Source: an optimization exercise on an open RTL-to-GDS flow (aim: small area). Production flows keep margins and buffers that such runs may drop. RTL that was checked went through simulation tests only; none was proved equivalent to the original. Not every run is shown, and edits may drop behaviour that the tests do not exercise. Function not checked in run 5: the RTL went through the layout flow alone. Power and IR-drop figures of this design are not reliable: the tool's default activity estimate is inflated in some of its runs.

--- flow/config.mk ---
export PLATFORM = sky130hd
export DESIGN_NAME = Txt_Renderer
export DESIGN_NICKNAME = Txt_Renderer
export VERILOG_FILES = /design/flow/design.v
export SDC_FILE = /design/flow/constraint.sdc
export NUM_CORES = 4
export LEC_CHECK = 0
export CAP_MARGIN = 20
export CORE_MARGIN = 2
export CORE_UTILIZATION = 40
export SLEW_MARGIN = 20
export SYNTH_MEMORY_MAX_BITS = 65536
--- flow/constraint.sdc ---
create_clock -name core_clock -period 30.0 [get_ports {CLOCK_50}]
set_input_delay 6.0000 -clock core_clock [delete_from_list [all_inputs] [get_ports {CLOCK_50}]]
set_output_delay 6.0000 -clock core_clock [all_outputs]
set_load 0.01 [all_outputs]
--- flow/design.v ---
module UDL_CNT #(
    parameter N_BIT=4
) (
    input clk, rst, en, d_nu, pl,
    input [N_BIT-1:0] pin,
    output reg [N_BIT-1:0] cnt
);
    always @(posedge clk or posedge rst) begin
        if (rst) cnt <= 0;
        else begin
            if (en) begin
               if (pl) cnt <= pin;
               else if (d_nu) cnt <= cnt-1;
               else cnt <= cnt+1;
            end
        end
    end
endmodule
module CNT #(
    parameter N_BIT=4
) (
    input clk, rst, en, d_nu,
    output reg [N_BIT-1:0] cnt
);
    always @(posedge clk or posedge rst) begin
        if (rst) cnt <= 0;
        else begin
            if (en) begin
                if (d_nu) cnt <= cnt-1;
                else cnt <= cnt+1;
            end
        end
    end
endmodule
module D_FF_Reg #(parameter N_BIT=1)(
	input clk,rst,en,
    input [N_BIT-1:0] d,
	output reg [N_BIT-1:0] q);
	always @(posedge clk or posedge rst) begin
		if (rst) q <= 0;
		else if (en) q <= d;
	end
endmodule
module T_FF (
    input clk, rst, t,
    output reg q
);
    always @(posedge clk or posedge rst) begin
        if (rst) q<=0;
        else if (t) q<=~q;
    end
endmodule
module Edge_Trigger (
    input clk, rst, in,
    output wire out
);
    reg [1:0] state;
    always @(posedge clk or posedge rst) begin
        if (rst) state <= 0;
        else
            begin
                if (state==0) state <= in ? 1 : 0;
                else if (state==1) state <= in ? 2 : 0;
                else state <= in ? 2 : 0;
            end
    end
    assign out= (state==1) ? 1 : 0;
endmodule
module Sync_Gen #(parameter SYNC = 192, parameter BACK_P = 96,
                parameter DISP = 1280, parameter FRONT_P = 32,
                parameter DISP_OUT = 1) (
    input clk, rst, en,
    output eol,sync,
    output reg d,
    output [$clog2(SYNC+BACK_P+DISP+FRONT_P)-1:0] coord
);
    parameter N_CNT=SYNC+BACK_P+DISP+FRONT_P;
    parameter N_BIT=$clog2(N_CNT);
    wire [N_BIT-1:0] cnt_out, cnt_pin;
    wire p_e;
    assign cnt_pin=0;
    UDL_CNT #(.N_BIT(N_BIT)) Core_CNT (.clk(clk),.rst(rst),.en(en),
                                        .d_nu(1'b0),.pl(p_e),.pin(cnt_pin),
                                        .cnt(cnt_out));
    assign p_e=cnt_out==N_CNT-1;
    assign eol=p_e&en;
    assign sync=cnt_out>SYNC-1;
    always @(cnt_out) begin
        if (DISP_OUT) begin
            if ((cnt_out>(SYNC+BACK_P-1))&(cnt_out<(N_CNT-FRONT_P))) d=1;
            else d=0;
        end else d=1;
    end
    assign coord=d ? cnt_out-SYNC-BACK_P : 0;
endmodule
module VGA_Sync #(
    parameter SYNC_H = 192,
    parameter BP_H = 96,
    parameter DISP_H = 1280,
    parameter FP_H = 32,
    parameter SYNC_V = 2,
    parameter BP_V = 33,
    parameter DISP_V = 480,
    parameter FP_V = 10
)  (
		input clk,rst,en,
		output vga_blank_n,vga_sync_n,vga_hsync,vga_vsync,eof,
        output [$clog2(DISP_H/2)-1:0] x_coord,
        output [$clog2(DISP_V)-1:0] y_coord
);
    parameter N_BIT_H = $clog2(SYNC_H+BP_H+DISP_H+FP_H);
    parameter N_BIT_V = $clog2(SYNC_V+BP_V+DISP_V+FP_V);
    parameter N_BIT_RH = $clog2(DISP_H/2);
    parameter N_BIT_RV = $clog2(DISP_V);
    wire eol, d_h, d_v;
    wire [N_BIT_H-1:0] x_coord_raw;
    wire [N_BIT_V-1:0] y_coord_raw;
	Sync_Gen #(.SYNC(SYNC_H),.BACK_P(BP_H),.DISP(DISP_H),.FRONT_P(FP_H))
                HSYNC (.clk(clk),.rst(rst),.en(en),.eol(eol),
                .sync(vga_hsync),.d(d_h),.coord(x_coord_raw));
	Sync_Gen #(.SYNC(SYNC_V),.BACK_P(BP_V),.DISP(DISP_V),.FRONT_P(FP_V))
                VSYNC (.clk(clk),.rst(rst),.en(eol),.eol(eof),
                .sync(vga_vsync),.d(d_v),.coord(y_coord_raw));
    assign x_coord=x_coord_raw[N_BIT_RH:1];
    assign y_coord=y_coord_raw[N_BIT_RV-1:0];
    assign vga_blank_n=d_h&d_v;
    assign vga_sync_n=1'b0;
endmodule
module CI_Gen #(
    parameter FONT_W=10, parameter FONT_H=12,
    parameter SCREEN_W=640, parameter SCREEN_H=480
) (
    input [$clog2(SCREEN_W)-1:0] px,
    input [$clog2(SCREEN_H)-1:0] py,
    output [$clog2((SCREEN_W/FONT_W) * (SCREEN_H/FONT_H))-1:0] ci,
    output off_limits
);
parameter NCW       =   SCREEN_W/FONT_W;
parameter NCH       =   SCREEN_H/FONT_H;
parameter X_LIM     =   NCW * FONT_W;
parameter Y_LIM     =   NCH * FONT_H;
reg [$clog2(NCW)-1:0] cx;
reg [$clog2(NCH)-1:0] cy;
reg ol_x, ol_y;
assign off_limits = ol_x | ol_y;
always @(*) begin       : X_handler
    if (px<X_LIM) begin
        cx=px/FONT_W;
        ol_x=1'b0;
    end else begin
        cx=0;
        ol_x=1'b1;
    end
end
always @(*) begin       : Y_handler
    if (py<Y_LIM) begin
        cy=py/FONT_H;
        ol_y=1'b0;
    end else begin
        cy=0;
        ol_y=1'b1;
    end
end
assign ci = off_limits ? 0 : NCW*cy+cx;
endmodule
module FI_Gen #(
    parameter FONT_W=8, parameter FONT_H=10,
    parameter SCREEN_W=640, parameter SCREEN_H=480
) (
    input [$clog2(SCREEN_W)-1:0] px,
    input [$clog2(SCREEN_H)-1:0] py,
    output [$clog2(FONT_W*FONT_H)-1:0] fi
);
    wire [$clog2(FONT_W)-1:0] fx;
    wire [$clog2(FONT_H)-1:0] fy;
    assign fx = px%FONT_W;
    assign fy = py%FONT_H;
    assign fi = FONT_W*fy+fx;
endmodule
module Font_BMP #(
    parameter FONT_W=10,
    parameter FONT_H=12
) (
    input en,
    input off_limits,
    input [6:0] cc,
    input [$clog2(FONT_W*FONT_H)-1:0] fi,
    input [FONT_W*FONT_H-1:0]font_mem_dout,
	 output reg [$clog2(95)-1:0]font_mem_addr,
    output reg pxi
);
reg [6:0] cpc;
reg cc_np;
always @(*) begin
    if (cc >= 32 & cc < 127) begin
        cpc=cc-7'd32;
        cc_np=1'b0;
    end else begin
        cpc=7'd0;
        cc_np=1'b1;
    end
end
always @(*) begin
	font_mem_addr = 0;
    if (off_limits | fi>=FONT_W*FONT_H | cc_np) pxi=1'b0;
    else begin
        if (en) begin
			font_mem_addr=cpc;
			pxi=font_mem_dout[fi];
        end else pxi=1'b0;
    end
end
endmodule
module Theme_Handler (
    input pxi,
    input [2:0] theme,
    output reg [7:0] R,G,B
);
    localparam WoK  = 3'd0;  
    localparam KoW  = 3'd1;  
    localparam KoG  = 3'd2;  
    localparam KoGY = 3'd3;  
    localparam GoK  = 3'd4;  
    localparam WoB  = 3'd5;  
    localparam GYoK = 3'd6;  
    localparam PoK  = 3'd7;  
    always @(*) begin
        case (theme)
            WoK: begin
                if (pxi) begin
                    R=8'd255;
                    G=8'd255;
                    B=8'd255;
                end else begin
                    R=8'd0;
                    G=8'd0;
                    B=8'd0;
                end
            end
            KoW: begin
                if (pxi) begin
                    R=8'd0;
                    G=8'd0;
                    B=8'd0;
                end else begin
                    R=8'd255;
                    G=8'd255;
                    B=8'd255;
                end
            end
            KoG: begin
                if (pxi) begin
                    R=8'd0;
                    G=8'd0;
                    B=8'd0;
                end else begin
                    R=8'd42;
                    G=8'd87;
                    B=8'd42;
                end
            end
            KoGY: begin
                if (pxi) begin
                    R=8'd0;
                    G=8'd0;
                    B=8'd0;
                end else begin
                    R=8'd170;
                    G=8'd170;
                    B=8'd170;
                end
            end
            GoK: begin
                if (pxi) begin
                    R=8'd0;
                    G=8'd170;
                    B=8'd0;
                end else begin
                    R=8'd0;
                    G=8'd0;
                    B=8'd0;
                end
            end
            WoB: begin
                if (pxi) begin
                    R=8'd255;
                    G=8'd255;
                    B=8'd255;
                end else begin
                    R=8'd0;
                    G=8'd0;
                    B=8'd60;
                end
            end
            GYoK: begin
                if (pxi) begin
                    R=8'd170;
                    G=8'd170;
                    B=8'd170;
                end else begin
                    R=8'd0;
                    G=8'd0;
                    B=8'd0;
                end
            end
            PoK: begin
                if (pxi) begin
                    R=8'd244;
                    G=8'd112;
                    B=8'd246;
                end else begin
                    R=8'd0;
                    G=8'd0;
                    B=8'd0;
                end
            end
            default: begin
                R=8'd0;
                G=8'd0;
                B=8'd0;
            end
        endcase
    end
endmodule
module BCD_7Seg(
	input [3:0] A,
	output [6:0] HEX0);
	reg [6:0] HEX0_N;
	always @(A) begin
		case (A)
			4'h0: HEX0_N=7'b0111111;
			4'h1: HEX0_N=7'b0000110;
			4'h2: HEX0_N=7'b1011011;
			4'h3: HEX0_N=7'b1001111;
			4'h4: HEX0_N=7'b1100110;
			4'h5: HEX0_N=7'b1101101;
			4'h6: HEX0_N=7'b1111101;
			4'h7: HEX0_N=7'b0000111;
			4'h8: HEX0_N=7'b1111111;
			4'h9: HEX0_N=7'b1101111;
			4'ha: HEX0_N=7'b1110111;
			4'hb: HEX0_N=7'b1111100;
			4'hc: HEX0_N=7'b0111001;
			4'hd: HEX0_N=7'b1011110;
			4'he: HEX0_N=7'b1111001;
			4'hf: HEX0_N=7'b1110001;
			default: HEX0_N=7'd0;
		endcase
	end
	assign HEX0 = ~HEX0_N;
endmodule
module Mem_Controller #(
	parameter M_WIDTH=8,
	parameter M_DEPTH=8192) (
	input clk, rst, 
	input [2:0] cmd,
	input [$clog2(M_DEPTH)-1:0] addr,
	input [M_WIDTH-1:0] din1,din2, mem_out,
	output reg [M_WIDTH-1:0] dout1, dout2, mem_in,
	output reg mem_w_nr,
	output reg [$clog2(M_DEPTH)-1:0] mem_addr,
	output op_cplt_flag);
	reg [3:0] state;
	localparam  idle=4'b0000,
				r1_1=4'b0001,
				r1_2=4'b0010,
				r1_3=4'b0011,
				r2_1=4'b0100,
				r2_2=4'b0101,
				r2_3=4'b0110,
				r2_4=4'b0111,
				w1_1=4'b1000,
				w1_2=4'b1001,
				w2_1=4'b1100,
				w2_2=4'b1101,
				w2_3=4'b1110,
				op_cplt=4'b1111;
	always @(posedge clk or posedge rst) begin : next_state_control
		if (rst) state <= idle;
		else begin
			case (state)
				idle: begin
					case (cmd)
						3'b100: state <= r1_1;
						3'b101: state <= r2_1;
						3'b110: state <= w1_1;
						3'b111: state <= w2_1; 
						default: state <= idle;
					endcase
				end
				r1_1: state <= r1_2;
				r1_2: state <= r1_3;
				r1_3: state <= op_cplt;
				r2_1: state <= r2_2;
				r2_2: state <= r2_3;
				r2_3: state <= r2_4;
				r2_4: state <= op_cplt;
				w1_1: state <= w1_2;
				w1_2: state <= op_cplt;
				w2_1: state <= w2_2;
				w2_2: state <= w2_3;
				w2_3: state <= op_cplt;
				op_cplt: state <= cmd[2] ? op_cplt : idle;
				default: state <= idle; 
			endcase
		end
	end
	assign op_cplt_flag = state==op_cplt ? 1'b1 : 1'b0;
	always @(posedge clk or posedge rst) begin : mem_control
		if (rst) begin
			mem_addr <= 0;
			mem_w_nr <= 0;
			mem_in <= 0;
			dout1 <= 0;
			dout2 <= 0;	
		end else begin
			case (state)
				r1_1: begin
					mem_addr <= addr;
					mem_w_nr <= 1'b0;
				end 
				r1_3: dout1 <= mem_out;
				r2_1: begin
					mem_addr <= addr;
					mem_w_nr <= 1'b0;
				end
				r2_2: mem_addr <= addr+1;
				r2_3: dout1 <= mem_out;
				r2_4: dout2 <= mem_out;
				w1_1: begin
					mem_addr <= addr;
					mem_w_nr <= 1'b1;
					mem_in <= din1;
				end
				w1_2: mem_w_nr <= 1'b0;
				w2_1: begin
					mem_addr <= addr;
					mem_w_nr <= 1'b1;
					mem_in <= din1;
				end
				w2_2: begin
					mem_addr <= addr+1;
					mem_in <= din2;
				end
				w2_3: mem_w_nr <= 1'b0;
			endcase
		end
	end
endmodule
module Axes_Checker #(
	parameter OFFSET=7,
	parameter WIDTH=5,
	parameter W_LEN=600,
	parameter H_LEN=450,
	parameter SCREEN_W=640,
   parameter SCREEN_H=480) (
	input [$clog2(SCREEN_W)-1:0] px,
   input [$clog2(SCREEN_H)-1:0] py,
   input en,
   output pxy_line);
	localparam ARR_LEN=WIDTH*2;
	reg x_ax, y_ax;
	reg x_arr, y_arr;
	assign pxy_line=(x_ax|y_ax|x_arr|y_arr)&en;
	always @(*) begin: x_ax_check
		x_ax=1'b0;
		if (px >= OFFSET & px < OFFSET+W_LEN) begin
			if (py-OFFSET <= WIDTH/2 | OFFSET-py <= WIDTH/2) x_ax=1'b1;
		end
	end
	always @(*) begin: y_ax_check
		y_ax=1'b0;
		if (py >= OFFSET & py < OFFSET+H_LEN) begin
			if (px-OFFSET <= WIDTH/2 | OFFSET-px <= WIDTH/2) y_ax=1'b1;
		end
	end
	always @(*) begin: x_arr_check
		x_arr=1'b0;
		if (px >= OFFSET+W_LEN & px < OFFSET+W_LEN+ARR_LEN) begin
			if (py-OFFSET <= (ARR_LEN-(px-OFFSET-W_LEN))/2 |
				OFFSET-py <= (ARR_LEN-(px-OFFSET-W_LEN))/2) x_arr=1'b1;
		end
	end
	always @(*) begin: y_arr_check
		y_arr=1'b0;
		if (py >= OFFSET+H_LEN & py < OFFSET+H_LEN+ARR_LEN) begin
			if (px-OFFSET <= (ARR_LEN-(py-OFFSET-H_LEN))/2 |
				OFFSET-px <= (ARR_LEN-(py-OFFSET-H_LEN))/2) y_arr=1'b1;
		end
	end
endmodule
module Buff_Controller (
	input clk, rst, en, trg,
	input [7:0] data_in,
	output [12:0] mem_addr,
	output [100*8-1:0] out
);
	localparam START_LOC = 13'h800;
	reg [6:0] tmp_addr;
	wire [6:0] cnt_out;
	wire [7:0] core_buf [99:0];
	wire [99:0] en_line;
	genvar idx;
	generate
		for (idx = 0; idx<100; idx=idx+1) begin: gen_loop
			assign out[8*(idx+1)-1:8*idx]= core_buf[idx];
			D_FF_Reg #(.N_BIT(8)) buf_reg (.clk(clk),.rst(rst),.en(en_line[idx]),.d(data_in),.q(core_buf[idx]));
		end
	endgenerate
	wire cnt_en;
	wire refr;  
	assign cnt_en = trg | refr;
	UDL_CNT #(.N_BIT(7)) buf_line_CNT (
		.clk(clk),.rst(rst),.en(cnt_en),
		.d_nu(1'b0),.pl(cnt_out==7'd100),
		.pin(7'd0),.cnt(cnt_out));
	assign refr = cnt_out > 7'd0;
	assign en_line = refr ? 100'h1 << cnt_out-1 : 100'h0;
	assign mem_addr = en ? START_LOC+cnt_out : 13'h0;
endmodule
module PX_Lin_Interpol #(
    parameter N_COLS=20,
    parameter SCREEN_W=640,
    parameter SCREEN_H=480
) (
    input [8*N_COLS-1:0] col_hs,
    input [$clog2(SCREEN_W)-1:0] px,
    input [$clog2(SCREEN_H)-1:0] py,
    input en,
    output reg pxy_line
);
    parameter DW = SCREEN_W/N_COLS;
    parameter X_MAX = DW*(N_COLS-1);
    wire [7:0] col_hs_mx [N_COLS-1:0];
    genvar idx;
    generate
        for (idx=0;idx<N_COLS;idx=idx+1) begin: col_assign
            assign col_hs_mx[idx]=col_hs[8*(idx+1)-1:8*idx];
        end
    endgenerate
    reg [$clog2(N_COLS)-1:0] col_idx;
    reg [7:0] px_liny;
    reg oob;
    reg [$clog2(DW)+8-1:0]tmp_mul;  
    always @(*) begin: y_interpolation
        col_idx=px/DW;
        oob=0;
        tmp_mul=0;
        if (px > X_MAX) begin
            px_liny=0;
            oob=1;
        end else if (px % DW == 0) begin
            px_liny=col_hs_mx[col_idx];
        end else begin
            if (col_hs_mx[col_idx+1] >= col_hs_mx[col_idx]) begin
                tmp_mul=(col_hs_mx[col_idx+1]-col_hs_mx[col_idx])*(px%DW);
                px_liny=tmp_mul/DW+col_hs_mx[col_idx];
            end else begin
                tmp_mul=(col_hs_mx[col_idx]-col_hs_mx[col_idx+1])*(px%DW);
                px_liny=col_hs_mx[col_idx]-tmp_mul/DW;
            end
        end
    end
    always @(*) begin: px_evaluation
        if (oob | ~en) pxy_line=1'b0;
        else if (py/2==px_liny) pxy_line=1'b1;
        else pxy_line=1'b0;
    end
endmodule
module Graph_TH_Handler (
	input [5:0] px_code,
	output [7:0] graph_R, graph_G, graph_B);
	reg [10:0] tmp_R, tmp_G, tmp_B;  
	localparam HUM_R=255;
	localparam HUM_G=0;
	localparam HUM_B=0;
	localparam TEMP_R=0;
	localparam TEMP_G=255;
	localparam TEMP_B=0;
	localparam MAGX_R=0;
	localparam MAGX_G=0;
	localparam MAGX_B=255;
	localparam MAGY_R=200;
	localparam MAGY_G=0;
	localparam MAGY_B=200;
	localparam MAGZ_R=150;
	localparam MAGZ_G=175;
	localparam MAGZ_B=0;
	always @(*) begin
		tmp_R=(px_code[0] ? HUM_R : 0)+(px_code[1] ? TEMP_R : 0)+
				(px_code[2] ? MAGX_R : 0)+(px_code[3] ? MAGY_R : 0)+
				(px_code[4] ? MAGZ_R : 0);
		tmp_G=(px_code[0] ? HUM_G : 0)+(px_code[1] ? TEMP_G : 0)+
				(px_code[2] ? MAGX_G : 0)+(px_code[3] ? MAGY_G : 0)+
				(px_code[4] ? MAGZ_G : 0);
		tmp_B=(px_code[0] ? HUM_B : 0)+(px_code[1] ? TEMP_B : 0)+
				(px_code[2] ? MAGX_B : 0)+(px_code[3] ? MAGY_B : 0)+
				(px_code[4] ? MAGZ_B : 0);
	end
	assign graph_R=(tmp_R > 255 | px_code[5]) ? 255 : tmp_R;
	assign graph_G=(tmp_G > 255 | px_code[5]) ? 255 : tmp_G;
	assign graph_B=(tmp_B > 255 | px_code[5]) ? 255 : tmp_B;
endmodule
module Font_ROM (
	input clk,
	input [6:0] addr,
	output [314:0] dout
);
	reg [314:0] rom [0:94];
	reg [6:0] addr_q;
	initial $readmemh("font_rom.hex", rom);
	always @(posedge clk) addr_q <= addr;
	assign dout = (addr_q < 7'd95) ? rom[addr_q] : 315'd0;
endmodule
module Txt_Renderer(
	input              CLOCK_50,
	input              RST_N,         
	input       [3:1]  KEY,
	input       [9:0]  SW,
	output      [6:0]  HEX3,
	output      [6:0]  HEX5,
	output             LEDR0,
	input       [31:0] from_hps,
	output      [7:0]  hps_dout1,     
	output      [7:0]  hps_dout2,     
	output             hps_op_cplt,   
	output      [2:0]  hps_sens_mode, 
	output      [3:1]  hps_sens_t,    
	output             hps_graph,     
	output      [12:0] p1_addr,
	output             p1_we,
	output      [7:0]  p1_w,
	input       [7:0]  p1_r,
	output      [12:0] p2_addr,
	input       [7:0]  p2_r,
	output VGA_CLK,
	output VGA_BLANK_N,
	output VGA_HS,
	output VGA_VS,
	output [7:0]VGA_R,
	output [7:0]VGA_B,
	output [7:0]VGA_G
);
	wire rst;
	assign rst = ~RST_N;
	wire [31:0] to_HPS, from_HPS;
	assign from_HPS = from_hps;
	wire [12:0] p2_char_addr, p2_graph_addr;
	wire [314:0] font_data;
	wire [6:0] font_addr;
	Font_ROM font_rom (.clk(CLOCK_50), .addr(font_addr), .dout(font_data));
	 Mem_Controller #(.M_WIDTH(8),.M_DEPTH(8192)) mem_controller
	(
		.clk(CLOCK_50), .rst(rst),
		.cmd(from_HPS[31:29]),
		.addr(from_HPS[28:16]),
		.din1(from_HPS[7:0]),
		.din2(from_HPS[15:8]),
		.mem_out(p1_r),
		.dout1(to_HPS[7:0]),
		.dout2(to_HPS[15:8]),
		.mem_in(p1_w),
		.mem_w_nr(p1_we),
		.mem_addr(p1_addr),
		.op_cplt_flag(to_HPS[31])
	);
	wire screen_eof;
	wire [9:0] px_x, px_x_p1;
	wire [8:0] px_y;
	 VGA_Sync vga_sync (
		.clk(CLOCK_50), .rst(rst), .en(SW[9]),
		.vga_blank_n(VGA_BLANK_N), .vga_sync_n(),
		.vga_hsync(VGA_HS),.vga_vsync(VGA_VS),.eof(screen_eof),
		.x_coord(px_x), .y_coord(px_y));
	assign px_x_p1 = px_x + 1;  
	wire [9:0] ci;  
	wire px_off_lims;
	CI_Gen #(.FONT_W(15),.FONT_H(21),.SCREEN_W(640),.SCREEN_H(480)) char_index_gen (
		.px(px_x_p1), .py(px_y), .ci(ci),.off_limits(px_off_lims));
	wire [8:0] fi;  
	FI_Gen #(.FONT_W(15),.FONT_H(21),.SCREEN_W(640),.SCREEN_H(480)) font_index_gen (
		.px(px_x_p1), .py(px_y), .fi(fi));
	wire [6:0] px_char;
	assign p2_char_addr = {3'b000,ci};
	assign px_char = p2_r[6:0];
	wire pxi;
	Font_BMP #(.FONT_W(15),.FONT_H(21)) font_bitmap_mem (
		.en(SW[9]),
		.off_limits(px_off_lims), .cc(px_char), .fi(fi),
		.font_mem_dout(font_data), .font_mem_addr(font_addr),
		.pxi(pxi));
	wire th_switcher;
	wire [2:0] th;
	Edge_Trigger TH_SW (.clk(CLOCK_50),.rst(rst),.in(~KEY[3]),.out(th_switcher));
	CNT #(.N_BIT(3)) theme (.clk(CLOCK_50), .rst(rst), .en(th_switcher), .d_nu(1'b0), .cnt(th));
	wire [7:0] txt_R, txt_G, txt_B;
	Theme_Handler TH (
		.pxi(pxi),.theme(th),.R(txt_R),.G(txt_G),.B(txt_B));
	T_FF TFF (.clk(CLOCK_50),.rst(rst),.t(1'b1),.q(VGA_CLK));
	wire sens_mode_en;
	wire [2:0] sens_mode;
	Edge_Trigger sens_mode_SW (.clk(CLOCK_50), .rst(rst), .in(~KEY[2]), .out(sens_mode_en));
	CNT #(.N_BIT(3)) sens_mode_CNT (.clk(CLOCK_50), .rst(rst), .en(sens_mode_en), .d_nu(1'b0), .cnt(sens_mode));
	assign to_HPS[30:28] = sens_mode;
	BCD_7Seg sens_mode_7seg (.A({1'b0,sens_mode}),.HEX0(HEX5));
	wire sens_t_en;
	wire [3:0] sens_t, sens_t_mod;
	assign sens_t[3]=1'b0;
	Edge_Trigger sens_t_SW (.clk(CLOCK_50), .rst(rst), .in(~KEY[1]), .out(sens_t_en));
	UDL_CNT #(.N_BIT(3)) sens_t_CNT (.clk(CLOCK_50), .rst(rst), .en(sens_t_en), .d_nu(1'b0),
											.pl(sens_t[2:0]==3'b110),.pin(3'h0),.cnt(sens_t[2:0]));
	assign sens_t_mod = (sens_t+1)<<1;
	assign to_HPS[27:24] = sens_t_mod;
	BCD_7Seg sens_t_7seg (.A(sens_t_mod),.HEX0(HEX3));
	assign p2_addr = SW[0] ? (SW[1] ? 13'h800+SW[8:2] : p2_graph_addr) : p2_char_addr;
	wire hs_update_trg, trg_addr;
	assign trg_addr = p1_addr==13'h8A0;
	Edge_Trigger hs_update_ET (.clk(CLOCK_50), .rst(rst), .in(trg_addr),.out(hs_update_trg));
	reg led_set;
	assign LEDR0=led_set;
	always @(posedge CLOCK_50 or posedge rst) begin
		if (rst) led_set <= 1'b0;
		else if (hs_update_trg) led_set<=1'b1;
	end
	wire [100*8-1:0] hs_buf;
	Buff_Controller Buff_CNTL(
		.clk(CLOCK_50), .rst(rst), .en(SW[0]), .trg(hs_update_trg),
		.data_in(p2_r),
		.mem_addr(p2_graph_addr),
		.out(hs_buf)
	);
	wire [5:0] pxy_control;
	wire [3:0] r_shift;
	assign r_shift=SW[8:6];
	localparam OFFSET=7;
	genvar interpol_idx;
	generate
		for (interpol_idx=0;interpol_idx<5;interpol_idx=interpol_idx+1) begin: PX_Interpolator_Gen
			if (interpol_idx<2) begin
				PX_Lin_Interpol #(
					 .N_COLS(20),
					 .SCREEN_W(640),
					 .SCREEN_H(480)
				) PX_Interpol (
					 .col_hs(hs_buf[(20*(interpol_idx+1)*8)-1:(20*interpol_idx*8)]),
					 .px(px_x-r_shift-OFFSET),.py(480-px_y),.en(SW[0]&sens_mode[interpol_idx]),
					 .pxy_line(pxy_control[interpol_idx])
				);
			end else begin
				PX_Lin_Interpol #(
					 .N_COLS(20),
					 .SCREEN_W(640),
					 .SCREEN_H(480)
				) PX_Interpol (
					 .col_hs(hs_buf[(20*(interpol_idx+1)*8)-1:(20*interpol_idx*8)]),
					 .px(px_x-r_shift-OFFSET),.py(480-px_y),.en(SW[0]&sens_mode[2]),
					 .pxy_line(pxy_control[interpol_idx])
				);
			end
		end
	endgenerate
	Axes_Checker #(
		.OFFSET(7),.WIDTH(5),
		.W_LEN(600),.H_LEN(450),
		.SCREEN_W(640),.SCREEN_H(480)) axes_checker (
		.px(px_x-r_shift),.py(480-px_y),
		.en(SW[0]),
		.pxy_line(pxy_control[5]));
	wire [7:0] graph_R, graph_G, graph_B;
	Graph_TH_Handler G_TH_Handler (.px_code(pxy_control),
												.graph_R(graph_R), .graph_G(graph_G), .graph_B(graph_B));
	assign VGA_R = SW[0] ? graph_R : txt_R;
	assign VGA_G = SW[0] ? graph_G : txt_G;
	assign VGA_B = SW[0] ? graph_B : txt_B;
	assign to_HPS[23] = SW[0];
	assign to_HPS[22:16] = 7'd0;
	assign hps_dout1     = to_HPS[7:0];
	assign hps_dout2     = to_HPS[15:8];
	assign hps_op_cplt   = to_HPS[31];
	assign hps_sens_mode = to_HPS[30:28];
	assign hps_sens_t    = to_HPS[27:25];
	assign hps_graph     = to_HPS[23];
endmodule
--- flow/font_rom.hex ---
0000000000000000000000000000000000000000000000000000000000000000000000000000000
0000000000000000000030006000000000010002000400080010002000400000000000000000000
000000000000000000000000000000000000000000090013002200cc00980000000000000000000
00000000000000000000240048000007f00480090012007e0048009001200000000000000000000
000000000000040010001000f8031004000c000e00030002008c00f000800080000000000000000
000000000000000000006001200260049009000cc00100140049011000180000000000000000000
000000000000000000011c01cc038805900920218007001a0024004800600000000000000000000
0000000000000000000000000000000000000000000400180010006000c00000000000000000000
0000000004000800000010002000200080018001000400080010000000800000000000000000000
0000000000800200080010004000800100020004000800180010001000300000000000000000000
000000000000000000000000000110014003000f002500080010000000000000000000000000000
000000000000000000000000000040008001001fc00400080010000000000000000000000000000
0000008002000800100030006000000000000000000000000000000000000000000000000000000
000000000000000000000000000000000000001fc00000000000000000000000000000000000000
0000000000000000000030006000400000000000000000000000000000000000000000000000000
0000000000800100060008001000400080010004000800300040008002000000000000000000000
0000000000000000000038009802100430082032402c80430084018800e00000000000000000000
00000000000000000000fc006000800180020006000800180020006800e00000000000000000000
00000000000000000000fc0018002001800200080010002000c0008800e00000000000000000000
0000000000000000000078018c0200040004000700180060008001cc00e00000000000000000000
0000000000000000000040008001000ff004200880130024005000c001800000000000000000000
0000000000000000000030019802000400080019001e00040008001003e00000000000000000000
0000000000000000000030019802100c30084018c01d80020004011801c00000000000000000000
0000000000000000000010002000400080030004000800300040010003f80000000000000000000
000000000000000000007003100430082018801e002600840108011003c00000000000000000000
000000000000000000001c00c8030004000bc0188020804100c6008800e00000000000000000000
0000000000000000000030006000400000000000000c00180010000000000000000000000000000
000001000400100020006000c000000000000004001800300000000000000000000000000000000
000000000000000000000001000100018001c000800200180040010000000000000000000000000
00000000000000000000000000000007f0000000003f80000000000000000000000000000000000
00000000000000000000000010006001000c0030003000100018001000000000000000000000000
00000000000000000000100070000000000100020018002000c0008001e00000000000000000000
0000000000003e0002000400e40648089013203840408082008c00e000000000000000000000000
00000000000000000000000204060804300fc018801300240068005000c00180000000000000000
000000000000000000000000f803180420184010c01f002300840108031803e0000000000000000
0000000000000000000000007003b800100010006000400080030004011801c0000000000000000
0000000000000000000000007c03900430184020c06100430184010c031001f0000000000000000
000000000000000000000003f800100020004000803f000200040008001007e0000000000000000
0000000000000000000000000400080030002000401f80030002000c000807f0000000000000000
000000000000000000000000f003300c200860104078800100060008023003c0000000000000000
0000000000000000000000030402180410086030403f80410086030402180410000000000000000
000000000000000000000000fc004000800100020004000800100020004003e0000000000000000
00000000000000000000000078019006000800180020004000c00100030007e0000000000000000
0000000000000000000000030c0210062004600d800f801a002600c803180420000000000000000
000000000000000000000003f80010002000c000800100060004000800300020000000000000000
0000000000000000000000010402080c10096016406a805500ca018c07180430000000000000000
0000000000000000000000010c030806200a60164064804b008a011802180430000000000000000
0000000000000000000000007003b00410186020406080410182010c033001c0000000000000000
0000000000000000000000000c0010002000600f8031004301840108031803e0000000000000000
0000000000000000f0002000f003300410186020406080410182010c033001c0000000000000000
0000000000000000000000030c02100620046004801f006301840108031803e0000000000000000
000000000000000000000000f003300400180018001c000e00040008023003c0000000000000000
0000000000000000000000002000c00080010006000400080030002000c00ff0000000000000000
000000000000000000000000f003300420086030402180410086030402180410000000000000000
000000000000000000000000400080008005000a001600640088011002300c20000000000000000
00000000000000000000000188033006700ea015404a80d90132020604080818000000000000000
0000000000000000000000010c03100260048007000c00180068009803100430000000000000000
000000000000000000000000400080030002000c001400680098011004301820000000000000000
000000000000000000000003fc00180060008003000c00100060008003000fe0000000000000000
0000000000003c00040010002000600080008002000200080008002000200780000000000000000
0000000000004000400080010001000200060004000800080010003000200040000000000000000
0000000000000f001000200040008001000200040008001000200040008001e0000000000000000
0000000000000000000000000000000000000000001100220048005000c00180000000000000000
0000000000000001fe0000000000000000000000000000000000000000000000000000000000000
0000000000000000000000000000000000000000000000000000000000000080018001000000000
000000000000000000000001780318041008c01e002000620078000000000000000000000000000
0000000000000000000000000001f00630084010c061004300cc00ec00100030004000c00000000
0000000000000000000000000003e0046000400040018002008c00e000000000000000000000000
000000000000000000000000000178039004300820104021806600b801000200040008000000000
0000000000000000000000000001e00460004000407f8043008400f000000000000000000000000
000000000000000000000000000040008001000200040008001001f80040008003003c000000000
00000000000000001f00c0010403f80010002003c0088031002201f800000000000000000000000
0000000000000000000000000006100430084030c021004300cc00ec00100030004000c00000000
0000000000000000000000000000800100060004000800300020007c00000000060004000000000
0000000000000780080000000000800000000004000000000020003c00000000020000000000000
000000000000000000000000000618042004400d800d80120044010800180020004000800000000
0000000000000000000000000007800180030002000400080010002000400080010003c00000000
0000000000000000000000000006480990112032404c808901b601b400000000000000000000000
0000000000000000000000000006100430084030c021004300cc00e400000000000000000000000
0000000000000000000000000000e006600860104060804300c4007000000000000000000000000
0000000000000100030004000c01f00630084010c061004300cc00e400000000000000000000000
0000000000002000400080010002f007200860104020804300cc017000000000000000000000000
000000000000000000000000000010006000400100030006001401c800000000000000000000000
0000000000000000000000000001e0063008001c000f0002008400f000000000000000000000000
0000000000000000000000000007c000800100030002000c000801f8004000c0000000000000000
00000000000000000000000000027007200c2010c02080410086010400000000000000000000000
0000000000000000000000000000c001c0068009001100420086010400000000000000000000000
00000000000000000000000000032006e00d402a806500920126020400000000000000000000000
0000000000000000000000000002180220068007000c0034004c010800000000000000000000000
00000000000003800c0010002000c000c0068009001100420086010400000000000000000000000
000000000000000000000000000ff000c001000400180060018003f000000000000000000000000
00000000000000006000300020004000800100020003000800100020004000800e0000000000000
0000000000000400080010002000400180010002000400080010006000400080010002000000000
00000000000000000c002000400080030000000c007000200020004000800100038000000000000
0000000000000000000000000000000000000000000000000000000000000000000000000000000
--- flow/run.sh ---
#!/bin/bash
# synth_recipe.tcl (not shown) runs the flow's synth.tcl, then flattens the netlist and writes it again
# the make line also repeats each setting of config.mk as NAME=value (left out here)
make -C /OpenROAD-flow-scripts/flow DESIGN_CONFIG=/design/flow/config.mk WORK_HOME=/design/flow/orfs CLKGATE_MAP_FILE= SYNTH_SCRIPT=/design/flow/synth_recipe.tcl finish
Figure 1. Floorplan with the power grid (run 1).
(1 px per µm) Pins as bars on the die edge.
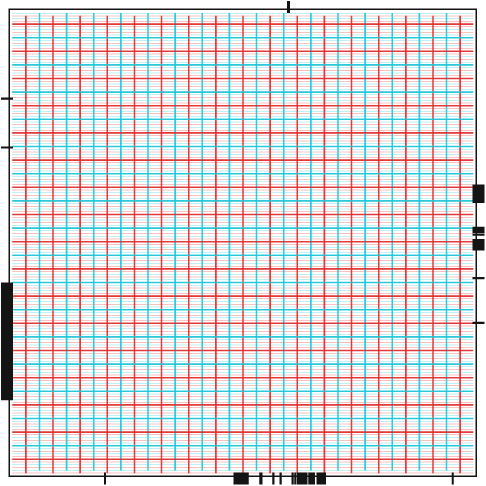
Cyan stands for VDD. Red stands for VSS.
33 straps on met4. 33 straps on met5. 165 signal pins sit on the boundary. 170 met1 rails follow the rows.

Figure 2. Top view of the die (run 1).
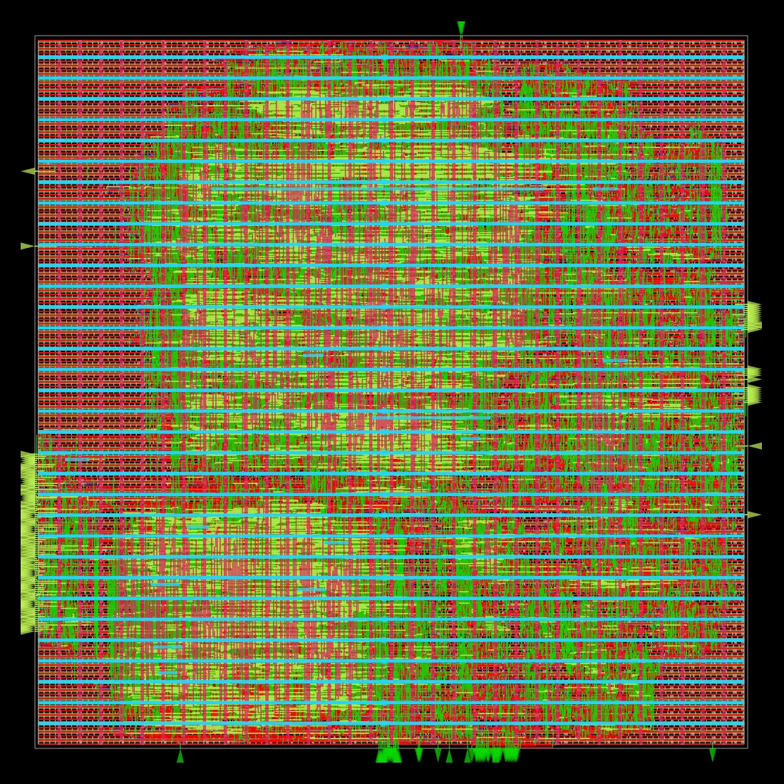
post-route design area: 0.0949 mm²
# IOs: 165
Die Height: 466 µm

==> results.toml, run 1 <==
[clock_network]
clockRootBuffer = "clkbuf_16"
cts_tree = "yes"
htreeDepth = 3
numCtsBuffers = 116
cts.path.max_buffers = 3
clkSlewWorstSetupHoldPaths_ns = 0.06

[synth]
yosys.area.top_type_share_pct = 26.1
yosysWarnings = 32
ys_seq_area_share_pct = 29.4
syn_avg_cell_area_um2 = 8.88
synth_area_mm2 = 0.0852
async_flop_share_pct = 86.3
synthCells = 9604
synth_area_leader_cell = "dfrtp_1"
ys.flop_type = "dfrtp_1"

[routing]
wl_per_cell_um = 31.9
vias = 83100
wl_mm = 398
ant_nets = 0
vias_per_cell = 6.66
drc_errors = 0

[worst_setup_path]
cp-end-kind = "output pin"
startpoint = "SW[8]"
cp.arrival_ns = 22.83
path_class = "input port to output pin"
cp_slowest_stage_delay_ns = 0.71
reg2reg_depth = 58
worstPathRequired_ns = 24.00
crit_end = "VGA_R[0]"
crit_path_frequent_cell = "a21oi_1"
worstPathMaxFanout = 17

[timing]
final-hold-violation-count = 0
setup_tns_ns = 0
tightest_slew_ns = 1.26
maxSlewHeadroom_pct = 15.4
slew_violations = 0
rsz0062_at_grt = "no"

[global_route]
track_usage_pct = 35.6
grt_start_max_net_pins = 172
grt_pass1_vias = 80300
grt_overflow = 0
antenna_found_initial = 20

[final_layout]
nFillCells = 20500
drive_above_1_share_pct = 15.0
syn2layout_area_growth_pct = 11.4
final_common_cell = "nand2_1"

[place]
dp_hpwl_mm = 276
io_buffers = 162

[worst_hold_path]
hp-class = "flip-flop to flip-flop"
hold-path-endpoint = "TFF.q$_DFF_PN0_"
whs_path_depth = 1
hp-start = "TFF.q$_DFF_PN0_"

[floorplan]
fp-row-count = 169
initial_core_util_pct = 40.2
die_area_mm2 = 0.217

[outcome]
outcome = "finished clean"
Figure 3. IR drop over the die (run 1).
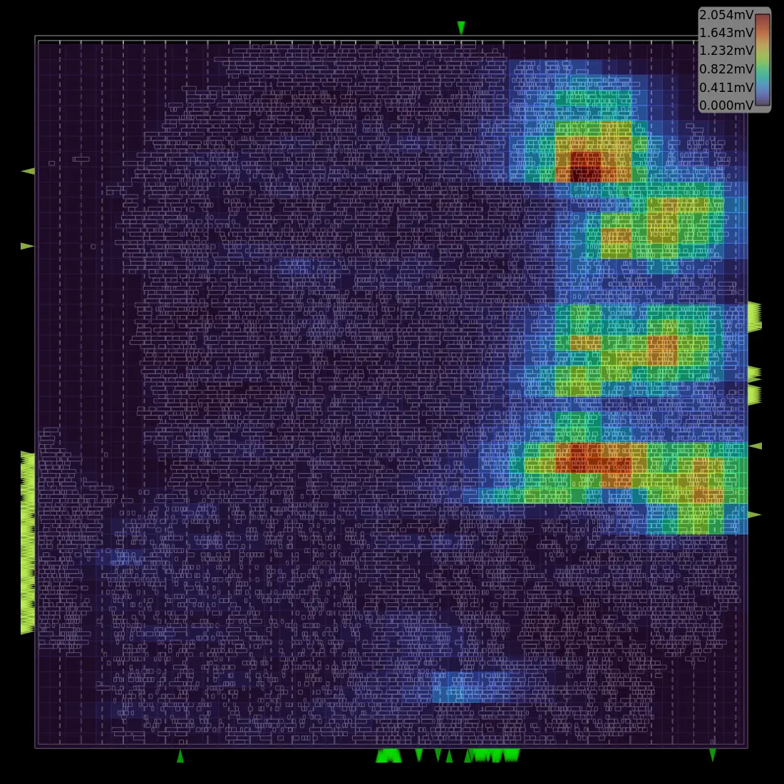

Figure 4. Wiring by layer (run 1).
(1 px per µm) Only two layers are drawn.
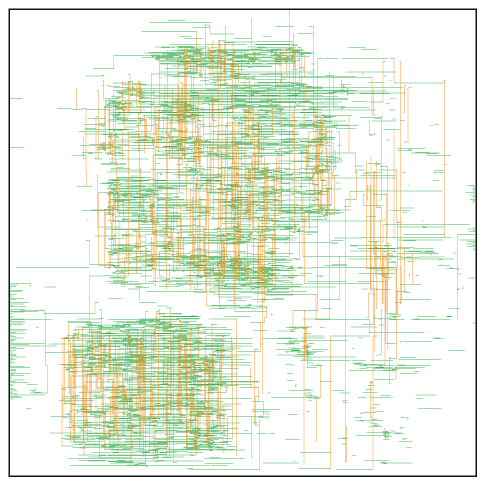
Orange stands for M4, wire length 26.7 mm. Green stands for M3, wire length 52.5 mm.

-- run 1: what timing repair did --
action	4_1_cts	5_1_grt
buffers inserted	0	0
gates resized for setup	0	1
hold buffers	0	0
endpoints found under the setup margin	0	3
-- run 1: synthesized netlist by cell type (59+ instances only) --
cell type and n:
nand2_1 982, dfrtp_1 889, mux2_2 693, nor2_1 632
a21oi_1 554, clkbuf_1 524, o21ai_0 524, inv_1 514
ha_1 503, fa_1 281, xnor2_1 272, a22oi_1 270
nand3_1 216, nor3_1 202, a221oi_1 161, dfxtp_1 141
nand2b_1 141, and2_1 139, a22o_1 132, nand4_1 131
a21o_1 128, mux2i_1 111, xor2_1 107, a31oi_1 103
buf_1 77, o211ai_1 71, o21a_1 70, a222oi_1 68
nor2b_1 65, a211oi_1 60, and3_1 59, nor4_1 59
or3_1 59
-- run 1: layer usage --
| layer | track usage, % | routed length (µm) | vias up |
|---|---|---|---|
| met5 | 0.703 | 439 | - |
| met4 | 19.5 | 26700 | 26 |
| met3 | 12.6 | 52500 | 1636 |
| met2 | 51.5 | 164000 | 5830 |
| met1 | 46.0 | 155000 | 41000 |
| li1 | - | - | 34700 |
-- run 1: layout make-up --
| class | count | share of cell area (%) |
|---|---|---|
| tap | 2821 | 3.72 |
| antenna | 9 | 0.0237 |
| multi-input combinational | 7393 | 59.1 |
| clock inverter | 67 | 0.937 |
| timing repair buffer | 478 | 4.31 |
| sequential | 1030 | 26.4 |
| inverter | 526 | 2.08 |
| clock buffer | 151 | 3.45 |
-- run 1: cell families after synthesis --
kind of cell | Yosys count | synth area share [%]
compound gates | 2590 | 20.8
xor+xnor | 383 | 3.98
fa+ha+maj | 787 | 14.0
buf+inv | 1182 | 5.33
flops | 1030 | 29.4
mux | 826 | 11.0
other cells | 1 | 0.00440
simple gates | 2805 | 15.5
-- run 1: critical path, delay by kind of cell --
kind | cells | cell delay (ns)
AOI/OAI and AO/OA | 22 | 4.92
xor gates and xnor gates | 3 | 0.68
adders and majority gates | 11 | 4.31
buffers and inverters | 10 | 2.20
muxes | 1 | 0.27
and+or+nand+nor | 18 | 4.38
-- run 1: per-stage QoR --
step                      utilization [%]  setup slack (ns)  hold WS (ns)  instances
after floorplan                         -              4.94         0.419       9605
after global placement               42.8              1.28         0.420      12200
after detailed placement             42.8              1.21         0.434      12200
after CTS                            44.8              1.20         0.446      12500
after global routing                 44.8             0.118         0.473      12500
final                                44.8              1.17         0.438      12500
--- run 2: outline of the changes from run 1 ---
flow/design.v: 783 -> 2120 lines; modules unchanged: 3
  Axes_Checker: edited, 42 -> 22 lines
  PX_Lin_Interpol: edited, 49 -> 44 lines
  Graph_TH_Handler: edited, 34 -> 9 lines
  Font_ROM: edited, 11 -> 1551 lines
  Txt_Renderer: edited, 169 -> 258 lines
  removed: UDL_CNT, CNT, D_FF_Reg, T_FF, Edge_Trigger, Sync_Gen, VGA_Sync, CI_Gen, FI_Gen, Font_BMP, Buff_Controller
==> module Graph_TH_Handler as of run 2 <==
module Graph_TH_Handler (
	input [5:0] px_code,
	output [7:0] graph_R, graph_G, graph_B);
	wire hum = px_code[0], tmp = px_code[1], mgx = px_code[2];
	wire mgy = px_code[3], mgz = px_code[4], ax = px_code[5];
	assign graph_R = (ax | hum | (mgy & mgz)) ? 8'd255 : mgy ? 8'd200 : mgz ? 8'd150 : 8'd0;
	assign graph_G = (ax | tmp) ? 8'd255 : mgz ? 8'd175 : 8'd0;
	assign graph_B = (ax | mgx) ? 8'd255 : mgy ? 8'd200 : 8'd0;
endmodule
==> module Axes_Checker as of run 2 <==
module Axes_Checker (
	input [9:0] px,
	input [8:0] py,
	output pxy_line);
	function [2:0] hw(input [3:0] a);
		hw = (4'd10 - a) >> 1;
	endfunction
	function in_arrow(input [3:0] a, input [3:0] d);
		reg [2:0] h;
		begin
			h = hw(a);
			in_arrow = ({1'b0, d} + h >= 5'd7) && ({1'b0, d} <= 5'd7 + h);
		end
	endfunction
	wire px_5_9 = (px >= 10'd5) & (px <= 10'd9);
	wire py_5_9 = (py >= 9'd5) & (py <= 9'd9);
	wire x_ax  = (px >= 10'd7) & (px <= 10'd606) & py_5_9;
	wire y_ax  = (py >= 9'd7) & (py <= 9'd456) & px_5_9;
	wire x_arr = (px >= 10'd607) & (px <= 10'd616) & (py[8:4] == 5'd0) & in_arrow(px[3:0] + 4'd1, py[3:0]);
	wire y_arr = (py >= 9'd457) & (py <= 9'd466) & (px[9:4] == 6'd0) & in_arrow(py[3:0] + 4'd7, px[3:0]);
	assign pxy_line = x_ax | y_ax | x_arr | y_arr;
endmodule
==> module PX_Lin_Interpol as of run 2 <==
module PX_Lin_Interpol (
    input [7:0] E,
    input [7:0] O,
    input w,
    input [4:0] f,
    input [7:0] Y,
    output pxy
);
    function [9:0] add9(input [8:0] a, input [8:0] b, input ci);
        integer k; reg c; reg [8:0] s;
        begin
            c = ci;
            for (k = 0; k < 9; k = k + 1) begin
                s[k] = a[k] ^ b[k] ^ c;
                c = (a[k] & b[k]) | (c & (a[k] ^ b[k]));
            end
            add9 = {c, s};
        end
    endfunction
    wire [7:0] c0 = w ? O : E;
    wire [9:0] d_full = add9({1'b0, O}, ~{1'b0, E}, 1'b1);     
    wire sd = d_full[8];
    wire nz = |d_full[7:0];
    wire neg = w ? (~sd & nz) : sd;
    wire [7:0] x = d_full[7:0] ^ {8{sd}};                       
    reg [12:0] acc;
    reg [12:0] pp, sm;
    reg cr;
    integer b, k;
    always @(*) begin
        acc = sd ? {8'b0, f} : 13'b0;
        for (b = 0; b < 5; b = b + 1) begin
            pp = f[b] ? ({5'b0, x} << b) : 13'b0;
            cr = 1'b0;
            for (k = 0; k < 13; k = k + 1) begin
                sm[k] = acc[k] ^ pp[k] ^ cr;
                cr = (acc[k] & pp[k]) | (cr & (acc[k] ^ pp[k]));
            end
            acc = sm;
        end
    end
    wire [9:0] g_full = add9({1'b0, Y}, ~{1'b0, c0}, ~neg);    
    assign pxy = (g_full[8:0] ^ {9{neg}}) == {1'b0, acc[12:5]};
endmodule
==> module Txt_Renderer as of run 2 <==
module Txt_Renderer(
	input              CLOCK_50,
	input              RST_N,         
	input       [3:1]  KEY,
	input       [9:0]  SW,
	output      [6:0]  HEX3,
	output      [6:0]  HEX5,
	output             LEDR0,
	input       [31:0] from_hps,
	output      [7:0]  hps_dout1,     
	output      [7:0]  hps_dout2,     
	output             hps_op_cplt,   
	output      [2:0]  hps_sens_mode, 
	output      [3:1]  hps_sens_t,    
	output             hps_graph,     
	output      [12:0] p1_addr,
	output             p1_we,
	output      [7:0]  p1_w,
	input       [7:0]  p1_r,
	output      [12:0] p2_addr,
	input       [7:0]  p2_r,
	output VGA_CLK,
	output VGA_BLANK_N,
	output VGA_HS,
	output VGA_VS,
	output [7:0]VGA_R,
	output [7:0]VGA_B,
	output [7:0]VGA_G
);
	wire rst;
	assign rst = ~RST_N;
	function [11:0] add12(input [11:0] a, input [11:0] b, input ci);
		integer k; reg c; reg [11:0] s;
		begin
			c = ci;
			for (k = 0; k < 12; k = k + 1) begin
				s[k] = a[k] ^ b[k] ^ c;
				c = (a[k] & b[k]) | (c & (a[k] ^ b[k]));
			end
			add12 = s;
		end
	endfunction
	function [12:0] inc13(input [12:0] a);
		integer k; reg c; reg [12:0] s;
		begin
			c = 1'b1;
			for (k = 0; k < 13; k = k + 1) begin
				s[k] = a[k] ^ c;
				c = a[k] & c;
			end
			inc13 = s;
		end
	endfunction
	function [12:0] dec13(input [12:0] a);
		integer k; reg c; reg [12:0] s;
		begin
			c = 1'b1;
			for (k = 0; k < 13; k = k + 1) begin
				s[k] = a[k] ^ c;
				c = ~a[k] & c;
			end
			dec13 = s;
		end
	endfunction
	Mem_Controller mem_controller (
		.clk(CLOCK_50), .rst(rst),
		.cmd(from_hps[31:29]),
		.addr(from_hps[28:16]),
		.din1(from_hps[7:0]),
		.din2(from_hps[15:8]),
		.mem_out(p1_r),
		.dout1(hps_dout1),
		.dout2(hps_dout2),
		.mem_in(p1_w),
		.mem_w_nr(p1_we),
		.mem_addr(p1_addr),
		.op_cplt_flag(hps_op_cplt)
	);
	reg [10:0] hc;
	reg [9:0]  vc;
	wire h_last = hc == 11'd1599;
	wire eol    = SW[9] & (hc == 11'd1311);
	wire [10:0] hc_inc = inc13({2'b0, hc});
	wire [9:0]  vc_dec = dec13({3'b0, vc});
	always @(posedge CLOCK_50 or posedge rst) begin
		if (rst) hc <= 11'd1312;
		else if (SW[9]) hc <= h_last ? 11'd0 : hc_inc;
	end
	always @(posedge CLOCK_50 or posedge rst) begin
		if (rst) vc <= 10'd515;
		else if (eol) vc <= (vc == 10'd0) ? 10'd524 : vc_dec;
	end
	wire dh = ~(hc[10] & (hc[9] | hc[8]));           
	wire dv = (vc != 10'd0) & (vc <= 10'd480);
	wire [9:0] px_x = dh ? hc[10:1] : 10'd0;
	assign VGA_HS      = ~((hc >= 11'd1312) & (hc <= 11'd1503));
	assign VGA_VS      = ~((vc == 10'd515) | (vc == 10'd514));
	assign VGA_BLANK_N = dh & dv;
	reg vclk;
	always @(posedge CLOCK_50 or posedge rst) begin
		if (rst) vclk <= 1'b0;
		else vclk <= ~vclk;
	end
	assign VGA_CLK = vclk;
	reg [3:0] fx;
	reg [5:0] cx;
	reg [4:0] fy;
	reg [4:0] cy;
	wire x_rst = SW[9] & (hc == 11'd1279);
	wire x_inc = SW[9] & hc[0] & (hc < 11'd1279);
	wire y_rst = eol & (vc == 10'd1);
	wire y_inc = eol & (vc >= 10'd2) & (vc <= 10'd480);
	wire fx_wrap = fx == 4'd14;
	wire fy_wrap = fy == 5'd20;
	wire [3:0] fx_n = x_rst ? 4'd1 : x_inc ? (fx_wrap ? 4'd0 : inc13({9'b0, fx})) : fx;
	wire [5:0] cx_n = x_rst ? 6'd0 : (x_inc & fx_wrap) ? inc13({7'b0, cx}) : cx;
	wire [4:0] fy_n = y_rst ? 5'd0 : y_inc ? (fy_wrap ? 5'd0 : inc13({8'b0, fy})) : fy;
	wire [4:0] cy_n = y_rst ? 5'd0 : (y_inc & fy_wrap) ? inc13({8'b0, cy}) : cy;
	always @(posedge CLOCK_50 or posedge rst) begin
		if (rst) begin
			fx <= 4'd1; cx <= 6'd0; fy <= 5'd0; cy <= 5'd0;
		end else begin
			fx <= fx_n; cx <= cx_n; fy <= fy_n; cy <= cy_n;
		end
	end
	wire off_lims = (cx >= 6'd42) | (cy >= 5'd22);
	wire [11:0] ci_sum = add12(add12({2'b0, cy, 5'b0}, {4'b0, cy, 3'b0}, 1'b0),
	                           add12({6'b0, cy, 1'b0}, {6'b0, cx}, 1'b0), 1'b0);
	wire [9:0] ci = off_lims ? 10'd0 : ci_sum[9:0];
	wire [6:0] cc = p2_r[6:0];
	wire cc_ok = (cc[6] | cc[5]) & ~(&cc);            
	wire txt_ok = ~off_lims & cc_ok & SW[9];
	wire font_pix;
	Font_ROM font_rom (.cc(cc), .fy(fy_n), .fx(fx_n), .p(font_pix));
	reg pxr;
	always @(posedge CLOCK_50) pxr <= txt_ok & font_pix;
	wire pxi = txt_ok & pxr;
	reg [3:1] key_q1, key_q2;
	always @(posedge CLOCK_50 or posedge rst) begin
		if (rst) begin
			key_q1 <= 3'b0; key_q2 <= 3'b0;
		end else begin
			key_q1 <= ~KEY; key_q2 <= key_q1;
		end
	end
	wire [3:1] key_edge = key_q1 & ~key_q2;
	reg [2:0] th, sens_mode, sens_t1;    
	always @(posedge CLOCK_50 or posedge rst) begin
		if (rst) begin
			th <= 3'd0; sens_mode <= 3'd0; sens_t1 <= 3'd1;
		end else begin
			if (key_edge[3]) th <= inc13({10'b0, th});
			if (key_edge[2]) sens_mode <= inc13({10'b0, sens_mode});
			if (key_edge[1]) sens_t1 <= (sens_t1 == 3'd7) ? 3'd1 : inc13({10'b0, sens_t1});
		end
	end
	assign hps_sens_mode = sens_mode;
	assign hps_sens_t    = sens_t1;
	assign hps_graph     = SW[0];
	BCD_7Seg sens_mode_7seg (.A({1'b0, sens_mode}), .HEX0(HEX5));
	BCD_7Seg sens_t_7seg    (.A({sens_t1, 1'b0}),   .HEX0(HEX3));
	wire [7:0] txt_R, txt_G, txt_B;
	Theme_Handler TH (.pxi(pxi), .theme(th), .R(txt_R), .G(txt_G), .B(txt_B));
	reg trg_q1, trg_q2;
	always @(posedge CLOCK_50 or posedge rst) begin
		if (rst) begin
			trg_q1 <= 1'b0; trg_q2 <= 1'b0;
		end else begin
			trg_q1 <= p1_addr == 13'h8A0; trg_q2 <= trg_q1;
		end
	end
	wire trg = trg_q1 & ~trg_q2;
	reg led_set;
	always @(posedge CLOCK_50 or posedge rst) begin
		if (rst) led_set <= 1'b0;
		else if (trg) led_set <= 1'b1;
	end
	assign LEDR0 = led_set;
	reg [6:0] cnt;
	reg full;        
	wire refr = cnt != 7'd0;
	always @(posedge CLOCK_50 or posedge rst) begin
		if (rst) begin
			cnt <= 7'd0; full <= 1'b0;
		end else begin
			if (trg | refr) cnt <= (cnt == 7'd100) ? 7'd0 : inc13({6'b0, cnt});
			if (cnt == 7'd100) full <= 1'b1;
		end
	end
	reg [7:0] col [0:99];
	genvar j;
	generate
		for (j = 0; j < 100; j = j + 1) begin : cols
			always @(posedge CLOCK_50)
				if (cnt == j + 1) col[j] <= p2_r;
		end
	endgenerate
	assign p2_addr = SW[0] ? {6'b010000, SW[1] ? SW[8:2] : cnt} : {3'b000, ci};
	wire [2:0] r_shift = SW[8:6];
	wire [9:0] px_a = add12({2'b0, px_x}, {9'h1ff, ~r_shift}, 1'b1);    
	wire [9:0] p0 = add12({2'b0, px_x}, 12'hff9, 1'b0);
	wire [5:0] f_full = add12({7'b0, p0[4:0]}, {9'h1ff, ~r_shift}, 1'b1);
	wire brw = f_full[5];
	wire [4:0] f_g = f_full[4:0];
	wire [4:0] i0 = p0[9:5];
	wire [4:0] i0m = dec13({8'b0, i0});
	wire [4:0] ci_g = brw ? i0m : i0;
	wire oob = (ci_g > 5'd19) | ((ci_g == 5'd19) & (f_g != 5'd0));
	wire [8:0] py   = dv ? vc[8:0] : 9'd480;
	wire [7:0] Y    = py[8:1];
	wire [3:0] h_o0 = i0[4:1];
	wire [3:0] h_e0 = h_o0 + i0[0];
	wire [3:0] h_o1 = i0m[4:1];
	wire [3:0] h_e1 = h_o1 + i0m[0];
	wire sw_eo = ci_g[0];
	reg  [10:0] sel_e;
	reg  [9:0]  sel_o;
	integer n;
	always @(*) begin
		for (n = 0; n < 11; n = n + 1) sel_e[n] = brw ? (h_e1 == n) : (h_e0 == n);
		for (n = 0; n < 10; n = n + 1) sel_o[n] = brw ? (h_o1 == n) : (h_o0 == n);
	end
	wire [11:0] dl0 = add12({5'b0, cnt}, ~{7'b0, i0}, 1'b0);    
	wire [11:0] dl1 = add12({5'b0, cnt}, ~{7'b0, i0}, 1'b1);    
	wire [11:0] dl = brw ? dl1 : dl0;
	wire dl_neg = dl[11];
	wire [4:0] pxy;
	genvar k;
	generate
		for (k = 0; k < 5; k = k + 1) begin : curves
			reg [7:0] ev, od;
			integer m;
			always @(*) begin
				ev = 8'd0; od = 8'd0;
				for (m = 0; m < 10; m = m + 1) begin
					ev = ev | ({8{sel_e[m]}} & col[20*k + 2*m]);
					od = od | ({8{sel_o[m]}} & col[20*k + 2*m + 1]);
				end
			end
			wire v0 = full | (~dl_neg & (dl[10:0] >= 20*k + 1));
			wire v1 = full | (~dl_neg & (dl[10:0] >= 20*k + 2));
			wire [7:0] e_m = ev & {8{sw_eo ? v1 : v0}};
			wire [7:0] o_m = od & {8{sw_eo ? v0 : v1}};
			wire hit;
			PX_Lin_Interpol lerp (.E(e_m), .O(o_m), .w(sw_eo), .f(f_g), .Y(Y), .pxy(hit));
			wire en_k = (k < 2) ? sens_mode[k] : sens_mode[2];
			assign pxy[k] = hit & ~oob & en_k;
		end
	endgenerate
	wire axes;
	Axes_Checker axes_checker (.px(px_a), .py(py), .pxy_line(axes));
	wire [7:0] graph_R, graph_G, graph_B;
	Graph_TH_Handler G_TH_Handler (.px_code({axes, pxy}),
		.graph_R(graph_R), .graph_G(graph_G), .graph_B(graph_B));
	assign VGA_R = SW[0] ? graph_R : txt_R;
	assign VGA_G = SW[0] ? graph_G : txt_G;
	assign VGA_B = SW[0] ? graph_B : txt_B;
endmodule
--- a/flow/config.mk
+++ b/flow/config.mk
@@ -6,7 +6,8 @@
 export NUM_CORES = 4
 export LEC_CHECK = 0
-export CAP_MARGIN = 20
+export CAP_MARGIN = 5
 export CORE_MARGIN = 2
-export CORE_UTILIZATION = 40
-export SLEW_MARGIN = 20
+export CORE_UTILIZATION = 55
+export PLACE_DENSITY = 0.72
+export SLEW_MARGIN = 5
 export SYNTH_MEMORY_MAX_BITS = 65536
removed: flow/font_rom.hex
==> results.toml, run 2 <==
[worst_setup_path]
cp-end-kind = "output pin"
worstPathRequired_ns = 24.00
cp_slowest_stage_delay_ns = 0.63
r2r_start = "hc[0]$_DFFE_PN0P_"
rrSetupSlack_ns = 20.85
critPathBufInv = 11
worstReg2RegEnd = "pxr$_DFF_P_"
slowest_stage = "xor2_1"
crit_path_frequent_cell = "fa_1"
path_class = "input port to output pin"
worstPathMaxFanout = 27
cp-start-kind = "input port"
cp_top_family = "adder cells"
reg2reg_depth = 22
cp.arrival_ns = 23.29
cp.depth = 56

[synth]
muxShareOfSynthArea_pct = 1.33
yosys.area.top_type_share_pct = 45.0
synth_fa_ha_area_share_pct = 13.1
synthSimpleGateAreaFrac_pct = 15.1
ys.flop_type = "edfxtp_1"
synthCells = 4780
synth_area_mm2 = 0.0534
ys_top_cells_by_area = "edfxtp_1 (45%), fa_1 (9.4%), dfrtp_1 (4.8%), ha_1 (3.7%), nand2_1 (3.7%)"
yosysMostFrequentCell = "edfxtp_1"
yosysWarnings = 7
synthXorXnorAreaFrac_pct = 2.15
yosys_register_bits = 911
synth_area_leader_cell = "edfxtp_1"
synth_edf_count = 800
syn_avg_cell_area_um2 = 11.2
async_flop_share_pct = 12.1
synthTopCellsByCount = "edfxtp_1 (800), nand2_1 (524), nor2_1 (456)"
synth_compound_area_share_pct = 14.6
yosysUniqueCellTypes = 121
synth_top_family_by_area = "simple AND/OR/NAND/NOR gates"
ys_seq_area_share_pct = 50.2

[worst_hold_path]
whs_path_depth = 0
hp-class = "flip-flop to flip-flop"
hold-path-endpoint = "key_q2[1]$_DFF_PN0_"
hp-start = "key_q1[1]$_DFF_PN0_"

[clock_network]
postCtsSetupBuffers = 0
numCtsBuffers = 88
clkSlewWorstSetupHoldPaths_ns = 0.06
insertion_delay_ns = 0.69
cts.path.max_buffers = 3
clockRootBuffer = "clkbuf_16"
htreeDepth = 3
cts_sinks = 911
cts_tree = "yes"

[routing]
wl_mm = 205
vias = 43200
ant_nets = 0
drt_iter0_markers = 6402
drc_errors = 0
drt-pass1-iter-count = 10
vias_per_cell = 6.92
wl_per_cell_um = 32.9

[timing]
final-hold-violation-count = 0
fmax_mhz = 34.1
maxSlewHeadroom_pct = 10.6
tightest_slew_ns = 1.34
setup_tns_ns = 0
finalClockSkew_ns = 0.0364
fin_crit_sh_pct = 97.6
rsz0062_at_grt = "no"
setup_viol = 0
post-route-min-period_ns = 29.29
slew_violations = 0

[floorplan]
die_h_um = 316
die_x_um = 316
io_pins = 165
die_area_mm2 = 0.0997
initial_core_util_pct = 55.4
core_area_mm2 = 0.0964
fp-row-count = 114

[global_route]
track_usage_pct = 41.0
grt_pass1_vias = 41300
grt_start_max_net_pins = 87
grt_pass1_wl_mm = 293
antenna_found_initial = 17
grt_overflow = 0

[final_layout]
fin_nets = 5370
finalCoreUtilization_pct = 62.0
largest-register = "col"
layout_common_cells = "edfxtp_1 (800), nand2_1 (524), nor2_1 (451)"
final_common_cell = "edfxtp_1"
largest_register_ffs = 800
top_regs = "col x800, mem_controller.mem_addr x13, hc x11"
syn2layout_area_growth_pct = 11.9
stdcell_area_mm2 = 0.0598
drive_above_1_share_pct = 9.16

[place]
dp_hpwl_mm = 146
io_buffers = 162
placed_area_mm2 = 0.0569
place.gp.congestion = 1.10

[job]
max_cap_violations = 0

[outcome]
outcome = "finished clean"

[power_and_ir_drop]
run 2: how the worst max path moves through the flow:
stage	slack (ns)	end	startpoint
final	0.71	VGA_B[6]	SW[6]
after CTS	0.57	VGA_B[6]	SW[6]
after detailed placement	0.63	VGA_B[6]	SW[6]
after floorplan	2.65	VGA_G[1]	SW[6]
after global routing	0.01	VGA_G[1]	SW[6]
after global placement	0.94	VGA_G[1]	SW[6]
run 2: cell families after synthesis:
family	count (synthesis)
and+or+nand+nor	1669
muxes	67
xor gates and xnor gates	131
buffers and inverters	475
other	1
AOI/OAI and AO/OA	1115
adders and majority gates	411
DFF	911
run 2: layer usage:
metal	share of wire, %	track usage, %	wire, µm	vias to the layer above
met2	43	60.0	88000	3141
met3	13	13.7	27500	726
li1	-	-	-	17900
met1	38	55.0	77200	21400
met5	0.056	0	115	-
met4	6.1	20.6	12500	18
run 2: final cells by class:
class	count	area [µm²]
repair buffers	308	2770
inverters	193	724
flip-flops and latches	911	26800
multi-input cells	3395	25000
diodes	5	12.5
well taps	1276	1600
fillers	7561	36600
clock inverters	53	562
clock buffers	107	2280
run 2: stage by stage:
stage,hold slack (ns),worst slack [ns],instances
final,0.378,0.706,6248
after global routing,0.390,0.0135,6243
after CTS,0.385,0.573,6243
after detailed placement,0.372,0.626,6083
after global placement,0.361,0.935,6083
after floorplan,0.355,2.65,4781
run 2: worst register-to-register path, cell delays in order (launching register included):
cell and delay [ns]:
dfrtp_1 0.53, ha_1 0.27, and4_1 0.36, and4_1 0.61, a31oi_4 0.25, nand2_4 0.22, buf_4 0.38, inv_2 0.05
buf_4 0.28, ha_1 0.49, and2_1 0.29, nor2_2 0.78, nor2_1 0.12, o22ai_1 0.82, o221ai_1 0.73, nor4_1 0.43
buf_4 0.23, a21oi_1 0.11, a2111oi_1 0.75, a31oi_1 0.17, a31oi_1 0.18, nand4b_1 0.44, o41a_1 0.54
run 2: timing repair:
item,in CTS,in global routing
hold buffers,0,0
resized for setup,0,11
setup endpoints to repair,0,22
Figure 5. IR drop over the die (run 2).
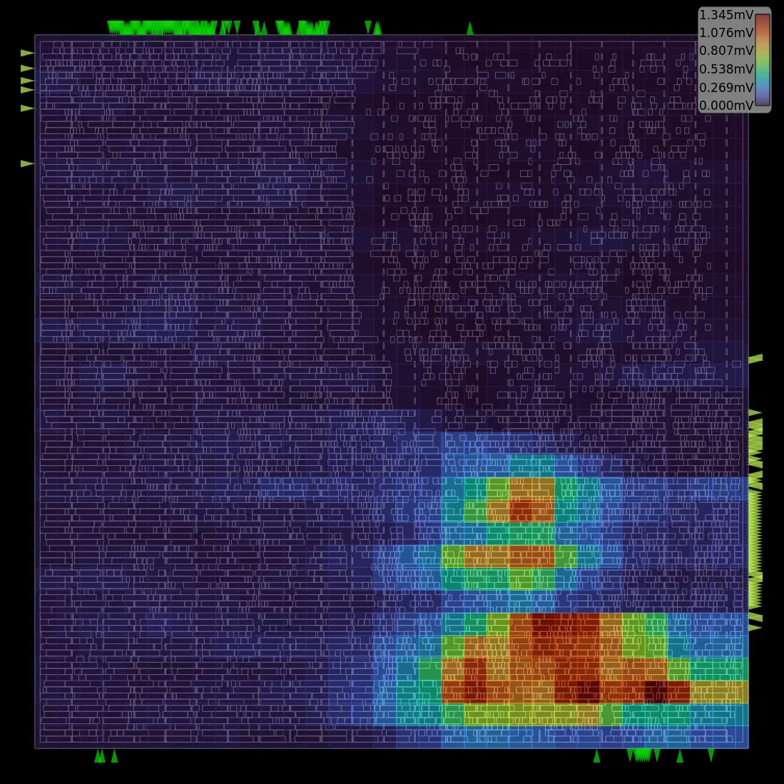

Figure 6. Floorplan with the power grid (run 2).
(1.5 px per µm) Pins as bars on the die edge.
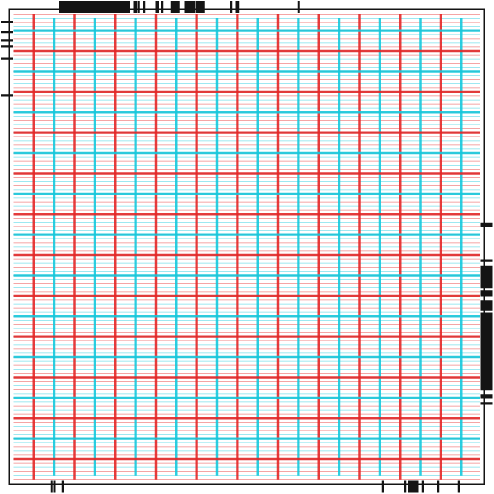
Cyan stands for VDD. Red stands for VSS.
22 straps on met5. 22 straps on met4. The core has 114 rows. 115 met1 rails follow the rows.

Figure 7. Clock wires, drivers and flops (run 2).
(2 px per µm)
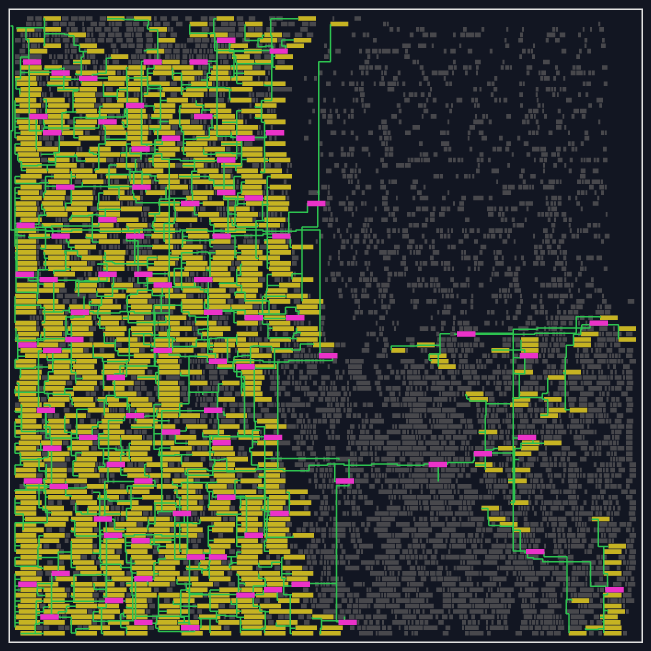
Magenta stands for clock-net drivers, count 88. Yellow stands for flip-flops, count 911. Green stands for clock wires, length 10,100 µm.
There are 89 routed clock nets.

==> run 2 -> run 3 <==
--- a/flow/config.mk
+++ b/flow/config.mk
@@ -6,8 +6,7 @@
 export NUM_CORES = 4
 export LEC_CHECK = 0
-export CAP_MARGIN = 5
+export CAP_MARGIN = 20
 export CORE_MARGIN = 2
-export CORE_UTILIZATION = 55
-export PLACE_DENSITY = 0.72
-export SLEW_MARGIN = 5
+export CORE_UTILIZATION = 40
+export SLEW_MARGIN = 20
 export SYNTH_MEMORY_MAX_BITS = 65536
==> results.toml, run 3 <==
[timing]
post-route-min-period_ns = 29.05
setup_tns_ns = 0
fin_crit_sh_pct = 96.8
slew_violations = 0
tightest_slew_ns = 1.28
rsz0062_at_grt = "no"
final-hold-violation-count = 0
maxSlewHeadroom_pct = 14.3
finalClockSkew_ns = 0.0577
setup_viol = 0
fmax_mhz = 34.4

[final_layout]
drive_above_1_share_pct = 9.43
nFillCells = 12200
fin_nets = 5388
largest-register = "col"
top_regs = "col x800, mem_controller.mem_addr x13, hc x11"
final_common_cell = "edfxtp_1"
layout_common_cells = "edfxtp_1 (800), nand2_1 (524), nor2_1 (452)"
largest_register_ffs = 800
syn2layout_area_growth_pct = 13.7

[place]
dp_hpwl_mm = 158
place.gp.congestion = 1.07
io_buffers = 162

[synth]
synth_area_mm2 = 0.0534
yosysMostFrequentCell = "edfxtp_1"
synthCells = 4780
synth_edf_count = 800
yosys_register_bits = 911
yosysWarnings = 7
async_flop_share_pct = 12.1
ys_top_cells_by_area = "edfxtp_1 (45%), fa_1 (9.4%), dfrtp_1 (4.8%), ha_1 (3.7%), nand2_1 (3.7%)"
ys_seq_area_share_pct = 50.2
syn_avg_cell_area_um2 = 11.2
ys.flop_type = "edfxtp_1"
synth_area_leader_cell = "edfxtp_1"
yosysUniqueCellTypes = 121
synthTopCellsByCount = "edfxtp_1 (800), nand2_1 (524), nor2_1 (456)"
yosys.area.top_type_share_pct = 45.0

[worst_hold_path]
hp-start = "trg_q1$_DFF_PN0_"
hp-class = "flip-flop to flip-flop"
hold-path-endpoint = "trg_q2$_DFF_PN0_"
whs_path_depth = 0

[worst_setup_path]
path_class = "input port to output pin"
slowest_stage = "nor3b_4"
crit_path_frequent_cell = "fa_1"
worstPathMaxFanout = 27
worstPathRequired_ns = 24.00
cp_slowest_stage_delay_ns = 0.62
crit_end = "VGA_B[6]"
cp-end-kind = "output pin"
critPathBufInv = 12
reg2reg_depth = 22
cp_top_family = "adder cells"
worstReg2RegEnd = "pxr$_DFF_P_"
cp.depth = 56
rrSetupSlack_ns = 20.98
r2r_start = "hc[0]$_DFFE_PN0P_"
startpoint = "SW[6]"
cp-start-kind = "input port"
cp.arrival_ns = 23.05

[global_route]
grt_overflow = 0
grt_start_max_net_pins = 89
grt_pass1_wl_mm = 306
antenna_found_initial = 17
grt_pass1_vias = 40900
track_usage_pct = 31.3

[clock_network]
clkSlewWorstSetupHoldPaths_ns = 0.06
cts_sinks = 911
cts_tree = "yes"
postCtsSetupBuffers = 0
cts.path.max_buffers = 3
numCtsBuffers = 94
insertion_delay_ns = 0.71
cts_hold_buf = 0
htreeDepth = 3
cts_resized = 0
clockRootBuffer = "clkbuf_16"

[floorplan]
initial_core_util_pct = 40.2
die_area_mm2 = 0.137
fp-row-count = 134
core_area_mm2 = 0.133
io_pins = 165

[outcome]
outcome = "finished clean"

[routing]
drt_iter0_markers = 5363
vias_per_cell = 6.23
wl_per_cell_um = 31.9
drc_errors = 0
drt-pass1-iter-count = 6
vias = 42100
ant_nets = 0

[job]
max_cap_violations = 0
[run 3: metal layers]
layer  share of wire (%)  up-vias  global-route usage (%)
met5               0.024        -                       0
li1                    -    18000                       -
met1                  45    21400                    46.3
met4                 2.9        8                    8.26
met3                  12      385                    10.1
met2                  41     2347                    43.8
[run 3: logic make-up after synthesis]
logic type,count (synthesis),synth area share (%)
xor gates and xnor gates,131,2.15
buffers and inverters,475,3.53
muxes,67,1.33
other,1,0.00702
and+or+nand+nor,1669,15.1
DFF,911,50.2
AOI/OAI and AO/OA,1115,14.6
adders and majority gates,411,13.1
[run 3: worst reg2reg max path, cell delays in order (launching register included)]
cell	delay, ns
dfrtp_1	0.49
ha_1	0.28
and4_1	0.33
and4_1	0.44
a31oi_4	0.68
nand2_4	0.40
inv_2	0.13
buf_4	0.47
ha_1	0.37
buf_4	0.23
nand2_1	0.74
o21ai_0	0.28
a221oi_1	0.25
a21boi_0	0.42
a311o_1	0.24
o2111ai_1	0.23
or3_1	0.45
o2111ai_1	0.32
nand2_1	0.11
mux2i_1	0.77
a211oi_1	0.23
o211ai_1	0.53
o41a_1	0.50
[run 3: stage by stage]
step / utilization [%] / setup slack (ns) / hold slack (ns) / std cells / instance area (µm²)
global placement: 43.3 / 0.950 / 0.363 / 6584 / 57500
detailed placement: 43.3 / 0.706 / 0.367 / 6585 / 57600
global route: 45.7 / 0.112 / 0.395 / 6753 / 60700
finish: 45.7 / 0.952 / 0.380 / 6758 / 60700
CTS: 45.6 / 0.685 / 0.382 / 6751 / 60700
floorplan: - / 2.65 / 0.355 / 4781 / 53400
[run 3: area by class of cell]
| type | instances | area, µm² | area share (%) |
|---|---|---|---|
| Clock buffer | 116 | 2450 | 4.04 |
| Multi-Input combinational cell | 3395 | 25000 | 41.2 |
| Timing Repair Buffer | 320 | 2890 | 4.75 |
| Tap cell | 1768 | 2210 | 3.64 |
| Antenna cell | 5 | 12.5 | 0.0206 |
| Sequential cell | 911 | 26800 | 44.1 |
| Clock inverter | 50 | 649 | 1.07 |
| Inverter | 193 | 724 | 1.19 |
Figure 8. Top view of the die (run 3).
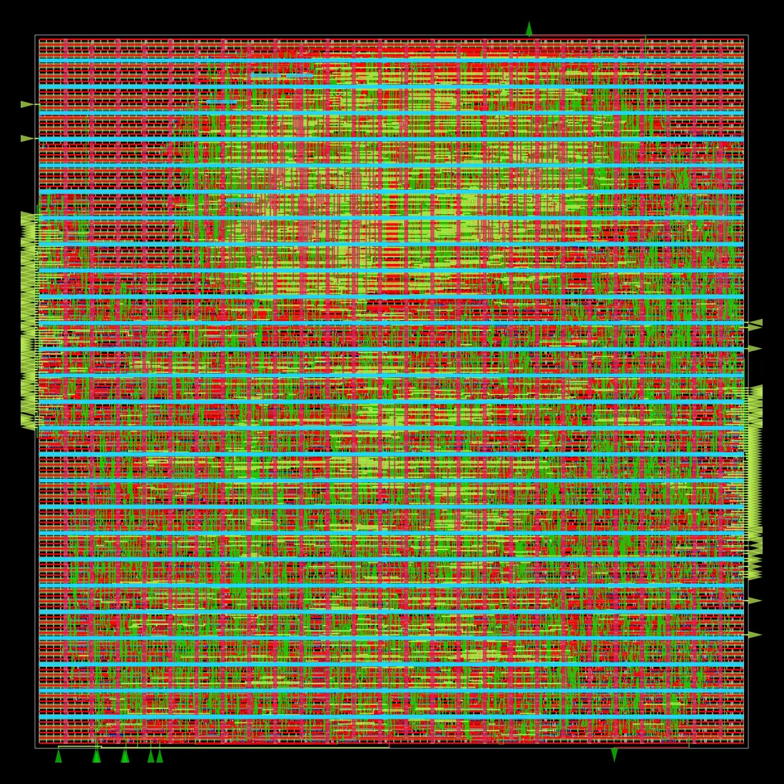
die width: 369 µm
final core utilization: 45.7%
Die Height: 369 µm
Post-Route WL: 216 mm
post-route design area: 0.0607 mm²

Figure 9. Floorplan with the power grid (run 3).
(1 px per µm) Pins as bars on the die edge.
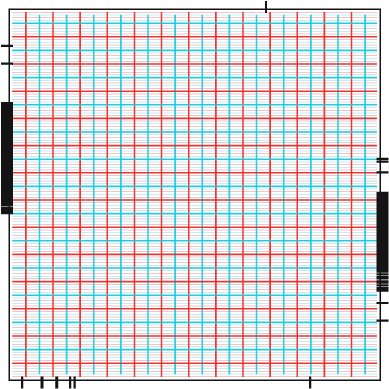
Red stands for VSS. Cyan stands for VDD.
The core has 134 rows. 26 straps on met4.

Figure 10. Placed cells, one color a class (run 3).
(1 px per µm)
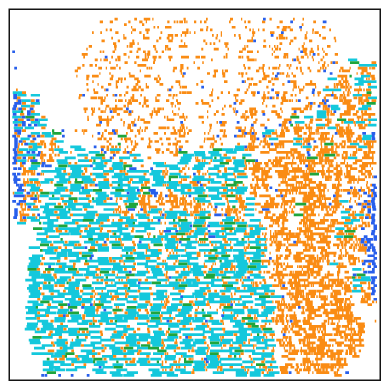
Blue stands for remaining buffers and delay cells, cells 320, share of their area 4.9%. Green stands for clock drivers and dummy loads, cells 166, share of their area 5.3%. Orange stands for remaining logic cells, cells 3,588, share of their area 44%. Cyan stands for registers, cells 911, share of their area 46%.

==> run 3 -> run 4 <==
--- a/flow/design.v
+++ b/flow/design.v
@@ -145,5 +145,5 @@
 	input [M_WIDTH-1:0] din1,din2, mem_out,
 	output reg [M_WIDTH-1:0] dout1, dout2, mem_in,
-	output reg mem_w_nr,
+	output mem_w_nr,
 	output reg [$clog2(M_DEPTH)-1:0] mem_addr,
 	output op_cplt_flag);
@@ -194,8 +194,8 @@
 	end
 	assign op_cplt_flag = state==op_cplt ? 1'b1 : 1'b0;
+	assign mem_w_nr = (state == w1_2) | (state == w2_2) | (state == w2_3);
 	always @(posedge clk or posedge rst) begin : mem_control
 		if (rst) begin
 			mem_addr <= 0;
-			mem_w_nr <= 0;
 			mem_in <= 0;
 			dout1 <= 0;
@@ -203,13 +203,7 @@
 		end else begin
 			case (state)
-				r1_1: begin
-					mem_addr <= addr;
-					mem_w_nr <= 1'b0;
-				end 
+				r1_1: mem_addr <= addr; 
 				r1_3: dout1 <= mem_out;
-				r2_1: begin
-					mem_addr <= addr;
-					mem_w_nr <= 1'b0;
-				end
+				r2_1: mem_addr <= addr;
 				r2_2: mem_addr <= addr+1;
 				r2_3: dout1 <= mem_out;
@@ -217,11 +211,8 @@
 				w1_1: begin
 					mem_addr <= addr;
-					mem_w_nr <= 1'b1;
 					mem_in <= din1;
 				end
-				w1_2: mem_w_nr <= 1'b0;
 				w2_1: begin
 					mem_addr <= addr;
-					mem_w_nr <= 1'b1;
 					mem_in <= din1;
 				end
@@ -230,5 +221,4 @@
 					mem_in <= din2;
 				end
-				w2_3: mem_w_nr <= 1'b0;
 			endcase
 		end
@@ -2040,20 +2030,16 @@
 	assign LEDR0 = led_set;
 	reg [6:0] cnt;
-	reg full;        
 	wire refr = cnt != 7'd0;
 	always @(posedge CLOCK_50 or posedge rst) begin
-		if (rst) begin
-			cnt <= 7'd0; full <= 1'b0;
-		end else begin
-			if (trg | refr) cnt <= (cnt == 7'd100) ? 7'd0 : inc13({6'b0, cnt});
-			if (cnt == 7'd100) full <= 1'b1;
-		end
+		if (rst) cnt <= 7'd0;
+		else if (trg | refr) cnt <= (cnt == 7'd100) ? 7'd0 : inc13({6'b0, cnt});
 	end
 	reg [7:0] col [0:99];
+	wire [7:0] col_d = p2_r & {8{RST_N}};
 	genvar j;
 	generate
 		for (j = 0; j < 100; j = j + 1) begin : cols
 			always @(posedge CLOCK_50)
-				if (cnt == j + 1) col[j] <= p2_r;
+				if (rst | (cnt == j + 1)) col[j] <= col_d;
 		end
 	endgenerate
@@ -2083,8 +2069,4 @@
 		for (n = 0; n < 10; n = n + 1) sel_o[n] = brw ? (h_o1 == n) : (h_o0 == n);
 	end
-	wire [11:0] dl0 = add12({5'b0, cnt}, ~{7'b0, i0}, 1'b0);    
-	wire [11:0] dl1 = add12({5'b0, cnt}, ~{7'b0, i0}, 1'b1);    
-	wire [11:0] dl = brw ? dl1 : dl0;
-	wire dl_neg = dl[11];
 	wire [4:0] pxy;
 	genvar k;
@@ -2100,10 +2082,6 @@
 				end
 			end
-			wire v0 = full | (~dl_neg & (dl[10:0] >= 20*k + 1));
-			wire v1 = full | (~dl_neg & (dl[10:0] >= 20*k + 2));
-			wire [7:0] e_m = ev & {8{sw_eo ? v1 : v0}};
-			wire [7:0] o_m = od & {8{sw_eo ? v0 : v1}};
 			wire hit;
-			PX_Lin_Interpol lerp (.E(e_m), .O(o_m), .w(sw_eo), .f(f_g), .Y(Y), .pxy(hit));
+			PX_Lin_Interpol lerp (.E(ev), .O(od), .w(sw_eo), .f(f_g), .Y(Y), .pxy(hit));
 			wire en_k = (k < 2) ? sens_mode[k] : sens_mode[2];
 			assign pxy[k] = hit & ~oob & en_k;
==> flow/flow/run.sh (new file) <==
#!/bin/bash
# Layout flow: the standard layout (standard.sh, ORFS make targets) run
# with a copy of the ORFS scripts that changes how the layout is made, not
# what it must meet:
#  - synthesis maps to cells with flow/abc_area.script, an area-oriented ABC
#    script (delay relaxed in &nf, no buffering or upsizing; the later ORFS
#    repair steps still fix slew, capacitance and timing);
#  - clock tree synthesis inserts no dummy loads;
#  - port buffers are buf_1 cells;
#  - after global routing, non-critical gates are downsized (RECOVER_POWER).
# Every tool's output goes to ORFS's logs under orfs/logs; make's own output
# goes to flow_make.log here.
set -euo pipefail
rm -rf scripts_area
cp -r "$FLOW_HOME/scripts" scripts_area
cp flow/abc_area.script scripts_area/abc_speed.script
sed -i 's/^  -sink_clustering_enable \\$/  -sink_clustering_enable -dont_use_dummy_load \\/' scripts_area/cts.tcl
grep -q -- '-dont_use_dummy_load' scripts_area/cts.tcl
bash standard.sh SCRIPTS_DIR="$PWD/scripts_area" \
  "BUFFER_PORTS_ARGS=-buffer_cell sky130_fd_sc_hd__buf_1" \
  RECOVER_POWER=100 finish > flow_make.log 2>&1
==> flow/flow/abc_area.script (new file) <==
&get -n
&st
&dch
&nf -R 1000 -p
&st
&syn2
&if -g -K 6
&synch2
&nf -R 1000 -p
&st
&syn2
&if -g -K 6
&synch2
&nf -R 1000 -p
&put
topo
stime -c
dnsize -c
==> flow/standard.sh (new file) <==
#!/bin/bash
# synth_recipe.tcl (not shown) runs the flow's synth.tcl, then flattens the netlist and writes it again
# the make line also repeats each setting of config.mk as NAME=value (left out here)
make -C /OpenROAD-flow-scripts/flow DESIGN_CONFIG=/design/flow/config.mk WORK_HOME=/design/flow/orfs CLKGATE_MAP_FILE= SYNTH_SCRIPT=/design/flow/synth_recipe.tcl "${@:-finish}"
--- a/flow/config.mk
+++ b/flow/config.mk
@@ -9,4 +9,6 @@
 export CORE_MARGIN = 2
 export CORE_UTILIZATION = 40
+export CTS_CLUSTER_DIAMETER = 80
+export CTS_CLUSTER_SIZE = 30
 export SLEW_MARGIN = 20
 export SYNTH_MEMORY_MAX_BITS = 65536
removed: flow/run.sh
==> results.toml, run 4 <==
[synth]
synthSimpleGateAreaFrac_pct = 12.4
synth_fa_ha_area_share_pct = 14.1
yosysWarnings = 7
ys.flop_type = "edfxtp_1"
synth_area_mm2 = 0.0493
synth_top_family_by_area = "compound AO/OA/AOI/OAI gates"
muxShareOfSynthArea_pct = 0.835
yosysUniqueCellTypes = 69
syn_avg_cell_area_um2 = 12.4
ys_top_cells_by_area = "edfxtp_1 (49%), fa_1 (10%), dfrtp_1 (5.1%), ha_1 (4.0%), o21ai_0 (3.0%)"
synthTopCellsByCount = "edfxtp_1 (800), nand2_1 (347), nor2_1 (327)"
ys_seq_area_share_pct = 54.3

[timing]
fin_crit_sh_pct = 94.6
maxSlewHeadroom_pct = -422
final-hold-violation-count = 0
setup_viol = 0
slew_violations = 1448
hold_ws_ns = 0.308
layout_setup_ws_ns = 1.62
rsz0062_at_grt = "no"
fmax_mhz = 35.2
post-route-min-period_ns = 28.38
setup_tns_ns = 0

[clock_network]
postCtsSetupBuffers = 0
cts.path.max_buffers = 3
insertion_delay_ns = 0.67
cts_tree = "yes"
cts_resized = 0
cts_sinks = 909
numCtsBuffers = 51
clockRootBuffer = "clkbuf_16"

[final_layout]
final_cells = 6012
drive_above_1_share_pct = 4.47
top_regs = "col x800, mem_controller.mem_addr x13, hc x11"
largest-register = "col"
fin_nets = 4854

[place]
io_buffers = 162
dp_hpwl_mm = 135
place.gp.congestion = 1.08
place_worst_setup_slack_ns = 1.72

[worst_setup_path]
critPathBufInv = 10
cp.arrival_ns = 22.38
worstPathRequired_ns = 24.00
cp-end-kind = "output pin"
worstPathMaxFanout = 39
slowest_stage = "fa_1"
path_class = "input port to output pin"

[worst_hold_path]
hold-path-endpoint = "trg_q2$_DFF_PN0_"
hp-class = "flip-flop to flip-flop"
whs_path_depth = 0
hp-start = "trg_q1$_DFF_PN0_"

[job]
max_cap_violations = 37

[routing]
drt-pass1-iter-count = 7
wl_met2_mm = 82.1
vias = 38300
vias_per_cell = 6.37
wl_per_cell_um = 31.8
wl_met1_mm = 78.7
wl_met3_mm = 20.7
top_layer = "met5"
ant_nets = 0

[global_route]
track_usage_pct = 29.8
antenna_found_initial = 8
grt_pass1_wl_mm = 272
grt_pass1_vias = 36800
grt_overflow = 0

[floorplan]
initial_core_util_pct = 40.4
core_area_mm2 = 0.122
io_pins = 165

[outcome]
violations = "capacitance limit, slew limit"
outcome = "complete, but fails checks"
run 4: cell types whose count changed in the layout (fill, tap and decap cells not counted), sizes merged, moves of 101 or more:
cell,change
clkdlybuf4s50,-153
nor2,-133
nand2,-178
inv,-195
a21oi,-121
buf,+101
o21ai,+120
clkinv,+159
run 4: through the flow:
| stage | area [µm²] | utilization [%] |
|---|---|---|
| 2_1_floorplan | 49300 | - |
| 3_3_place_gp | 53600 | 43.9 |
| 6_report | 54500 | 44.7 |
| 4_1_cts | 54900 | 45.0 |
| 5_1_grt | 54500 | 44.7 |
| 3_5_place_dp | 53600 | 43.9 |
run 4: worst max path at each step:
stage | from | end | slack, ns | cells past startpoint
detailed placement | SW[6] | VGA_B[6] | 1.72 | 56
global placement | SW[6] | VGA_B[6] | 1.97 | 56
finish | SW[6] | VGA_B[6] | 1.62 | 55
floorplan | SW[6] | VGA_G[1] | 2.39 | 54
global route | SW[6] | VGA_R[0] | 0.71 | 58
CTS | SW[6] | VGA_B[6] | 1.70 | 56
run 4: area by class of cell:
| cell class | count | area, µm² | share of cell area, % |
|---|---|---|---|
| sequential | 909 | 26800 | 49.1 |
| timing repair buffer | 365 | 1780 | 3.26 |
| antenna | 4 | 10.0 | 0.0184 |
| inverter | 192 | 721 | 1.32 |
| clock buffer | 51 | 1280 | 2.34 |
| multi-input combinational | 2866 | 21900 | 40.2 |
| tap | 1625 | 2030 | 3.73 |
run 4: layer usage:
| metal | up-vias | GRT usage (%) |
|---|---|---|
| met1 | 19400 | 42.2 |
| li1 | 16200 | - |
| met4 | 6 | 12.0 |
| met2 | 2265 | 43.9 |
| met3 | 474 | 7.17 |
| met5 | - | 0 |
run 4: cells by family (layout without fill, tap and decap cells):
| logic type | count (synthesis) | in the layout |
|---|---|---|
| buffers and inverters | 205 | 608 |
| adder cells (fa/ha/maj) | 406 | 406 |
| AO/OA/AOI/OAI | 1036 | 1036 |
| other | 1 | 6 |
| AND/OR/NAND/NOR | 1258 | 1258 |
| multiplexers | 38 | 38 |
| flip-flops | 909 | 909 |
| XOR/XNOR | 126 | 126 |
Figure 11. Placed cells, one color a class (run 4).
(1.5 px per µm)
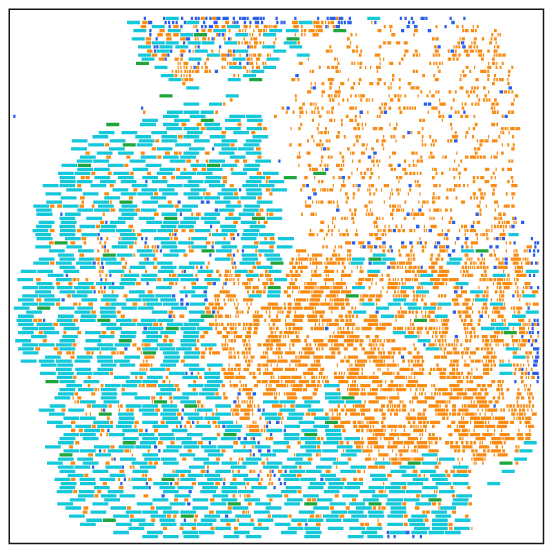
Orange stands for remaining logic cells, cells 3,058, share of their area 43%. Blue stands for remaining buffers and delay cells, cells 365, share of their area 3.4%. Cyan stands for registers, cells 909, share of their area 51%. Green stands for clock-net drivers, cells 51, share of their area 2.4%.

Figure 12. Clock wires, drivers and flops (run 4).
(2 px per µm)
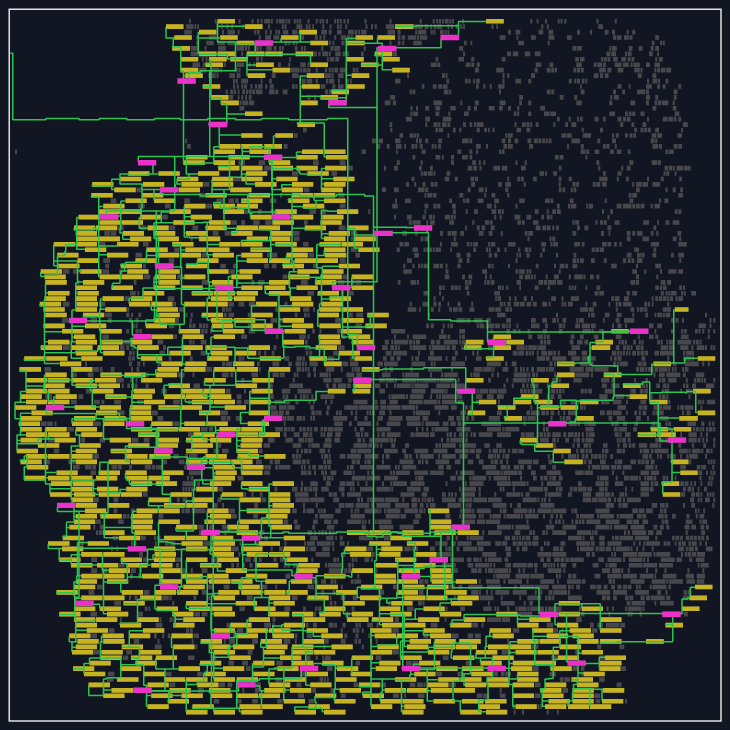
Magenta stands for clock-net drivers, count 51. Green stands for clock wires, length 10,300 µm. Yellow stands for flip-flops, count 909.
There are 52 routed clock nets. Position of the flops: all over the die.

Figure 13. Top view of the die (run 4).
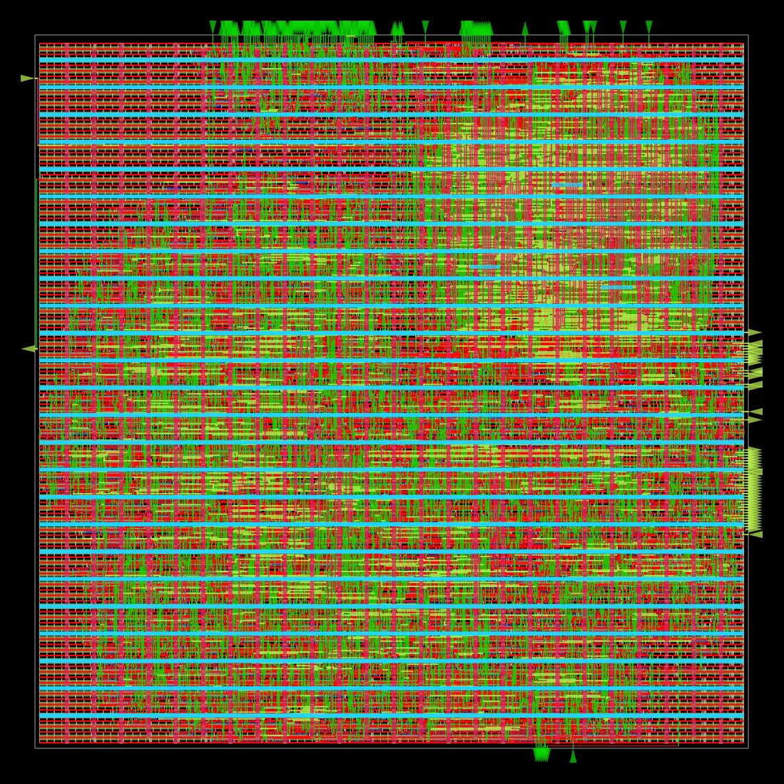
Die Area: 0.126 mm²
die width: 355 µm
Post-Route WL: 191 mm

==> run 4 -> run 5 <==
--- a/flow/design.v
+++ b/flow/design.v
@@ -269,6 +269,5 @@
     wire [9:0] d_full = add9({1'b0, O}, ~{1'b0, E}, 1'b1);     
     wire sd = d_full[8];
-    wire nz = |d_full[7:0];
-    wire neg = w ? (~sd & nz) : sd;
+    wire neg = w ^ sd;
     wire [7:0] x = d_full[7:0] ^ {8{sd}};                       
     reg [12:0] acc;
--- a/flow/flow/run.sh
+++ b/flow/flow/run.sh
@@ -7,6 +7,5 @@
 #    repair steps still fix slew, capacitance and timing);
 #  - clock tree synthesis inserts no dummy loads;
-#  - port buffers are buf_1 cells;
-#  - after global routing, non-critical gates are downsized (RECOVER_POWER).
+#  - port buffers are buf_1 cells.
 # Every tool's output goes to ORFS's logs under orfs/logs; make's own output
 # goes to flow_make.log here.
@@ -19,3 +18,3 @@
 bash standard.sh SCRIPTS_DIR="$PWD/scripts_area" \
   "BUFFER_PORTS_ARGS=-buffer_cell sky130_fd_sc_hd__buf_1" \
-  RECOVER_POWER=100 finish > flow_make.log 2>&1
+  finish > flow_make.log 2>&1
==> results.toml, run 5 <==
[synth]
ys_top_cells_by_area = "edfxtp_1 (49%), fa_1 (10%), dfrtp_1 (5.1%), ha_1 (4.0%), nand2_1 (3.2%)"
synth_fa_ha_area_share_pct = 14.1
synth_area_leader_cell = "edfxtp_1"
synth_compound_area_share_pct = 14.2
synthCells = 4042
yosys_register_bits = 909
yosysWarnings = 7
synth_edf_count = 800
yosys.area.top_type_share_pct = 48.6
muxShareOfSynthArea_pct = 0.892
yosysMostFrequentCell = "edfxtp_1"
synth_top_family_by_area = "compound AO/OA/AOI/OAI gates"
syn_avg_cell_area_um2 = 12.2
yosysUniqueCellTypes = 70
synthXorXnorAreaFrac_pct = 2.38
ys.flop_type = "edfxtp_1"

[timing]
fmax_mhz = 34.6
fin_crit_sh_pct = 96.2
maxSlewHeadroom_pct = 17.3
post-route-min-period_ns = 28.86
final-hold-violation-count = 0
layout_setup_ws_ns = 1.14
setup_viol = 0
setup_tns_ns = 0
slew_violations = 0
rsz0062_at_grt = "no"

[clock_network]
cts_sinks = 909
htreeDepth = 2
cts_resized = 0
cts_tree = "yes"
cts_hold_buf = 0
postCtsSetupBuffers = 0
clockRootBuffer = "clkbuf_16"
clkSlewWorstSetupHoldPaths_ns = 0.04
numCtsBuffers = 47

[final_layout]
largest-register = "col"
syn2layout_area_growth_pct = 11.2
final_common_cell = "edfxtp_1"
top_regs = "col x800, mem_controller.mem_addr x13, hc x11"
fin_nets = 4914
drive_above_1_share_pct = 6.71

[place]
dp_hpwl_mm = 131
place.gp.congestion = 1.06
io_buffers = 162
place_worst_setup_slack_ns = 1.15

[global_route]
grt_pass1_vias = 36600
track_usage_pct = 28.8
grt_start_max_net_pins = 101
antenna_found_initial = 9
grt_pass1_wl_mm = 264

[worst_setup_path]
cp-start-kind = "input port"
critPathBufInv = 11
r2r_start = "hc[10]$_DFFE_PN1P_"
worstPathRequired_ns = 24.00
cp_slowest_stage_delay_ns = 0.77
rrSetupSlack_ns = 21.36
cp_top_family = "adder cells"
path_class = "input port to output pin"
slowest_stage = "a221oi_1"
worstPathMaxFanout = 31
cp.arrival_ns = 22.86
cp-end-kind = "output pin"
worstReg2RegEnd = "pxr$_DFF_P_"

[worst_hold_path]
hold-path-endpoint = "key_q2[2]$_DFF_PN0_"
hp-class = "flip-flop to flip-flop"
hp-start = "key_q1[2]$_DFF_PN0_"

[routing]
vias = 37900
drt-pass1-iter-count = 9
drc_errors = 0
wl_per_cell_um = 30.4
vias_per_cell = 6.24
drt_iter0_markers = 5297
ant_nets = 0

[job]
max_cap_violations = 0

[floorplan]
fp-row-count = 128
initial_core_util_pct = 40.4

[outcome]
outcome = "finished clean"
==> run 5: changes by cell type after synthesis, sizes merged, moves of 8 or more <==
cell,previous run,this run
a221oi,100,53
and2,42,50
a22o,80,42
a221o,2,33
or2,43,35
nand4,58,27
a31oi,57,40
a21oi,152,205
nand2,347,419
or4,10,2
nand3,91,129
==> run 5: kinds of logic (layout without fill, tap and decap cells) <==
| logic type | count (synthesis) | count (layout) |
|---|---|---|
| flip-flops | 909 | 909 |
| XOR/XNOR | 134 | 134 |
| buffers and inverters | 201 | 601 |
| multiplexers | 41 | 41 |
| AND/OR/NAND/NOR | 1322 | 1322 |
| AO/OA/AOI/OAI | 1028 | 1028 |
| adder cells (fa/ha/maj) | 406 | 406 |
| other | 1 | 6 |
==> run 5: metal layers <==
layer | up-vias | global-route usage (%) | routed length, µm
li1 | 16200 | - | -
met1 | 19200 | 40.1 | 76000
met2 | 2085 | 44.2 | 81600
met3 | 435 | 5.69 | 17600
met4 | 4 | 11.5 | 9140
met5 | - | 0 | 30
==> run 5: cell type report <==
type / instances / area, µm²
Tap cell: 1625 / 2030
Antenna cell: 4 / 10.0
Inverter: 188 / 706
Timing Repair Buffer: 366 / 2190
Sequential cell: 909 / 26800
Clock buffer: 47 / 1180
Multi-Input combinational cell: 2933 / 22100
Fill cell: 11300 / 67300
==> run 5: through the flow <==
step / hold slack (ns) / utilization [%] / cell area, µm² / cells
finish: 0.361 / 44.9 / 54900 / 6072
global route: 0.387 / 44.9 / 54900 / 6069
CTS: 0.363 / 44.9 / 54900 / 6066
detailed placement: 0.353 / 43.9 / 53700 / 6019
global placement: 0.349 / 43.9 / 53700 / 6017
floorplan: 0.347 / - / 49400 / 4043
==> run 5: worst max path at each step <==
| stage | to | slack, ns | startpoint | depth (start not counted) |
|---|---|---|---|---|
| 3_3_place_gp | VGA_G[5] | 1.45 | SW[6] | 56 |
| 2_1_floorplan | VGA_G[2] | 0.38 | SW[6] | 49 |
| 5_1_grt | VGA_G[5] | 0.35 | SW[6] | 56 |
| 3_5_place_dp | VGA_G[5] | 1.15 | SW[6] | 56 |
| 4_1_cts | VGA_G[5] | 1.14 | SW[6] | 56 |
| 6_report | VGA_G[5] | 1.14 | SW[6] | 56 |
Figure 14. Floorplan with the power grid (run 5).
(1.5 px per µm) Pins as bars on the die edge.
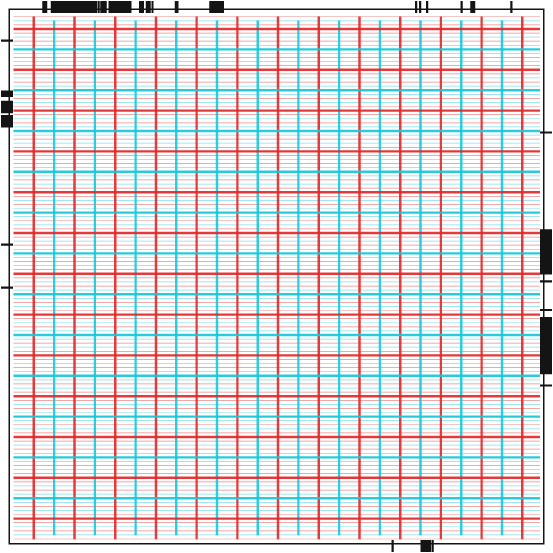
Cyan stands for VDD. Red stands for VSS.
129 met1 rails follow the rows. The core has 128 rows. 25 straps on met4.

Figure 15. Top view of the die (run 5).
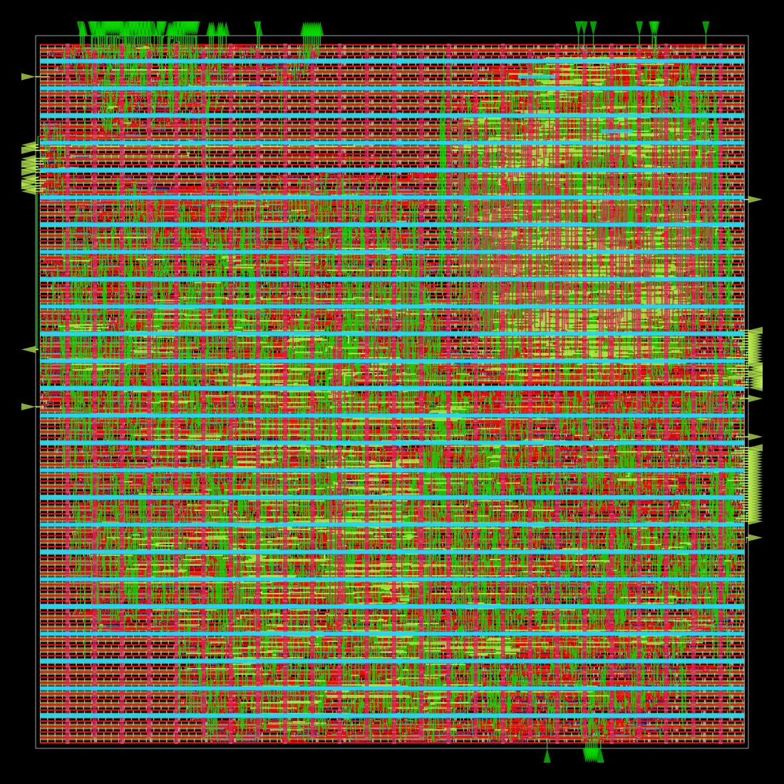
die width: 355 µm
Die Area: 0.126 mm²
Post-Route WL: 184 mm
post-route design area: 0.0549 mm²
final core utilization: 44.9%

Figure 16. Wiring by layer (run 5).
(1.5 px per µm) Only two layers are drawn.
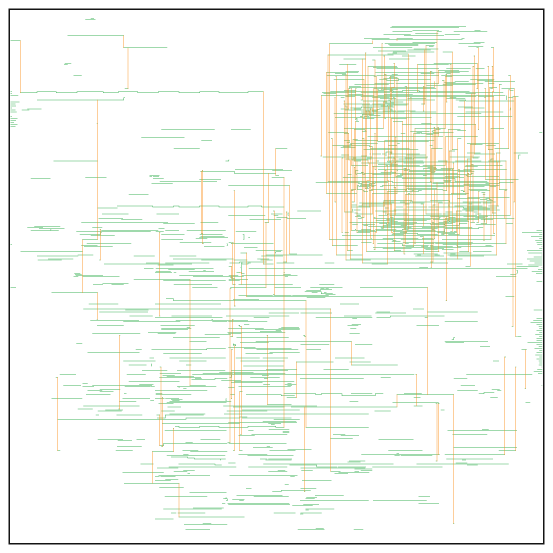
Green stands for M3, wire length 17,600 µm. Orange stands for M4, wire length 9,140 µm.

==> run 5 -> run 6 <==
--- a/flow/design.v
+++ b/flow/design.v
@@ -269,5 +269,6 @@
     wire [9:0] d_full = add9({1'b0, O}, ~{1'b0, E}, 1'b1);     
     wire sd = d_full[8];
-    wire neg = w ^ sd;
+    wire nz = |d_full[7:0];
+    wire neg = w ? (~sd & nz) : sd;
     wire [7:0] x = d_full[7:0] ^ {8{sd}};                       
     reg [12:0] acc;
==> flow/flow/run.sh (replaced) <==
#!/bin/bash
# Layout flow: the standard layout (standard.sh, all ORFS steps unchanged)
# run with a copy of the ORFS scripts in which only the ABC script that
# synthesis uses for technology mapping is replaced by flow/abc_area.script,
# an area-oriented variant (delay relaxed in &nf, no buffering or upsizing;
# the later ORFS repair steps still fix slew, capacitance and timing).
set -euo pipefail
rm -rf scripts_area
cp -r "$FLOW_HOME/scripts" scripts_area
cp flow/abc_area.script scripts_area/abc_speed.script
bash standard.sh SCRIPTS_DIR="$PWD/scripts_area" finish > flow_make.log 2>&1
--- a/flow/config.mk
+++ b/flow/config.mk
@@ -9,6 +9,4 @@
 export CORE_MARGIN = 2
 export CORE_UTILIZATION = 40
-export CTS_CLUSTER_DIAMETER = 80
-export CTS_CLUSTER_SIZE = 30
 export SLEW_MARGIN = 20
 export SYNTH_MEMORY_MAX_BITS = 65536
==> results.toml, run 6 <==
[clock_network]
htreeDepth = 3
insertion_delay_ns = 0.71
cts_hold_buf = 0
postCtsSetupBuffers = 0
numCtsBuffers = 95
cts_sinks = 909
clockRootBuffer = "clkbuf_16"
cts_resized = 0
cts.path.max_buffers = 3
clkSlewWorstSetupHoldPaths_ns = 0.05
cts_tree = "yes"

[global_route]
grt_overflow = 0
grt_pass1_vias = 37500
antenna_found_initial = 14
grt_pass1_wl_mm = 284
track_usage_pct = 31.4
grt_start_max_net_pins = 101

[floorplan]
core_area_mm2 = 0.122
io_pins = 165
initial_core_util_pct = 40.4
fp-row-count = 128
die_x_um = 355
die_h_um = 355
die_area_mm2 = 0.126

[timing]
setup_tns_ns = 0
rsz0062_at_grt = "no"
hold_ws_ns = 0.381
setup_viol = 0
final-hold-violation-count = 0
tightest_slew_ns = 1.21
slew_violations = 0
fmax_mhz = 34.5
maxSlewHeadroom_pct = 19.0
fin_crit_sh_pct = 96.7
post-route-min-period_ns = 29.01
finalClockSkew_ns = 0.0342

[final_layout]
top_regs = "col x800, mem_controller.mem_addr x13, hc x11"
regArea_mm2 = 0.0268
layout_common_cells = "edfxtp_1 (800), nand2_1 (346), nor2_1 (310)"
multiInputGateArea_mm2 = 0.0220
syn2layout_area_growth_pct = 17.1
final_common_cell = "edfxtp_1"
largest_register_ffs = 800
drive_above_1_share_pct = 8.61
largest-register = "col"
nFillCells = 11100
fin_nets = 4909

[worst_setup_path]
worstReg2RegEnd = "pxr$_DFF_P_"
cp_slowest_stage_delay_ns = 0.67
critPathBufInv = 9
cp.arrival_ns = 23.01
worstPathRequired_ns = 24.00
slowest_stage = "fa_1"
crit_path_frequent_cell = "fa_1"
r2r_start = "hc[2]$_DFFE_PN0P_"
cp-end-kind = "output pin"
reg2reg_depth = 22
path_class = "input port to output pin"
worstPathMaxFanout = 25
rrSetupSlack_ns = 20.66
cp-start-kind = "input port"
cp_top_family = "adder cells"

[worst_hold_path]
whs_path_depth = 0
hp-class = "flip-flop to flip-flop"
hp-start = "key_q1[3]$_DFF_PN0_"
hold-path-endpoint = "key_q2[3]$_DFF_PN0_"

[routing]
wl_mm = 199
wl_met1_mm = 83.5
top_layer = "met5"
vias = 38200
wl_met3_mm = 16.9
wl_per_cell_um = 32.4
drc_errors = 0
ant_nets = 0
drt_iter0_markers = 4958
vias_per_cell = 6.21
wl_met2_mm = 88.5
drt-pass1-iter-count = 8

[synth]
ys_seq_area_share_pct = 54.3
synthTopCellsByCount = "edfxtp_1 (800), nand2_1 (347), nor2_1 (327)"
synthCells = 3979
synth_area_leader_cell = "edfxtp_1"
yosys.area.top_type_share_pct = 48.7
syn_avg_cell_area_um2 = 12.4
synth_area_mm2 = 0.0493
ys.flop_type = "edfxtp_1"
yosysUniqueCellTypes = 69
synth_edf_count = 800
async_flop_share_pct = 11.9
yosys_register_bits = 909
yosysWarnings = 7
yosysMostFrequentCell = "edfxtp_1"
ys_top_cells_by_area = "edfxtp_1 (49%), fa_1 (10%), dfrtp_1 (5.1%), ha_1 (4.0%), o21ai_0 (3.0%)"

[job]
max_cap_violations = 0

[outcome]
outcome = "finished clean"

[place]
dp_hpwl_mm = 144
place.gp.congestion = 1.05
io_buffers = 162
run 6: kinds of logic after synthesis:
logic type / count (synthesis) / synth area share, %
AND/OR/NAND/NOR: 1258 / 12.4
adder cells (fa/ha/maj): 406 / 14.1
flip-flops: 909 / 54.3
other: 1 / 0.00760
XOR/XNOR: 126 / 2.24
multiplexers: 38 / 0.835
buffers and inverters: 205 / 1.66
AO/OA/AOI/OAI: 1036 / 14.5
run 6: worst max path at each step:
stage	startpoint	endpoint	cells after the start
after floorplan	SW[6]	VGA_G[1]	54
after global placement	SW[6]	VGA_R[0]	58
after detailed placement	SW[6]	VGA_R[0]	58
after CTS	SW[6]	VGA_R[0]	58
after global routing	SW[6]	VGA_R[0]	58
final	SW[6]	VGA_R[0]	55
run 6: layout make-up:
cell class | count | share of cell area [%]
clock buffer | 135 | 4.45
tap | 1625 | 3.52
sequential | 909 | 46.3
inverter | 192 | 1.25
timing repair buffer | 376 | 5.65
clock inverter | 40 | 0.782
multi-input combinational | 2866 | 38.0
antenna | 2 | 0.00866
run 6: through the flow:
stage / utilization, % / cells / setup slack (ns) / area, µm²
finish: 47.3 / 6145 / 0.994 / 57800
global route: 47.3 / 6143 / 0.0215 / 57800
CTS: 47.3 / 6142 / 0.974 / 57700
detailed placement: 44.8 / 5967 / 0.982 / 54700
global placement: 44.8 / 5966 / 1.30 / 54700
floorplan: - / 3980 / 2.39 / 49300
run 6: routing by layer:
metal,global-route usage [%],vias up
met2,47.7,1915
met5,0,-
li1,-,16300
met3,5.38,421
met1,43.9,19500
met4,14.8,10
Figure 17. Wiring by layer (run 6).
(1.5 px per µm) Only two layers are drawn.
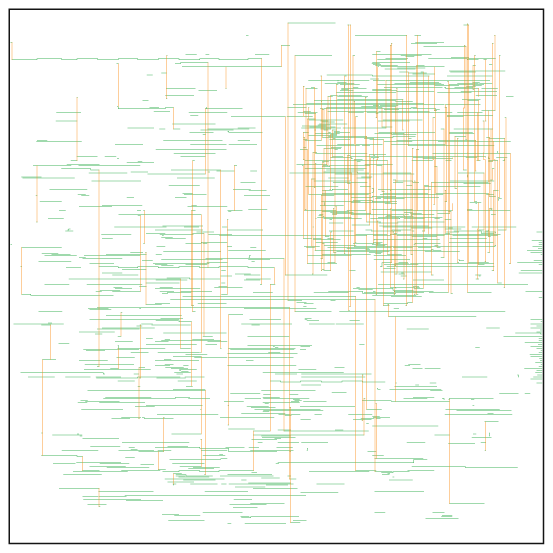
Orange stands for M4, wire length 10,500 µm. Green stands for M3, wire length 16,900 µm.

Figure 18. Placed cells, one color a class (run 6).
(1.5 px per µm)
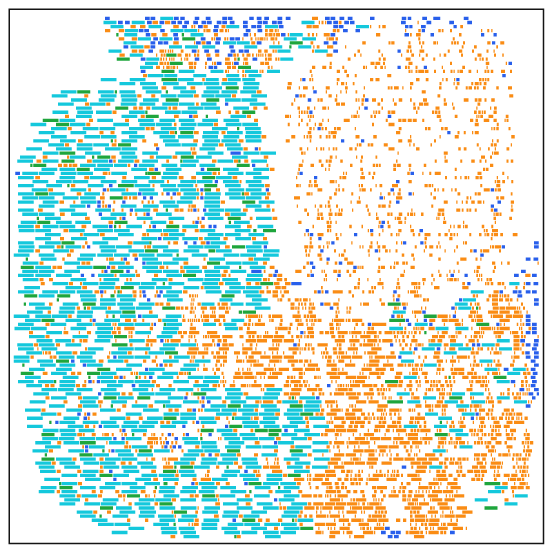
Cyan stands for registers, cells 909, share of their area 48%. Green stands for clock drivers and dummy loads, cells 175, share of their area 5.4%. Orange stands for remaining logic cells, cells 3,058, share of their area 41%. Blue stands for remaining buffers and delay cells, cells 376, share of their area 5.9%.

Figure 19. IR drop over the die (run 6).
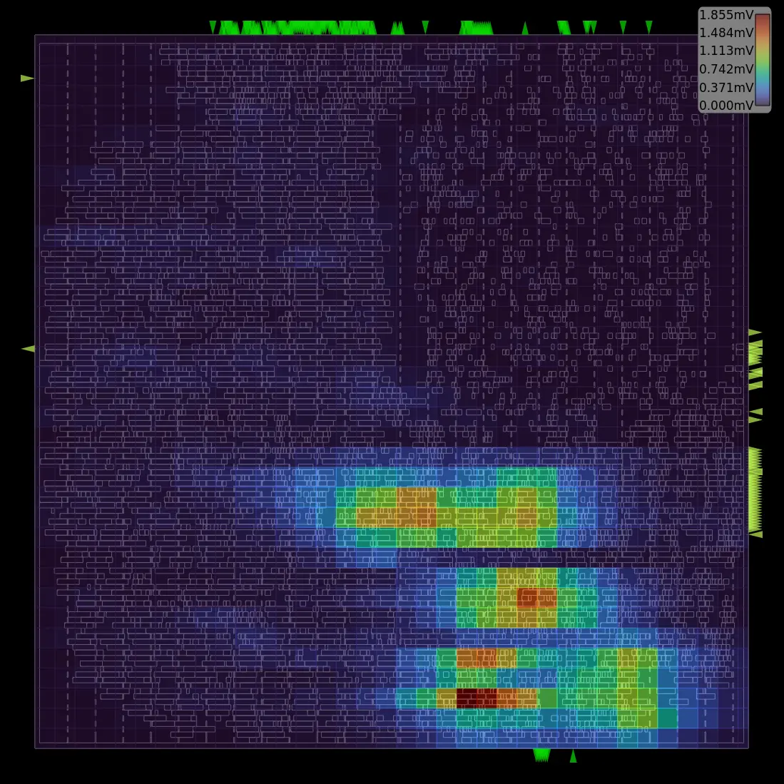

==> run 6 -> run 7 <==
--- a/flow/design.v
+++ b/flow/design.v
@@ -226,5 +226,5 @@
 endmodule
 module Axes_Checker (
-	input [9:0] px,
+	input [9:0] p,
 	input [8:0] py,
 	output pxy_line);
@@ -232,17 +232,16 @@
 		hw = (4'd10 - a) >> 1;
 	endfunction
-	function in_arrow(input [3:0] a, input [3:0] d);
-		reg [2:0] h;
-		begin
-			h = hw(a);
-			in_arrow = ({1'b0, d} + h >= 5'd7) && ({1'b0, d} <= 5'd7 + h);
-		end
-	endfunction
-	wire px_5_9 = (px >= 10'd5) & (px <= 10'd9);
+	wire px_5_9 = (p >= 10'd1022) | (p <= 10'd2);             
 	wire py_5_9 = (py >= 9'd5) & (py <= 9'd9);
-	wire x_ax  = (px >= 10'd7) & (px <= 10'd606) & py_5_9;
+	wire x_ax  = (p <= 10'd599) & py_5_9;                      
 	wire y_ax  = (py >= 9'd7) & (py <= 9'd456) & px_5_9;
-	wire x_arr = (px >= 10'd607) & (px <= 10'd616) & (py[8:4] == 5'd0) & in_arrow(px[3:0] + 4'd1, py[3:0]);
-	wire y_arr = (py >= 9'd457) & (py <= 9'd466) & (px[9:4] == 6'd0) & in_arrow(py[3:0] + 4'd7, px[3:0]);
+	wire [3:0] ax = p[3:0] + 4'd8;                             
+	wire [2:0] hx = hw(ax);
+	wire x_arr = (p >= 10'd600) & (p <= 10'd609) & (py[8:4] == 5'd0) &
+	             ({1'b0, py[3:0]} + hx >= 5'd7) & ({1'b0, py[3:0]} <= 5'd7 + hx);
+	wire [3:0] ay = py[3:0] + 4'd7;                            
+	wire [2:0] hy = hw(ay);
+	wire [9:0] p_abs = p[9] ? -p : p;
+	wire y_arr = (py >= 9'd457) & (py <= 9'd466) & (p_abs <= {7'd0, hy});
 	assign pxy_line = x_ax | y_ax | x_arr | y_arr;
 endmodule
@@ -269,6 +268,5 @@
     wire [9:0] d_full = add9({1'b0, O}, ~{1'b0, E}, 1'b1);     
     wire sd = d_full[8];
-    wire nz = |d_full[7:0];
-    wire neg = w ? (~sd & nz) : sd;
+    wire neg = w ^ sd;
     wire [7:0] x = d_full[7:0] ^ {8{sd}};                       
     reg [12:0] acc;
@@ -2035,4 +2033,11 @@
 		else if (trg | refr) cnt <= (cnt == 7'd100) ? 7'd0 : inc13({6'b0, cnt});
 	end
+	reg [7:0]  cnt_lo;
+	reg [15:0] cnt_hi;
+	integer q;
+	always @(*) begin
+		for (q = 0; q < 8; q = q + 1)  cnt_lo[q] = rst | (cnt[2:0] == q);
+		for (q = 0; q < 16; q = q + 1) cnt_hi[q] = rst | (cnt[6:3] == q);
+	end
 	reg [7:0] col [0:99];
 	wire [7:0] col_d = p2_r & {8{RST_N}};
@@ -2041,10 +2046,9 @@
 		for (j = 0; j < 100; j = j + 1) begin : cols
 			always @(posedge CLOCK_50)
-				if (rst | (cnt == j + 1)) col[j] <= col_d;
+				if (cnt_lo[(j + 1) % 8] & cnt_hi[(j + 1) / 8]) col[j] <= col_d;
 		end
 	endgenerate
 	assign p2_addr = SW[0] ? {6'b010000, SW[1] ? SW[8:2] : cnt} : {3'b000, ci};
 	wire [2:0] r_shift = SW[8:6];
-	wire [9:0] px_a = add12({2'b0, px_x}, {9'h1ff, ~r_shift}, 1'b1);    
 	wire [9:0] p0 = add12({2'b0, px_x}, 12'hff9, 1'b0);
 	wire [5:0] f_full = add12({7'b0, p0[4:0]}, {9'h1ff, ~r_shift}, 1'b1);
@@ -2089,5 +2093,5 @@
 	endgenerate
 	wire axes;
-	Axes_Checker axes_checker (.px(px_a), .py(py), .pxy_line(axes));
+	Axes_Checker axes_checker (.p({ci_g, f_g}), .py(py), .pxy_line(axes));
 	wire [7:0] graph_R, graph_G, graph_B;
 	Graph_TH_Handler G_TH_Handler (.px_code({axes, pxy}),
==> flow/flow/run.sh (replaced) <==
#!/bin/bash
# Layout flow: the standard layout (standard.sh, ORFS make targets) run
# with a copy of the ORFS scripts that changes how the layout is made, not
# what it must meet:
#  - synthesis maps to cells with flow/abc_area.script, an area-oriented ABC
#    script (rounds of &dc2, &dch and &nf with delay relaxed, no buffering
#    or upsizing; the later ORFS
#    repair steps still fix slew, capacitance and timing);
#  - clock tree synthesis inserts no dummy loads;
#  - port buffers are buf_1 cells.
# Every tool's output goes to ORFS's logs under orfs/logs; make's own output
# goes to flow_make.log here.
set -euo pipefail
rm -rf scripts_area
cp -r "$FLOW_HOME/scripts" scripts_area
cp flow/abc_area.script scripts_area/abc_speed.script
sed -i 's/^  -sink_clustering_enable \\$/  -sink_clustering_enable -dont_use_dummy_load \\/' scripts_area/cts.tcl
grep -q -- '-dont_use_dummy_load' scripts_area/cts.tcl
bash standard.sh SCRIPTS_DIR="$PWD/scripts_area" \
  "BUFFER_PORTS_ARGS=-buffer_cell sky130_fd_sc_hd__buf_1" \
  finish > flow_make.log 2>&1
==> flow/flow/abc_area.script (replaced) <==
&get -n
&st
&dc2
&dch -f
&nf -R 1000 -p
&st
&dc2
&dch -f
&nf -R 1000 -p
&st
&dc2
&dch -f
&nf -R 1000 -p
&st
&dc2
&dch -f
&nf -R 1000 -p
&put
topo
stime -c
--- a/flow/config.mk
+++ b/flow/config.mk
@@ -9,4 +9,6 @@
 export CORE_MARGIN = 2
 export CORE_UTILIZATION = 40
+export CTS_CLUSTER_DIAMETER = 60
+export CTS_CLUSTER_SIZE = 25
 export SLEW_MARGIN = 20
 export SYNTH_MEMORY_MAX_BITS = 65536
==> results.toml, run 7 <==
[final_layout]
drive_above_1_share_pct = 6.65
top_regs = "col x800, mem_controller.mem_addr x13, hc x11"
final_cells = 5764
fin_nets = 4607
layout_common_cells = "edfxtp_1 (800), nor2_1 (416), nand2_1 (282)"
syn2layout_area_growth_pct = 12.2
nFillCells = 11100
final_common_cell = "edfxtp_1"
largest_register_ffs = 800
stdcell_area_mm2 = 0.0539
largest-register = "col"

[worst_setup_path]
worstPathRequired_ns = 24.00
cp-start-kind = "input port"
cp.arrival_ns = 22.42
critPathBufInv = 9
startpoint = "SW[6]"
cp-end-kind = "output pin"
cp_slowest_stage_delay_ns = 0.69
worstPathMaxFanout = 19
cp_top_family = "adder cells"
r2r_start = "hc[1]$_DFFE_PN0P_"
crit_path_frequent_cell = "fa_1"
path_class = "input port to output pin"
slowest_stage = "fa_1"

[global_route]
grt_pass1_wl_mm = 255
grt_start_max_net_pins = 101
grt_overflow = 0
antenna_found_initial = 6
track_usage_pct = 28.7
grt_pass1_vias = 35000

[routing]
wl_per_cell_um = 30.8
drt_iter0_markers = 5560
ant_nets = 0
vias = 36100
drc_errors = 0
vias_per_cell = 6.27
drt-pass1-iter-count = 9

[clock_network]
cts_resized = 0
clkSlewWorstSetupHoldPaths_ns = 0.04
cts_hold_buf = 0
cts_sinks = 909
htreeDepth = 3
cts_tree = "yes"
postCtsSetupBuffers = 0
cts.path.max_buffers = 3
clockRootBuffer = "clkbuf_16"
numCtsBuffers = 77
insertion_delay_ns = 0.69

[floorplan]
io_pins = 165
die_h_um = 351
die_x_um = 351
core_area_mm2 = 0.119
die_area_mm2 = 0.123
fp-row-count = 127
initial_core_util_pct = 40.2

[timing]
fin_crit_sh_pct = 94.7
maxSlewHeadroom_pct = 15.8
final-hold-violation-count = 0
rsz0062_at_grt = "no"
hold_ws_ns = 0.362
post-route-min-period_ns = 28.42
finalClockSkew_ns = 0.0772
setup_viol = 0
tightest_slew_ns = 1.26
fmax_mhz = 35.2
setup_tns_ns = 0
slew_violations = 0

[place]
place_inst = 5683
placed_area_mm2 = 0.0520
dp_hpwl_mm = 126
place.gp.congestion = 1.05
io_buffers = 162

[synth]
synth_area_leader_cell = "edfxtp_1"
yosysWarnings = 7
synthCells = 3776
ys.flop_type = "edfxtp_1"
yosysUniqueCellTypes = 71
async_flop_share_pct = 11.9
syn_avg_cell_area_um2 = 12.7
yosys_register_bits = 909
synth_edf_count = 800
synth_area_mm2 = 0.0481
ys_top_cells_by_area = "edfxtp_1 (50%), fa_1 (10%), dfrtp_1 (5.2%), a222oi_1 (5.0%), ha_1 (3.8%)"
synthTopCellsByCount = "edfxtp_1 (800), nor2_1 (426), nand2_1 (282)"
yosysMostFrequentCell = "edfxtp_1"
ys_seq_area_share_pct = 55.7
yosys.area.top_type_share_pct = 50.0

[outcome]
outcome = "finished clean"

[job]
max_cap_violations = 0

[worst_hold_path]
hp-class = "flip-flop to flip-flop"
hp-start = "key_q1[1]$_DFF_PN0_"
-- run 7: cell count changes after synthesis, moves of 17 or more --
| cell | delta |
|---|---|
| nand4_1 | -30 |
| nor2_1 | +99 |
| a22oi_1 | -48 |
| a31oi_1 | -24 |
| a221oi_1 | -92 |
| a21boi_0 | +80 |
| a222oi_1 | +126 |
| a22o_1 | -69 |
| o21ai_0 | -132 |
| or2_0 | -17 |
| nand2_1 | -65 |
| nand3_1 | +22 |
-- run 7: layout make-up --
type / count / area (µm²) / area share, %
timing repair buffer: 309 / 1810 / 3.36
clock buffer: 77 / 1930 / 3.57
multi-input combinational: 2674 / 20700 / 38.5
antenna: 2 / 5.00 / 0.00928
sequential: 909 / 26800 / 49.6
tap: 1612 / 2020 / 3.74
inverter: 181 / 679 / 1.26
-- run 7: final timing paths --
path / end / slack [ns] / cells past startpoint
max: VGA_R[5] / 1.58 / 55
min: key_q2[1]$_DFF_PN0_ / 0.36 / 0
max reg2reg: pxr$_DFF_P_ / 18.29 / 26
min reg2reg: key_q2[1]$_DFF_PN0_ / 0.36 / 0
max in group asynchronous: mem_controller.dout1[0]$_DFFE_PN0P_ / 23.71 / 2
min in group asynchronous: sens_t1[1]$_DFFE_PN0P_ / 5.63 / 2
-- run 7: cell families (layout without fill, tap and decap cells) --
| family | count (synthesis) | in the layout | synth area share (%) |
|---|---|---|---|
| simple gates | 1252 | 1252 | 12.3 |
| flops | 909 | 909 | 55.7 |
| compound gates | 876 | 876 | 13.4 |
| fa+ha+maj | 392 | 392 | 14.1 |
| buf+inv | 194 | 567 | 1.62 |
| xor+xnor | 115 | 115 | 2.10 |
| mux | 37 | 37 | 0.831 |
| other cells | 1 | 4 | 0.00780 |
-- run 7: per-stage QoR --
stage,worst slack [ns]
floorplan,1.77
global placement,1.82
detailed placement,1.65
CTS,1.66
global route,0.955
finish,1.58
-- run 7: per-layer routing --
layer	global-route usage, %	routed length, µm	share of wire (%)	vias to the layer above
li1	-	-	-	15300
met1	40.1	72800	41	18400
met2	42.7	77500	44	2072
met3	7.13	19500	11	398
met4	11.8	7900	4.4	6
met5	0	34	0.019	-
Figure 20. Top view of the die (run 7).
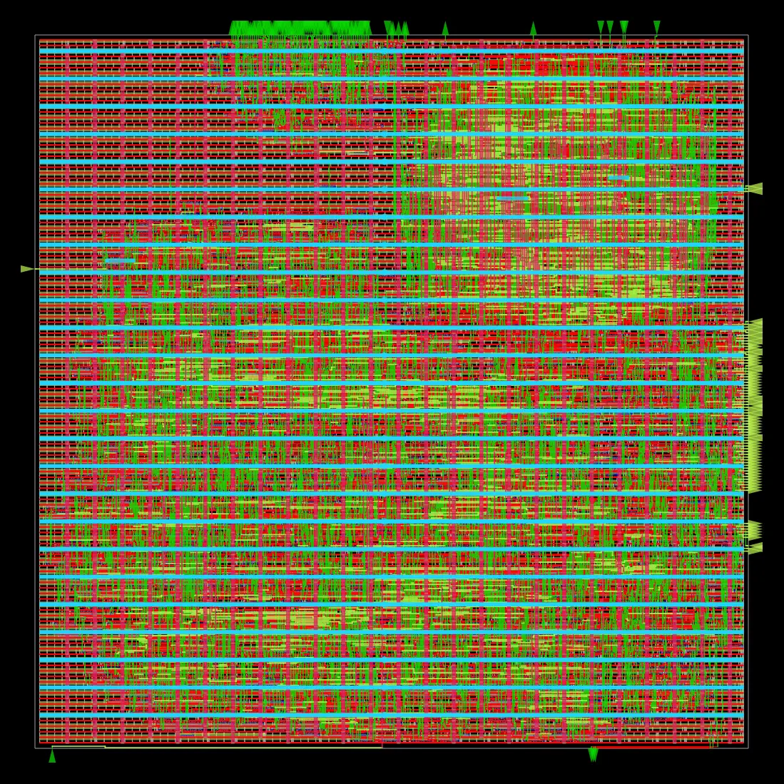
final core utilization: 45.1%
Post-Route WL: 178 mm

Figure 21. Floorplan with the power grid (run 7).
(1.5 px per µm) Pins as bars on the die edge.
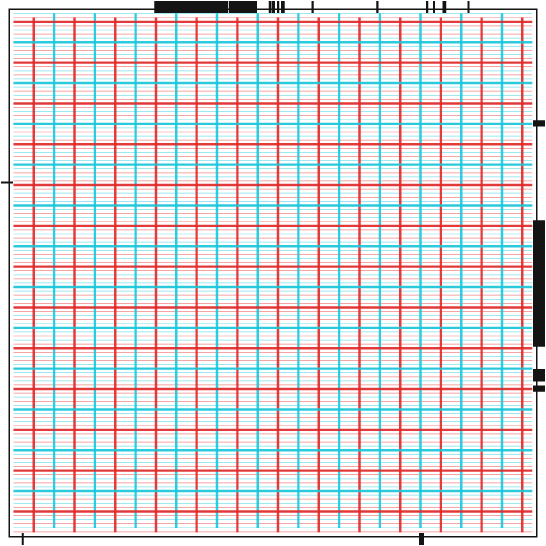
Red stands for VSS. Cyan stands for VDD.
The core has 127 rows. 25 straps on met4. 165 signal pins sit on the boundary.

Figure 22. Clock wires, drivers and flops (run 7).
(2 px per µm)
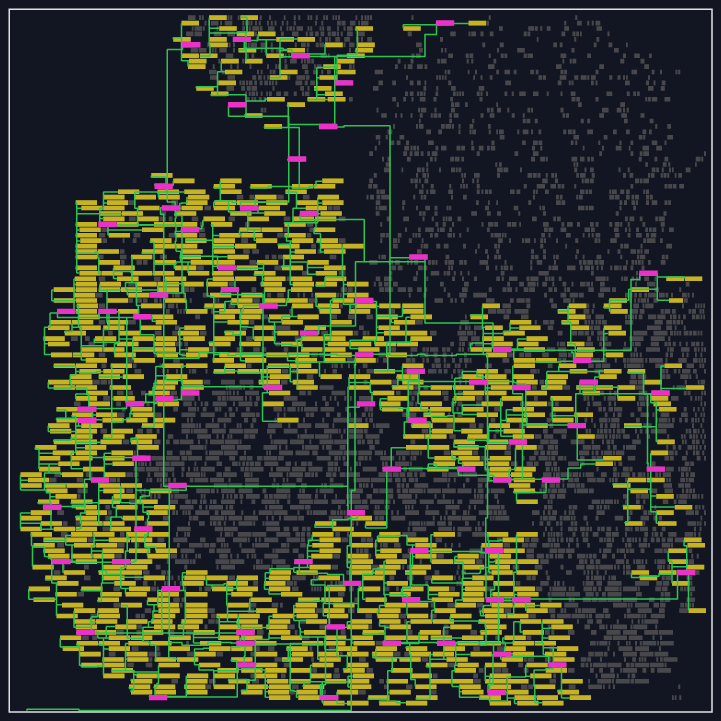
Green stands for clock wires, length 10,600 µm. Magenta stands for clock-net drivers, count 77. Yellow stands for flip-flops, count 909.
Position of the flops: all over the die.

[static timing again, ports no longer ideal]
How much do the figures lean on ideal ports? The routed layouts below were timed once more, with nothing changed but the port constraints.
Step 1 assumes that a clkbuf_16 drives the clock port and a buf_2 every other input.
Step 2 moves the port delays by t, midway between the first and last clock arrival at a register: inputs arrive t later, outputs are due t later. That takes back most of the time a late clock gives input paths.
Three values: ideal ports, drivers, drivers and shift; two values: the first two.
run | t (ns) | setup slack, ns | clock arrival spread, ns
run 1 | 0.883 | 1.166 / 1.143 / 1.143 | 0.065 / 0.065
run 2 | 0.750 | 0.706 / 0.666 / 0.666 | 0.043 / 0.043
run 3 | 0.748 | 0.952 / 0.917 / 0.917 | 0.061 / 0.061
run 4 | 0.706 | 1.623 / 1.601 / 1.601 | 0.170 / 0.170
run 5 | 0.706 | 1.140 / 1.104 / 1.104 | 0.106 / 0.107
run 6 | 0.775 | 0.994 / 0.957 / 0.957 | 0.047 / 0.048
run 7 | 0.719 | 1.585 / 1.559 / 1.559 | 0.101 / 0.101
The setup slack of run 2, which loses most, moves by -0.040 ns with the drivers and by -0.040 ns with both steps.
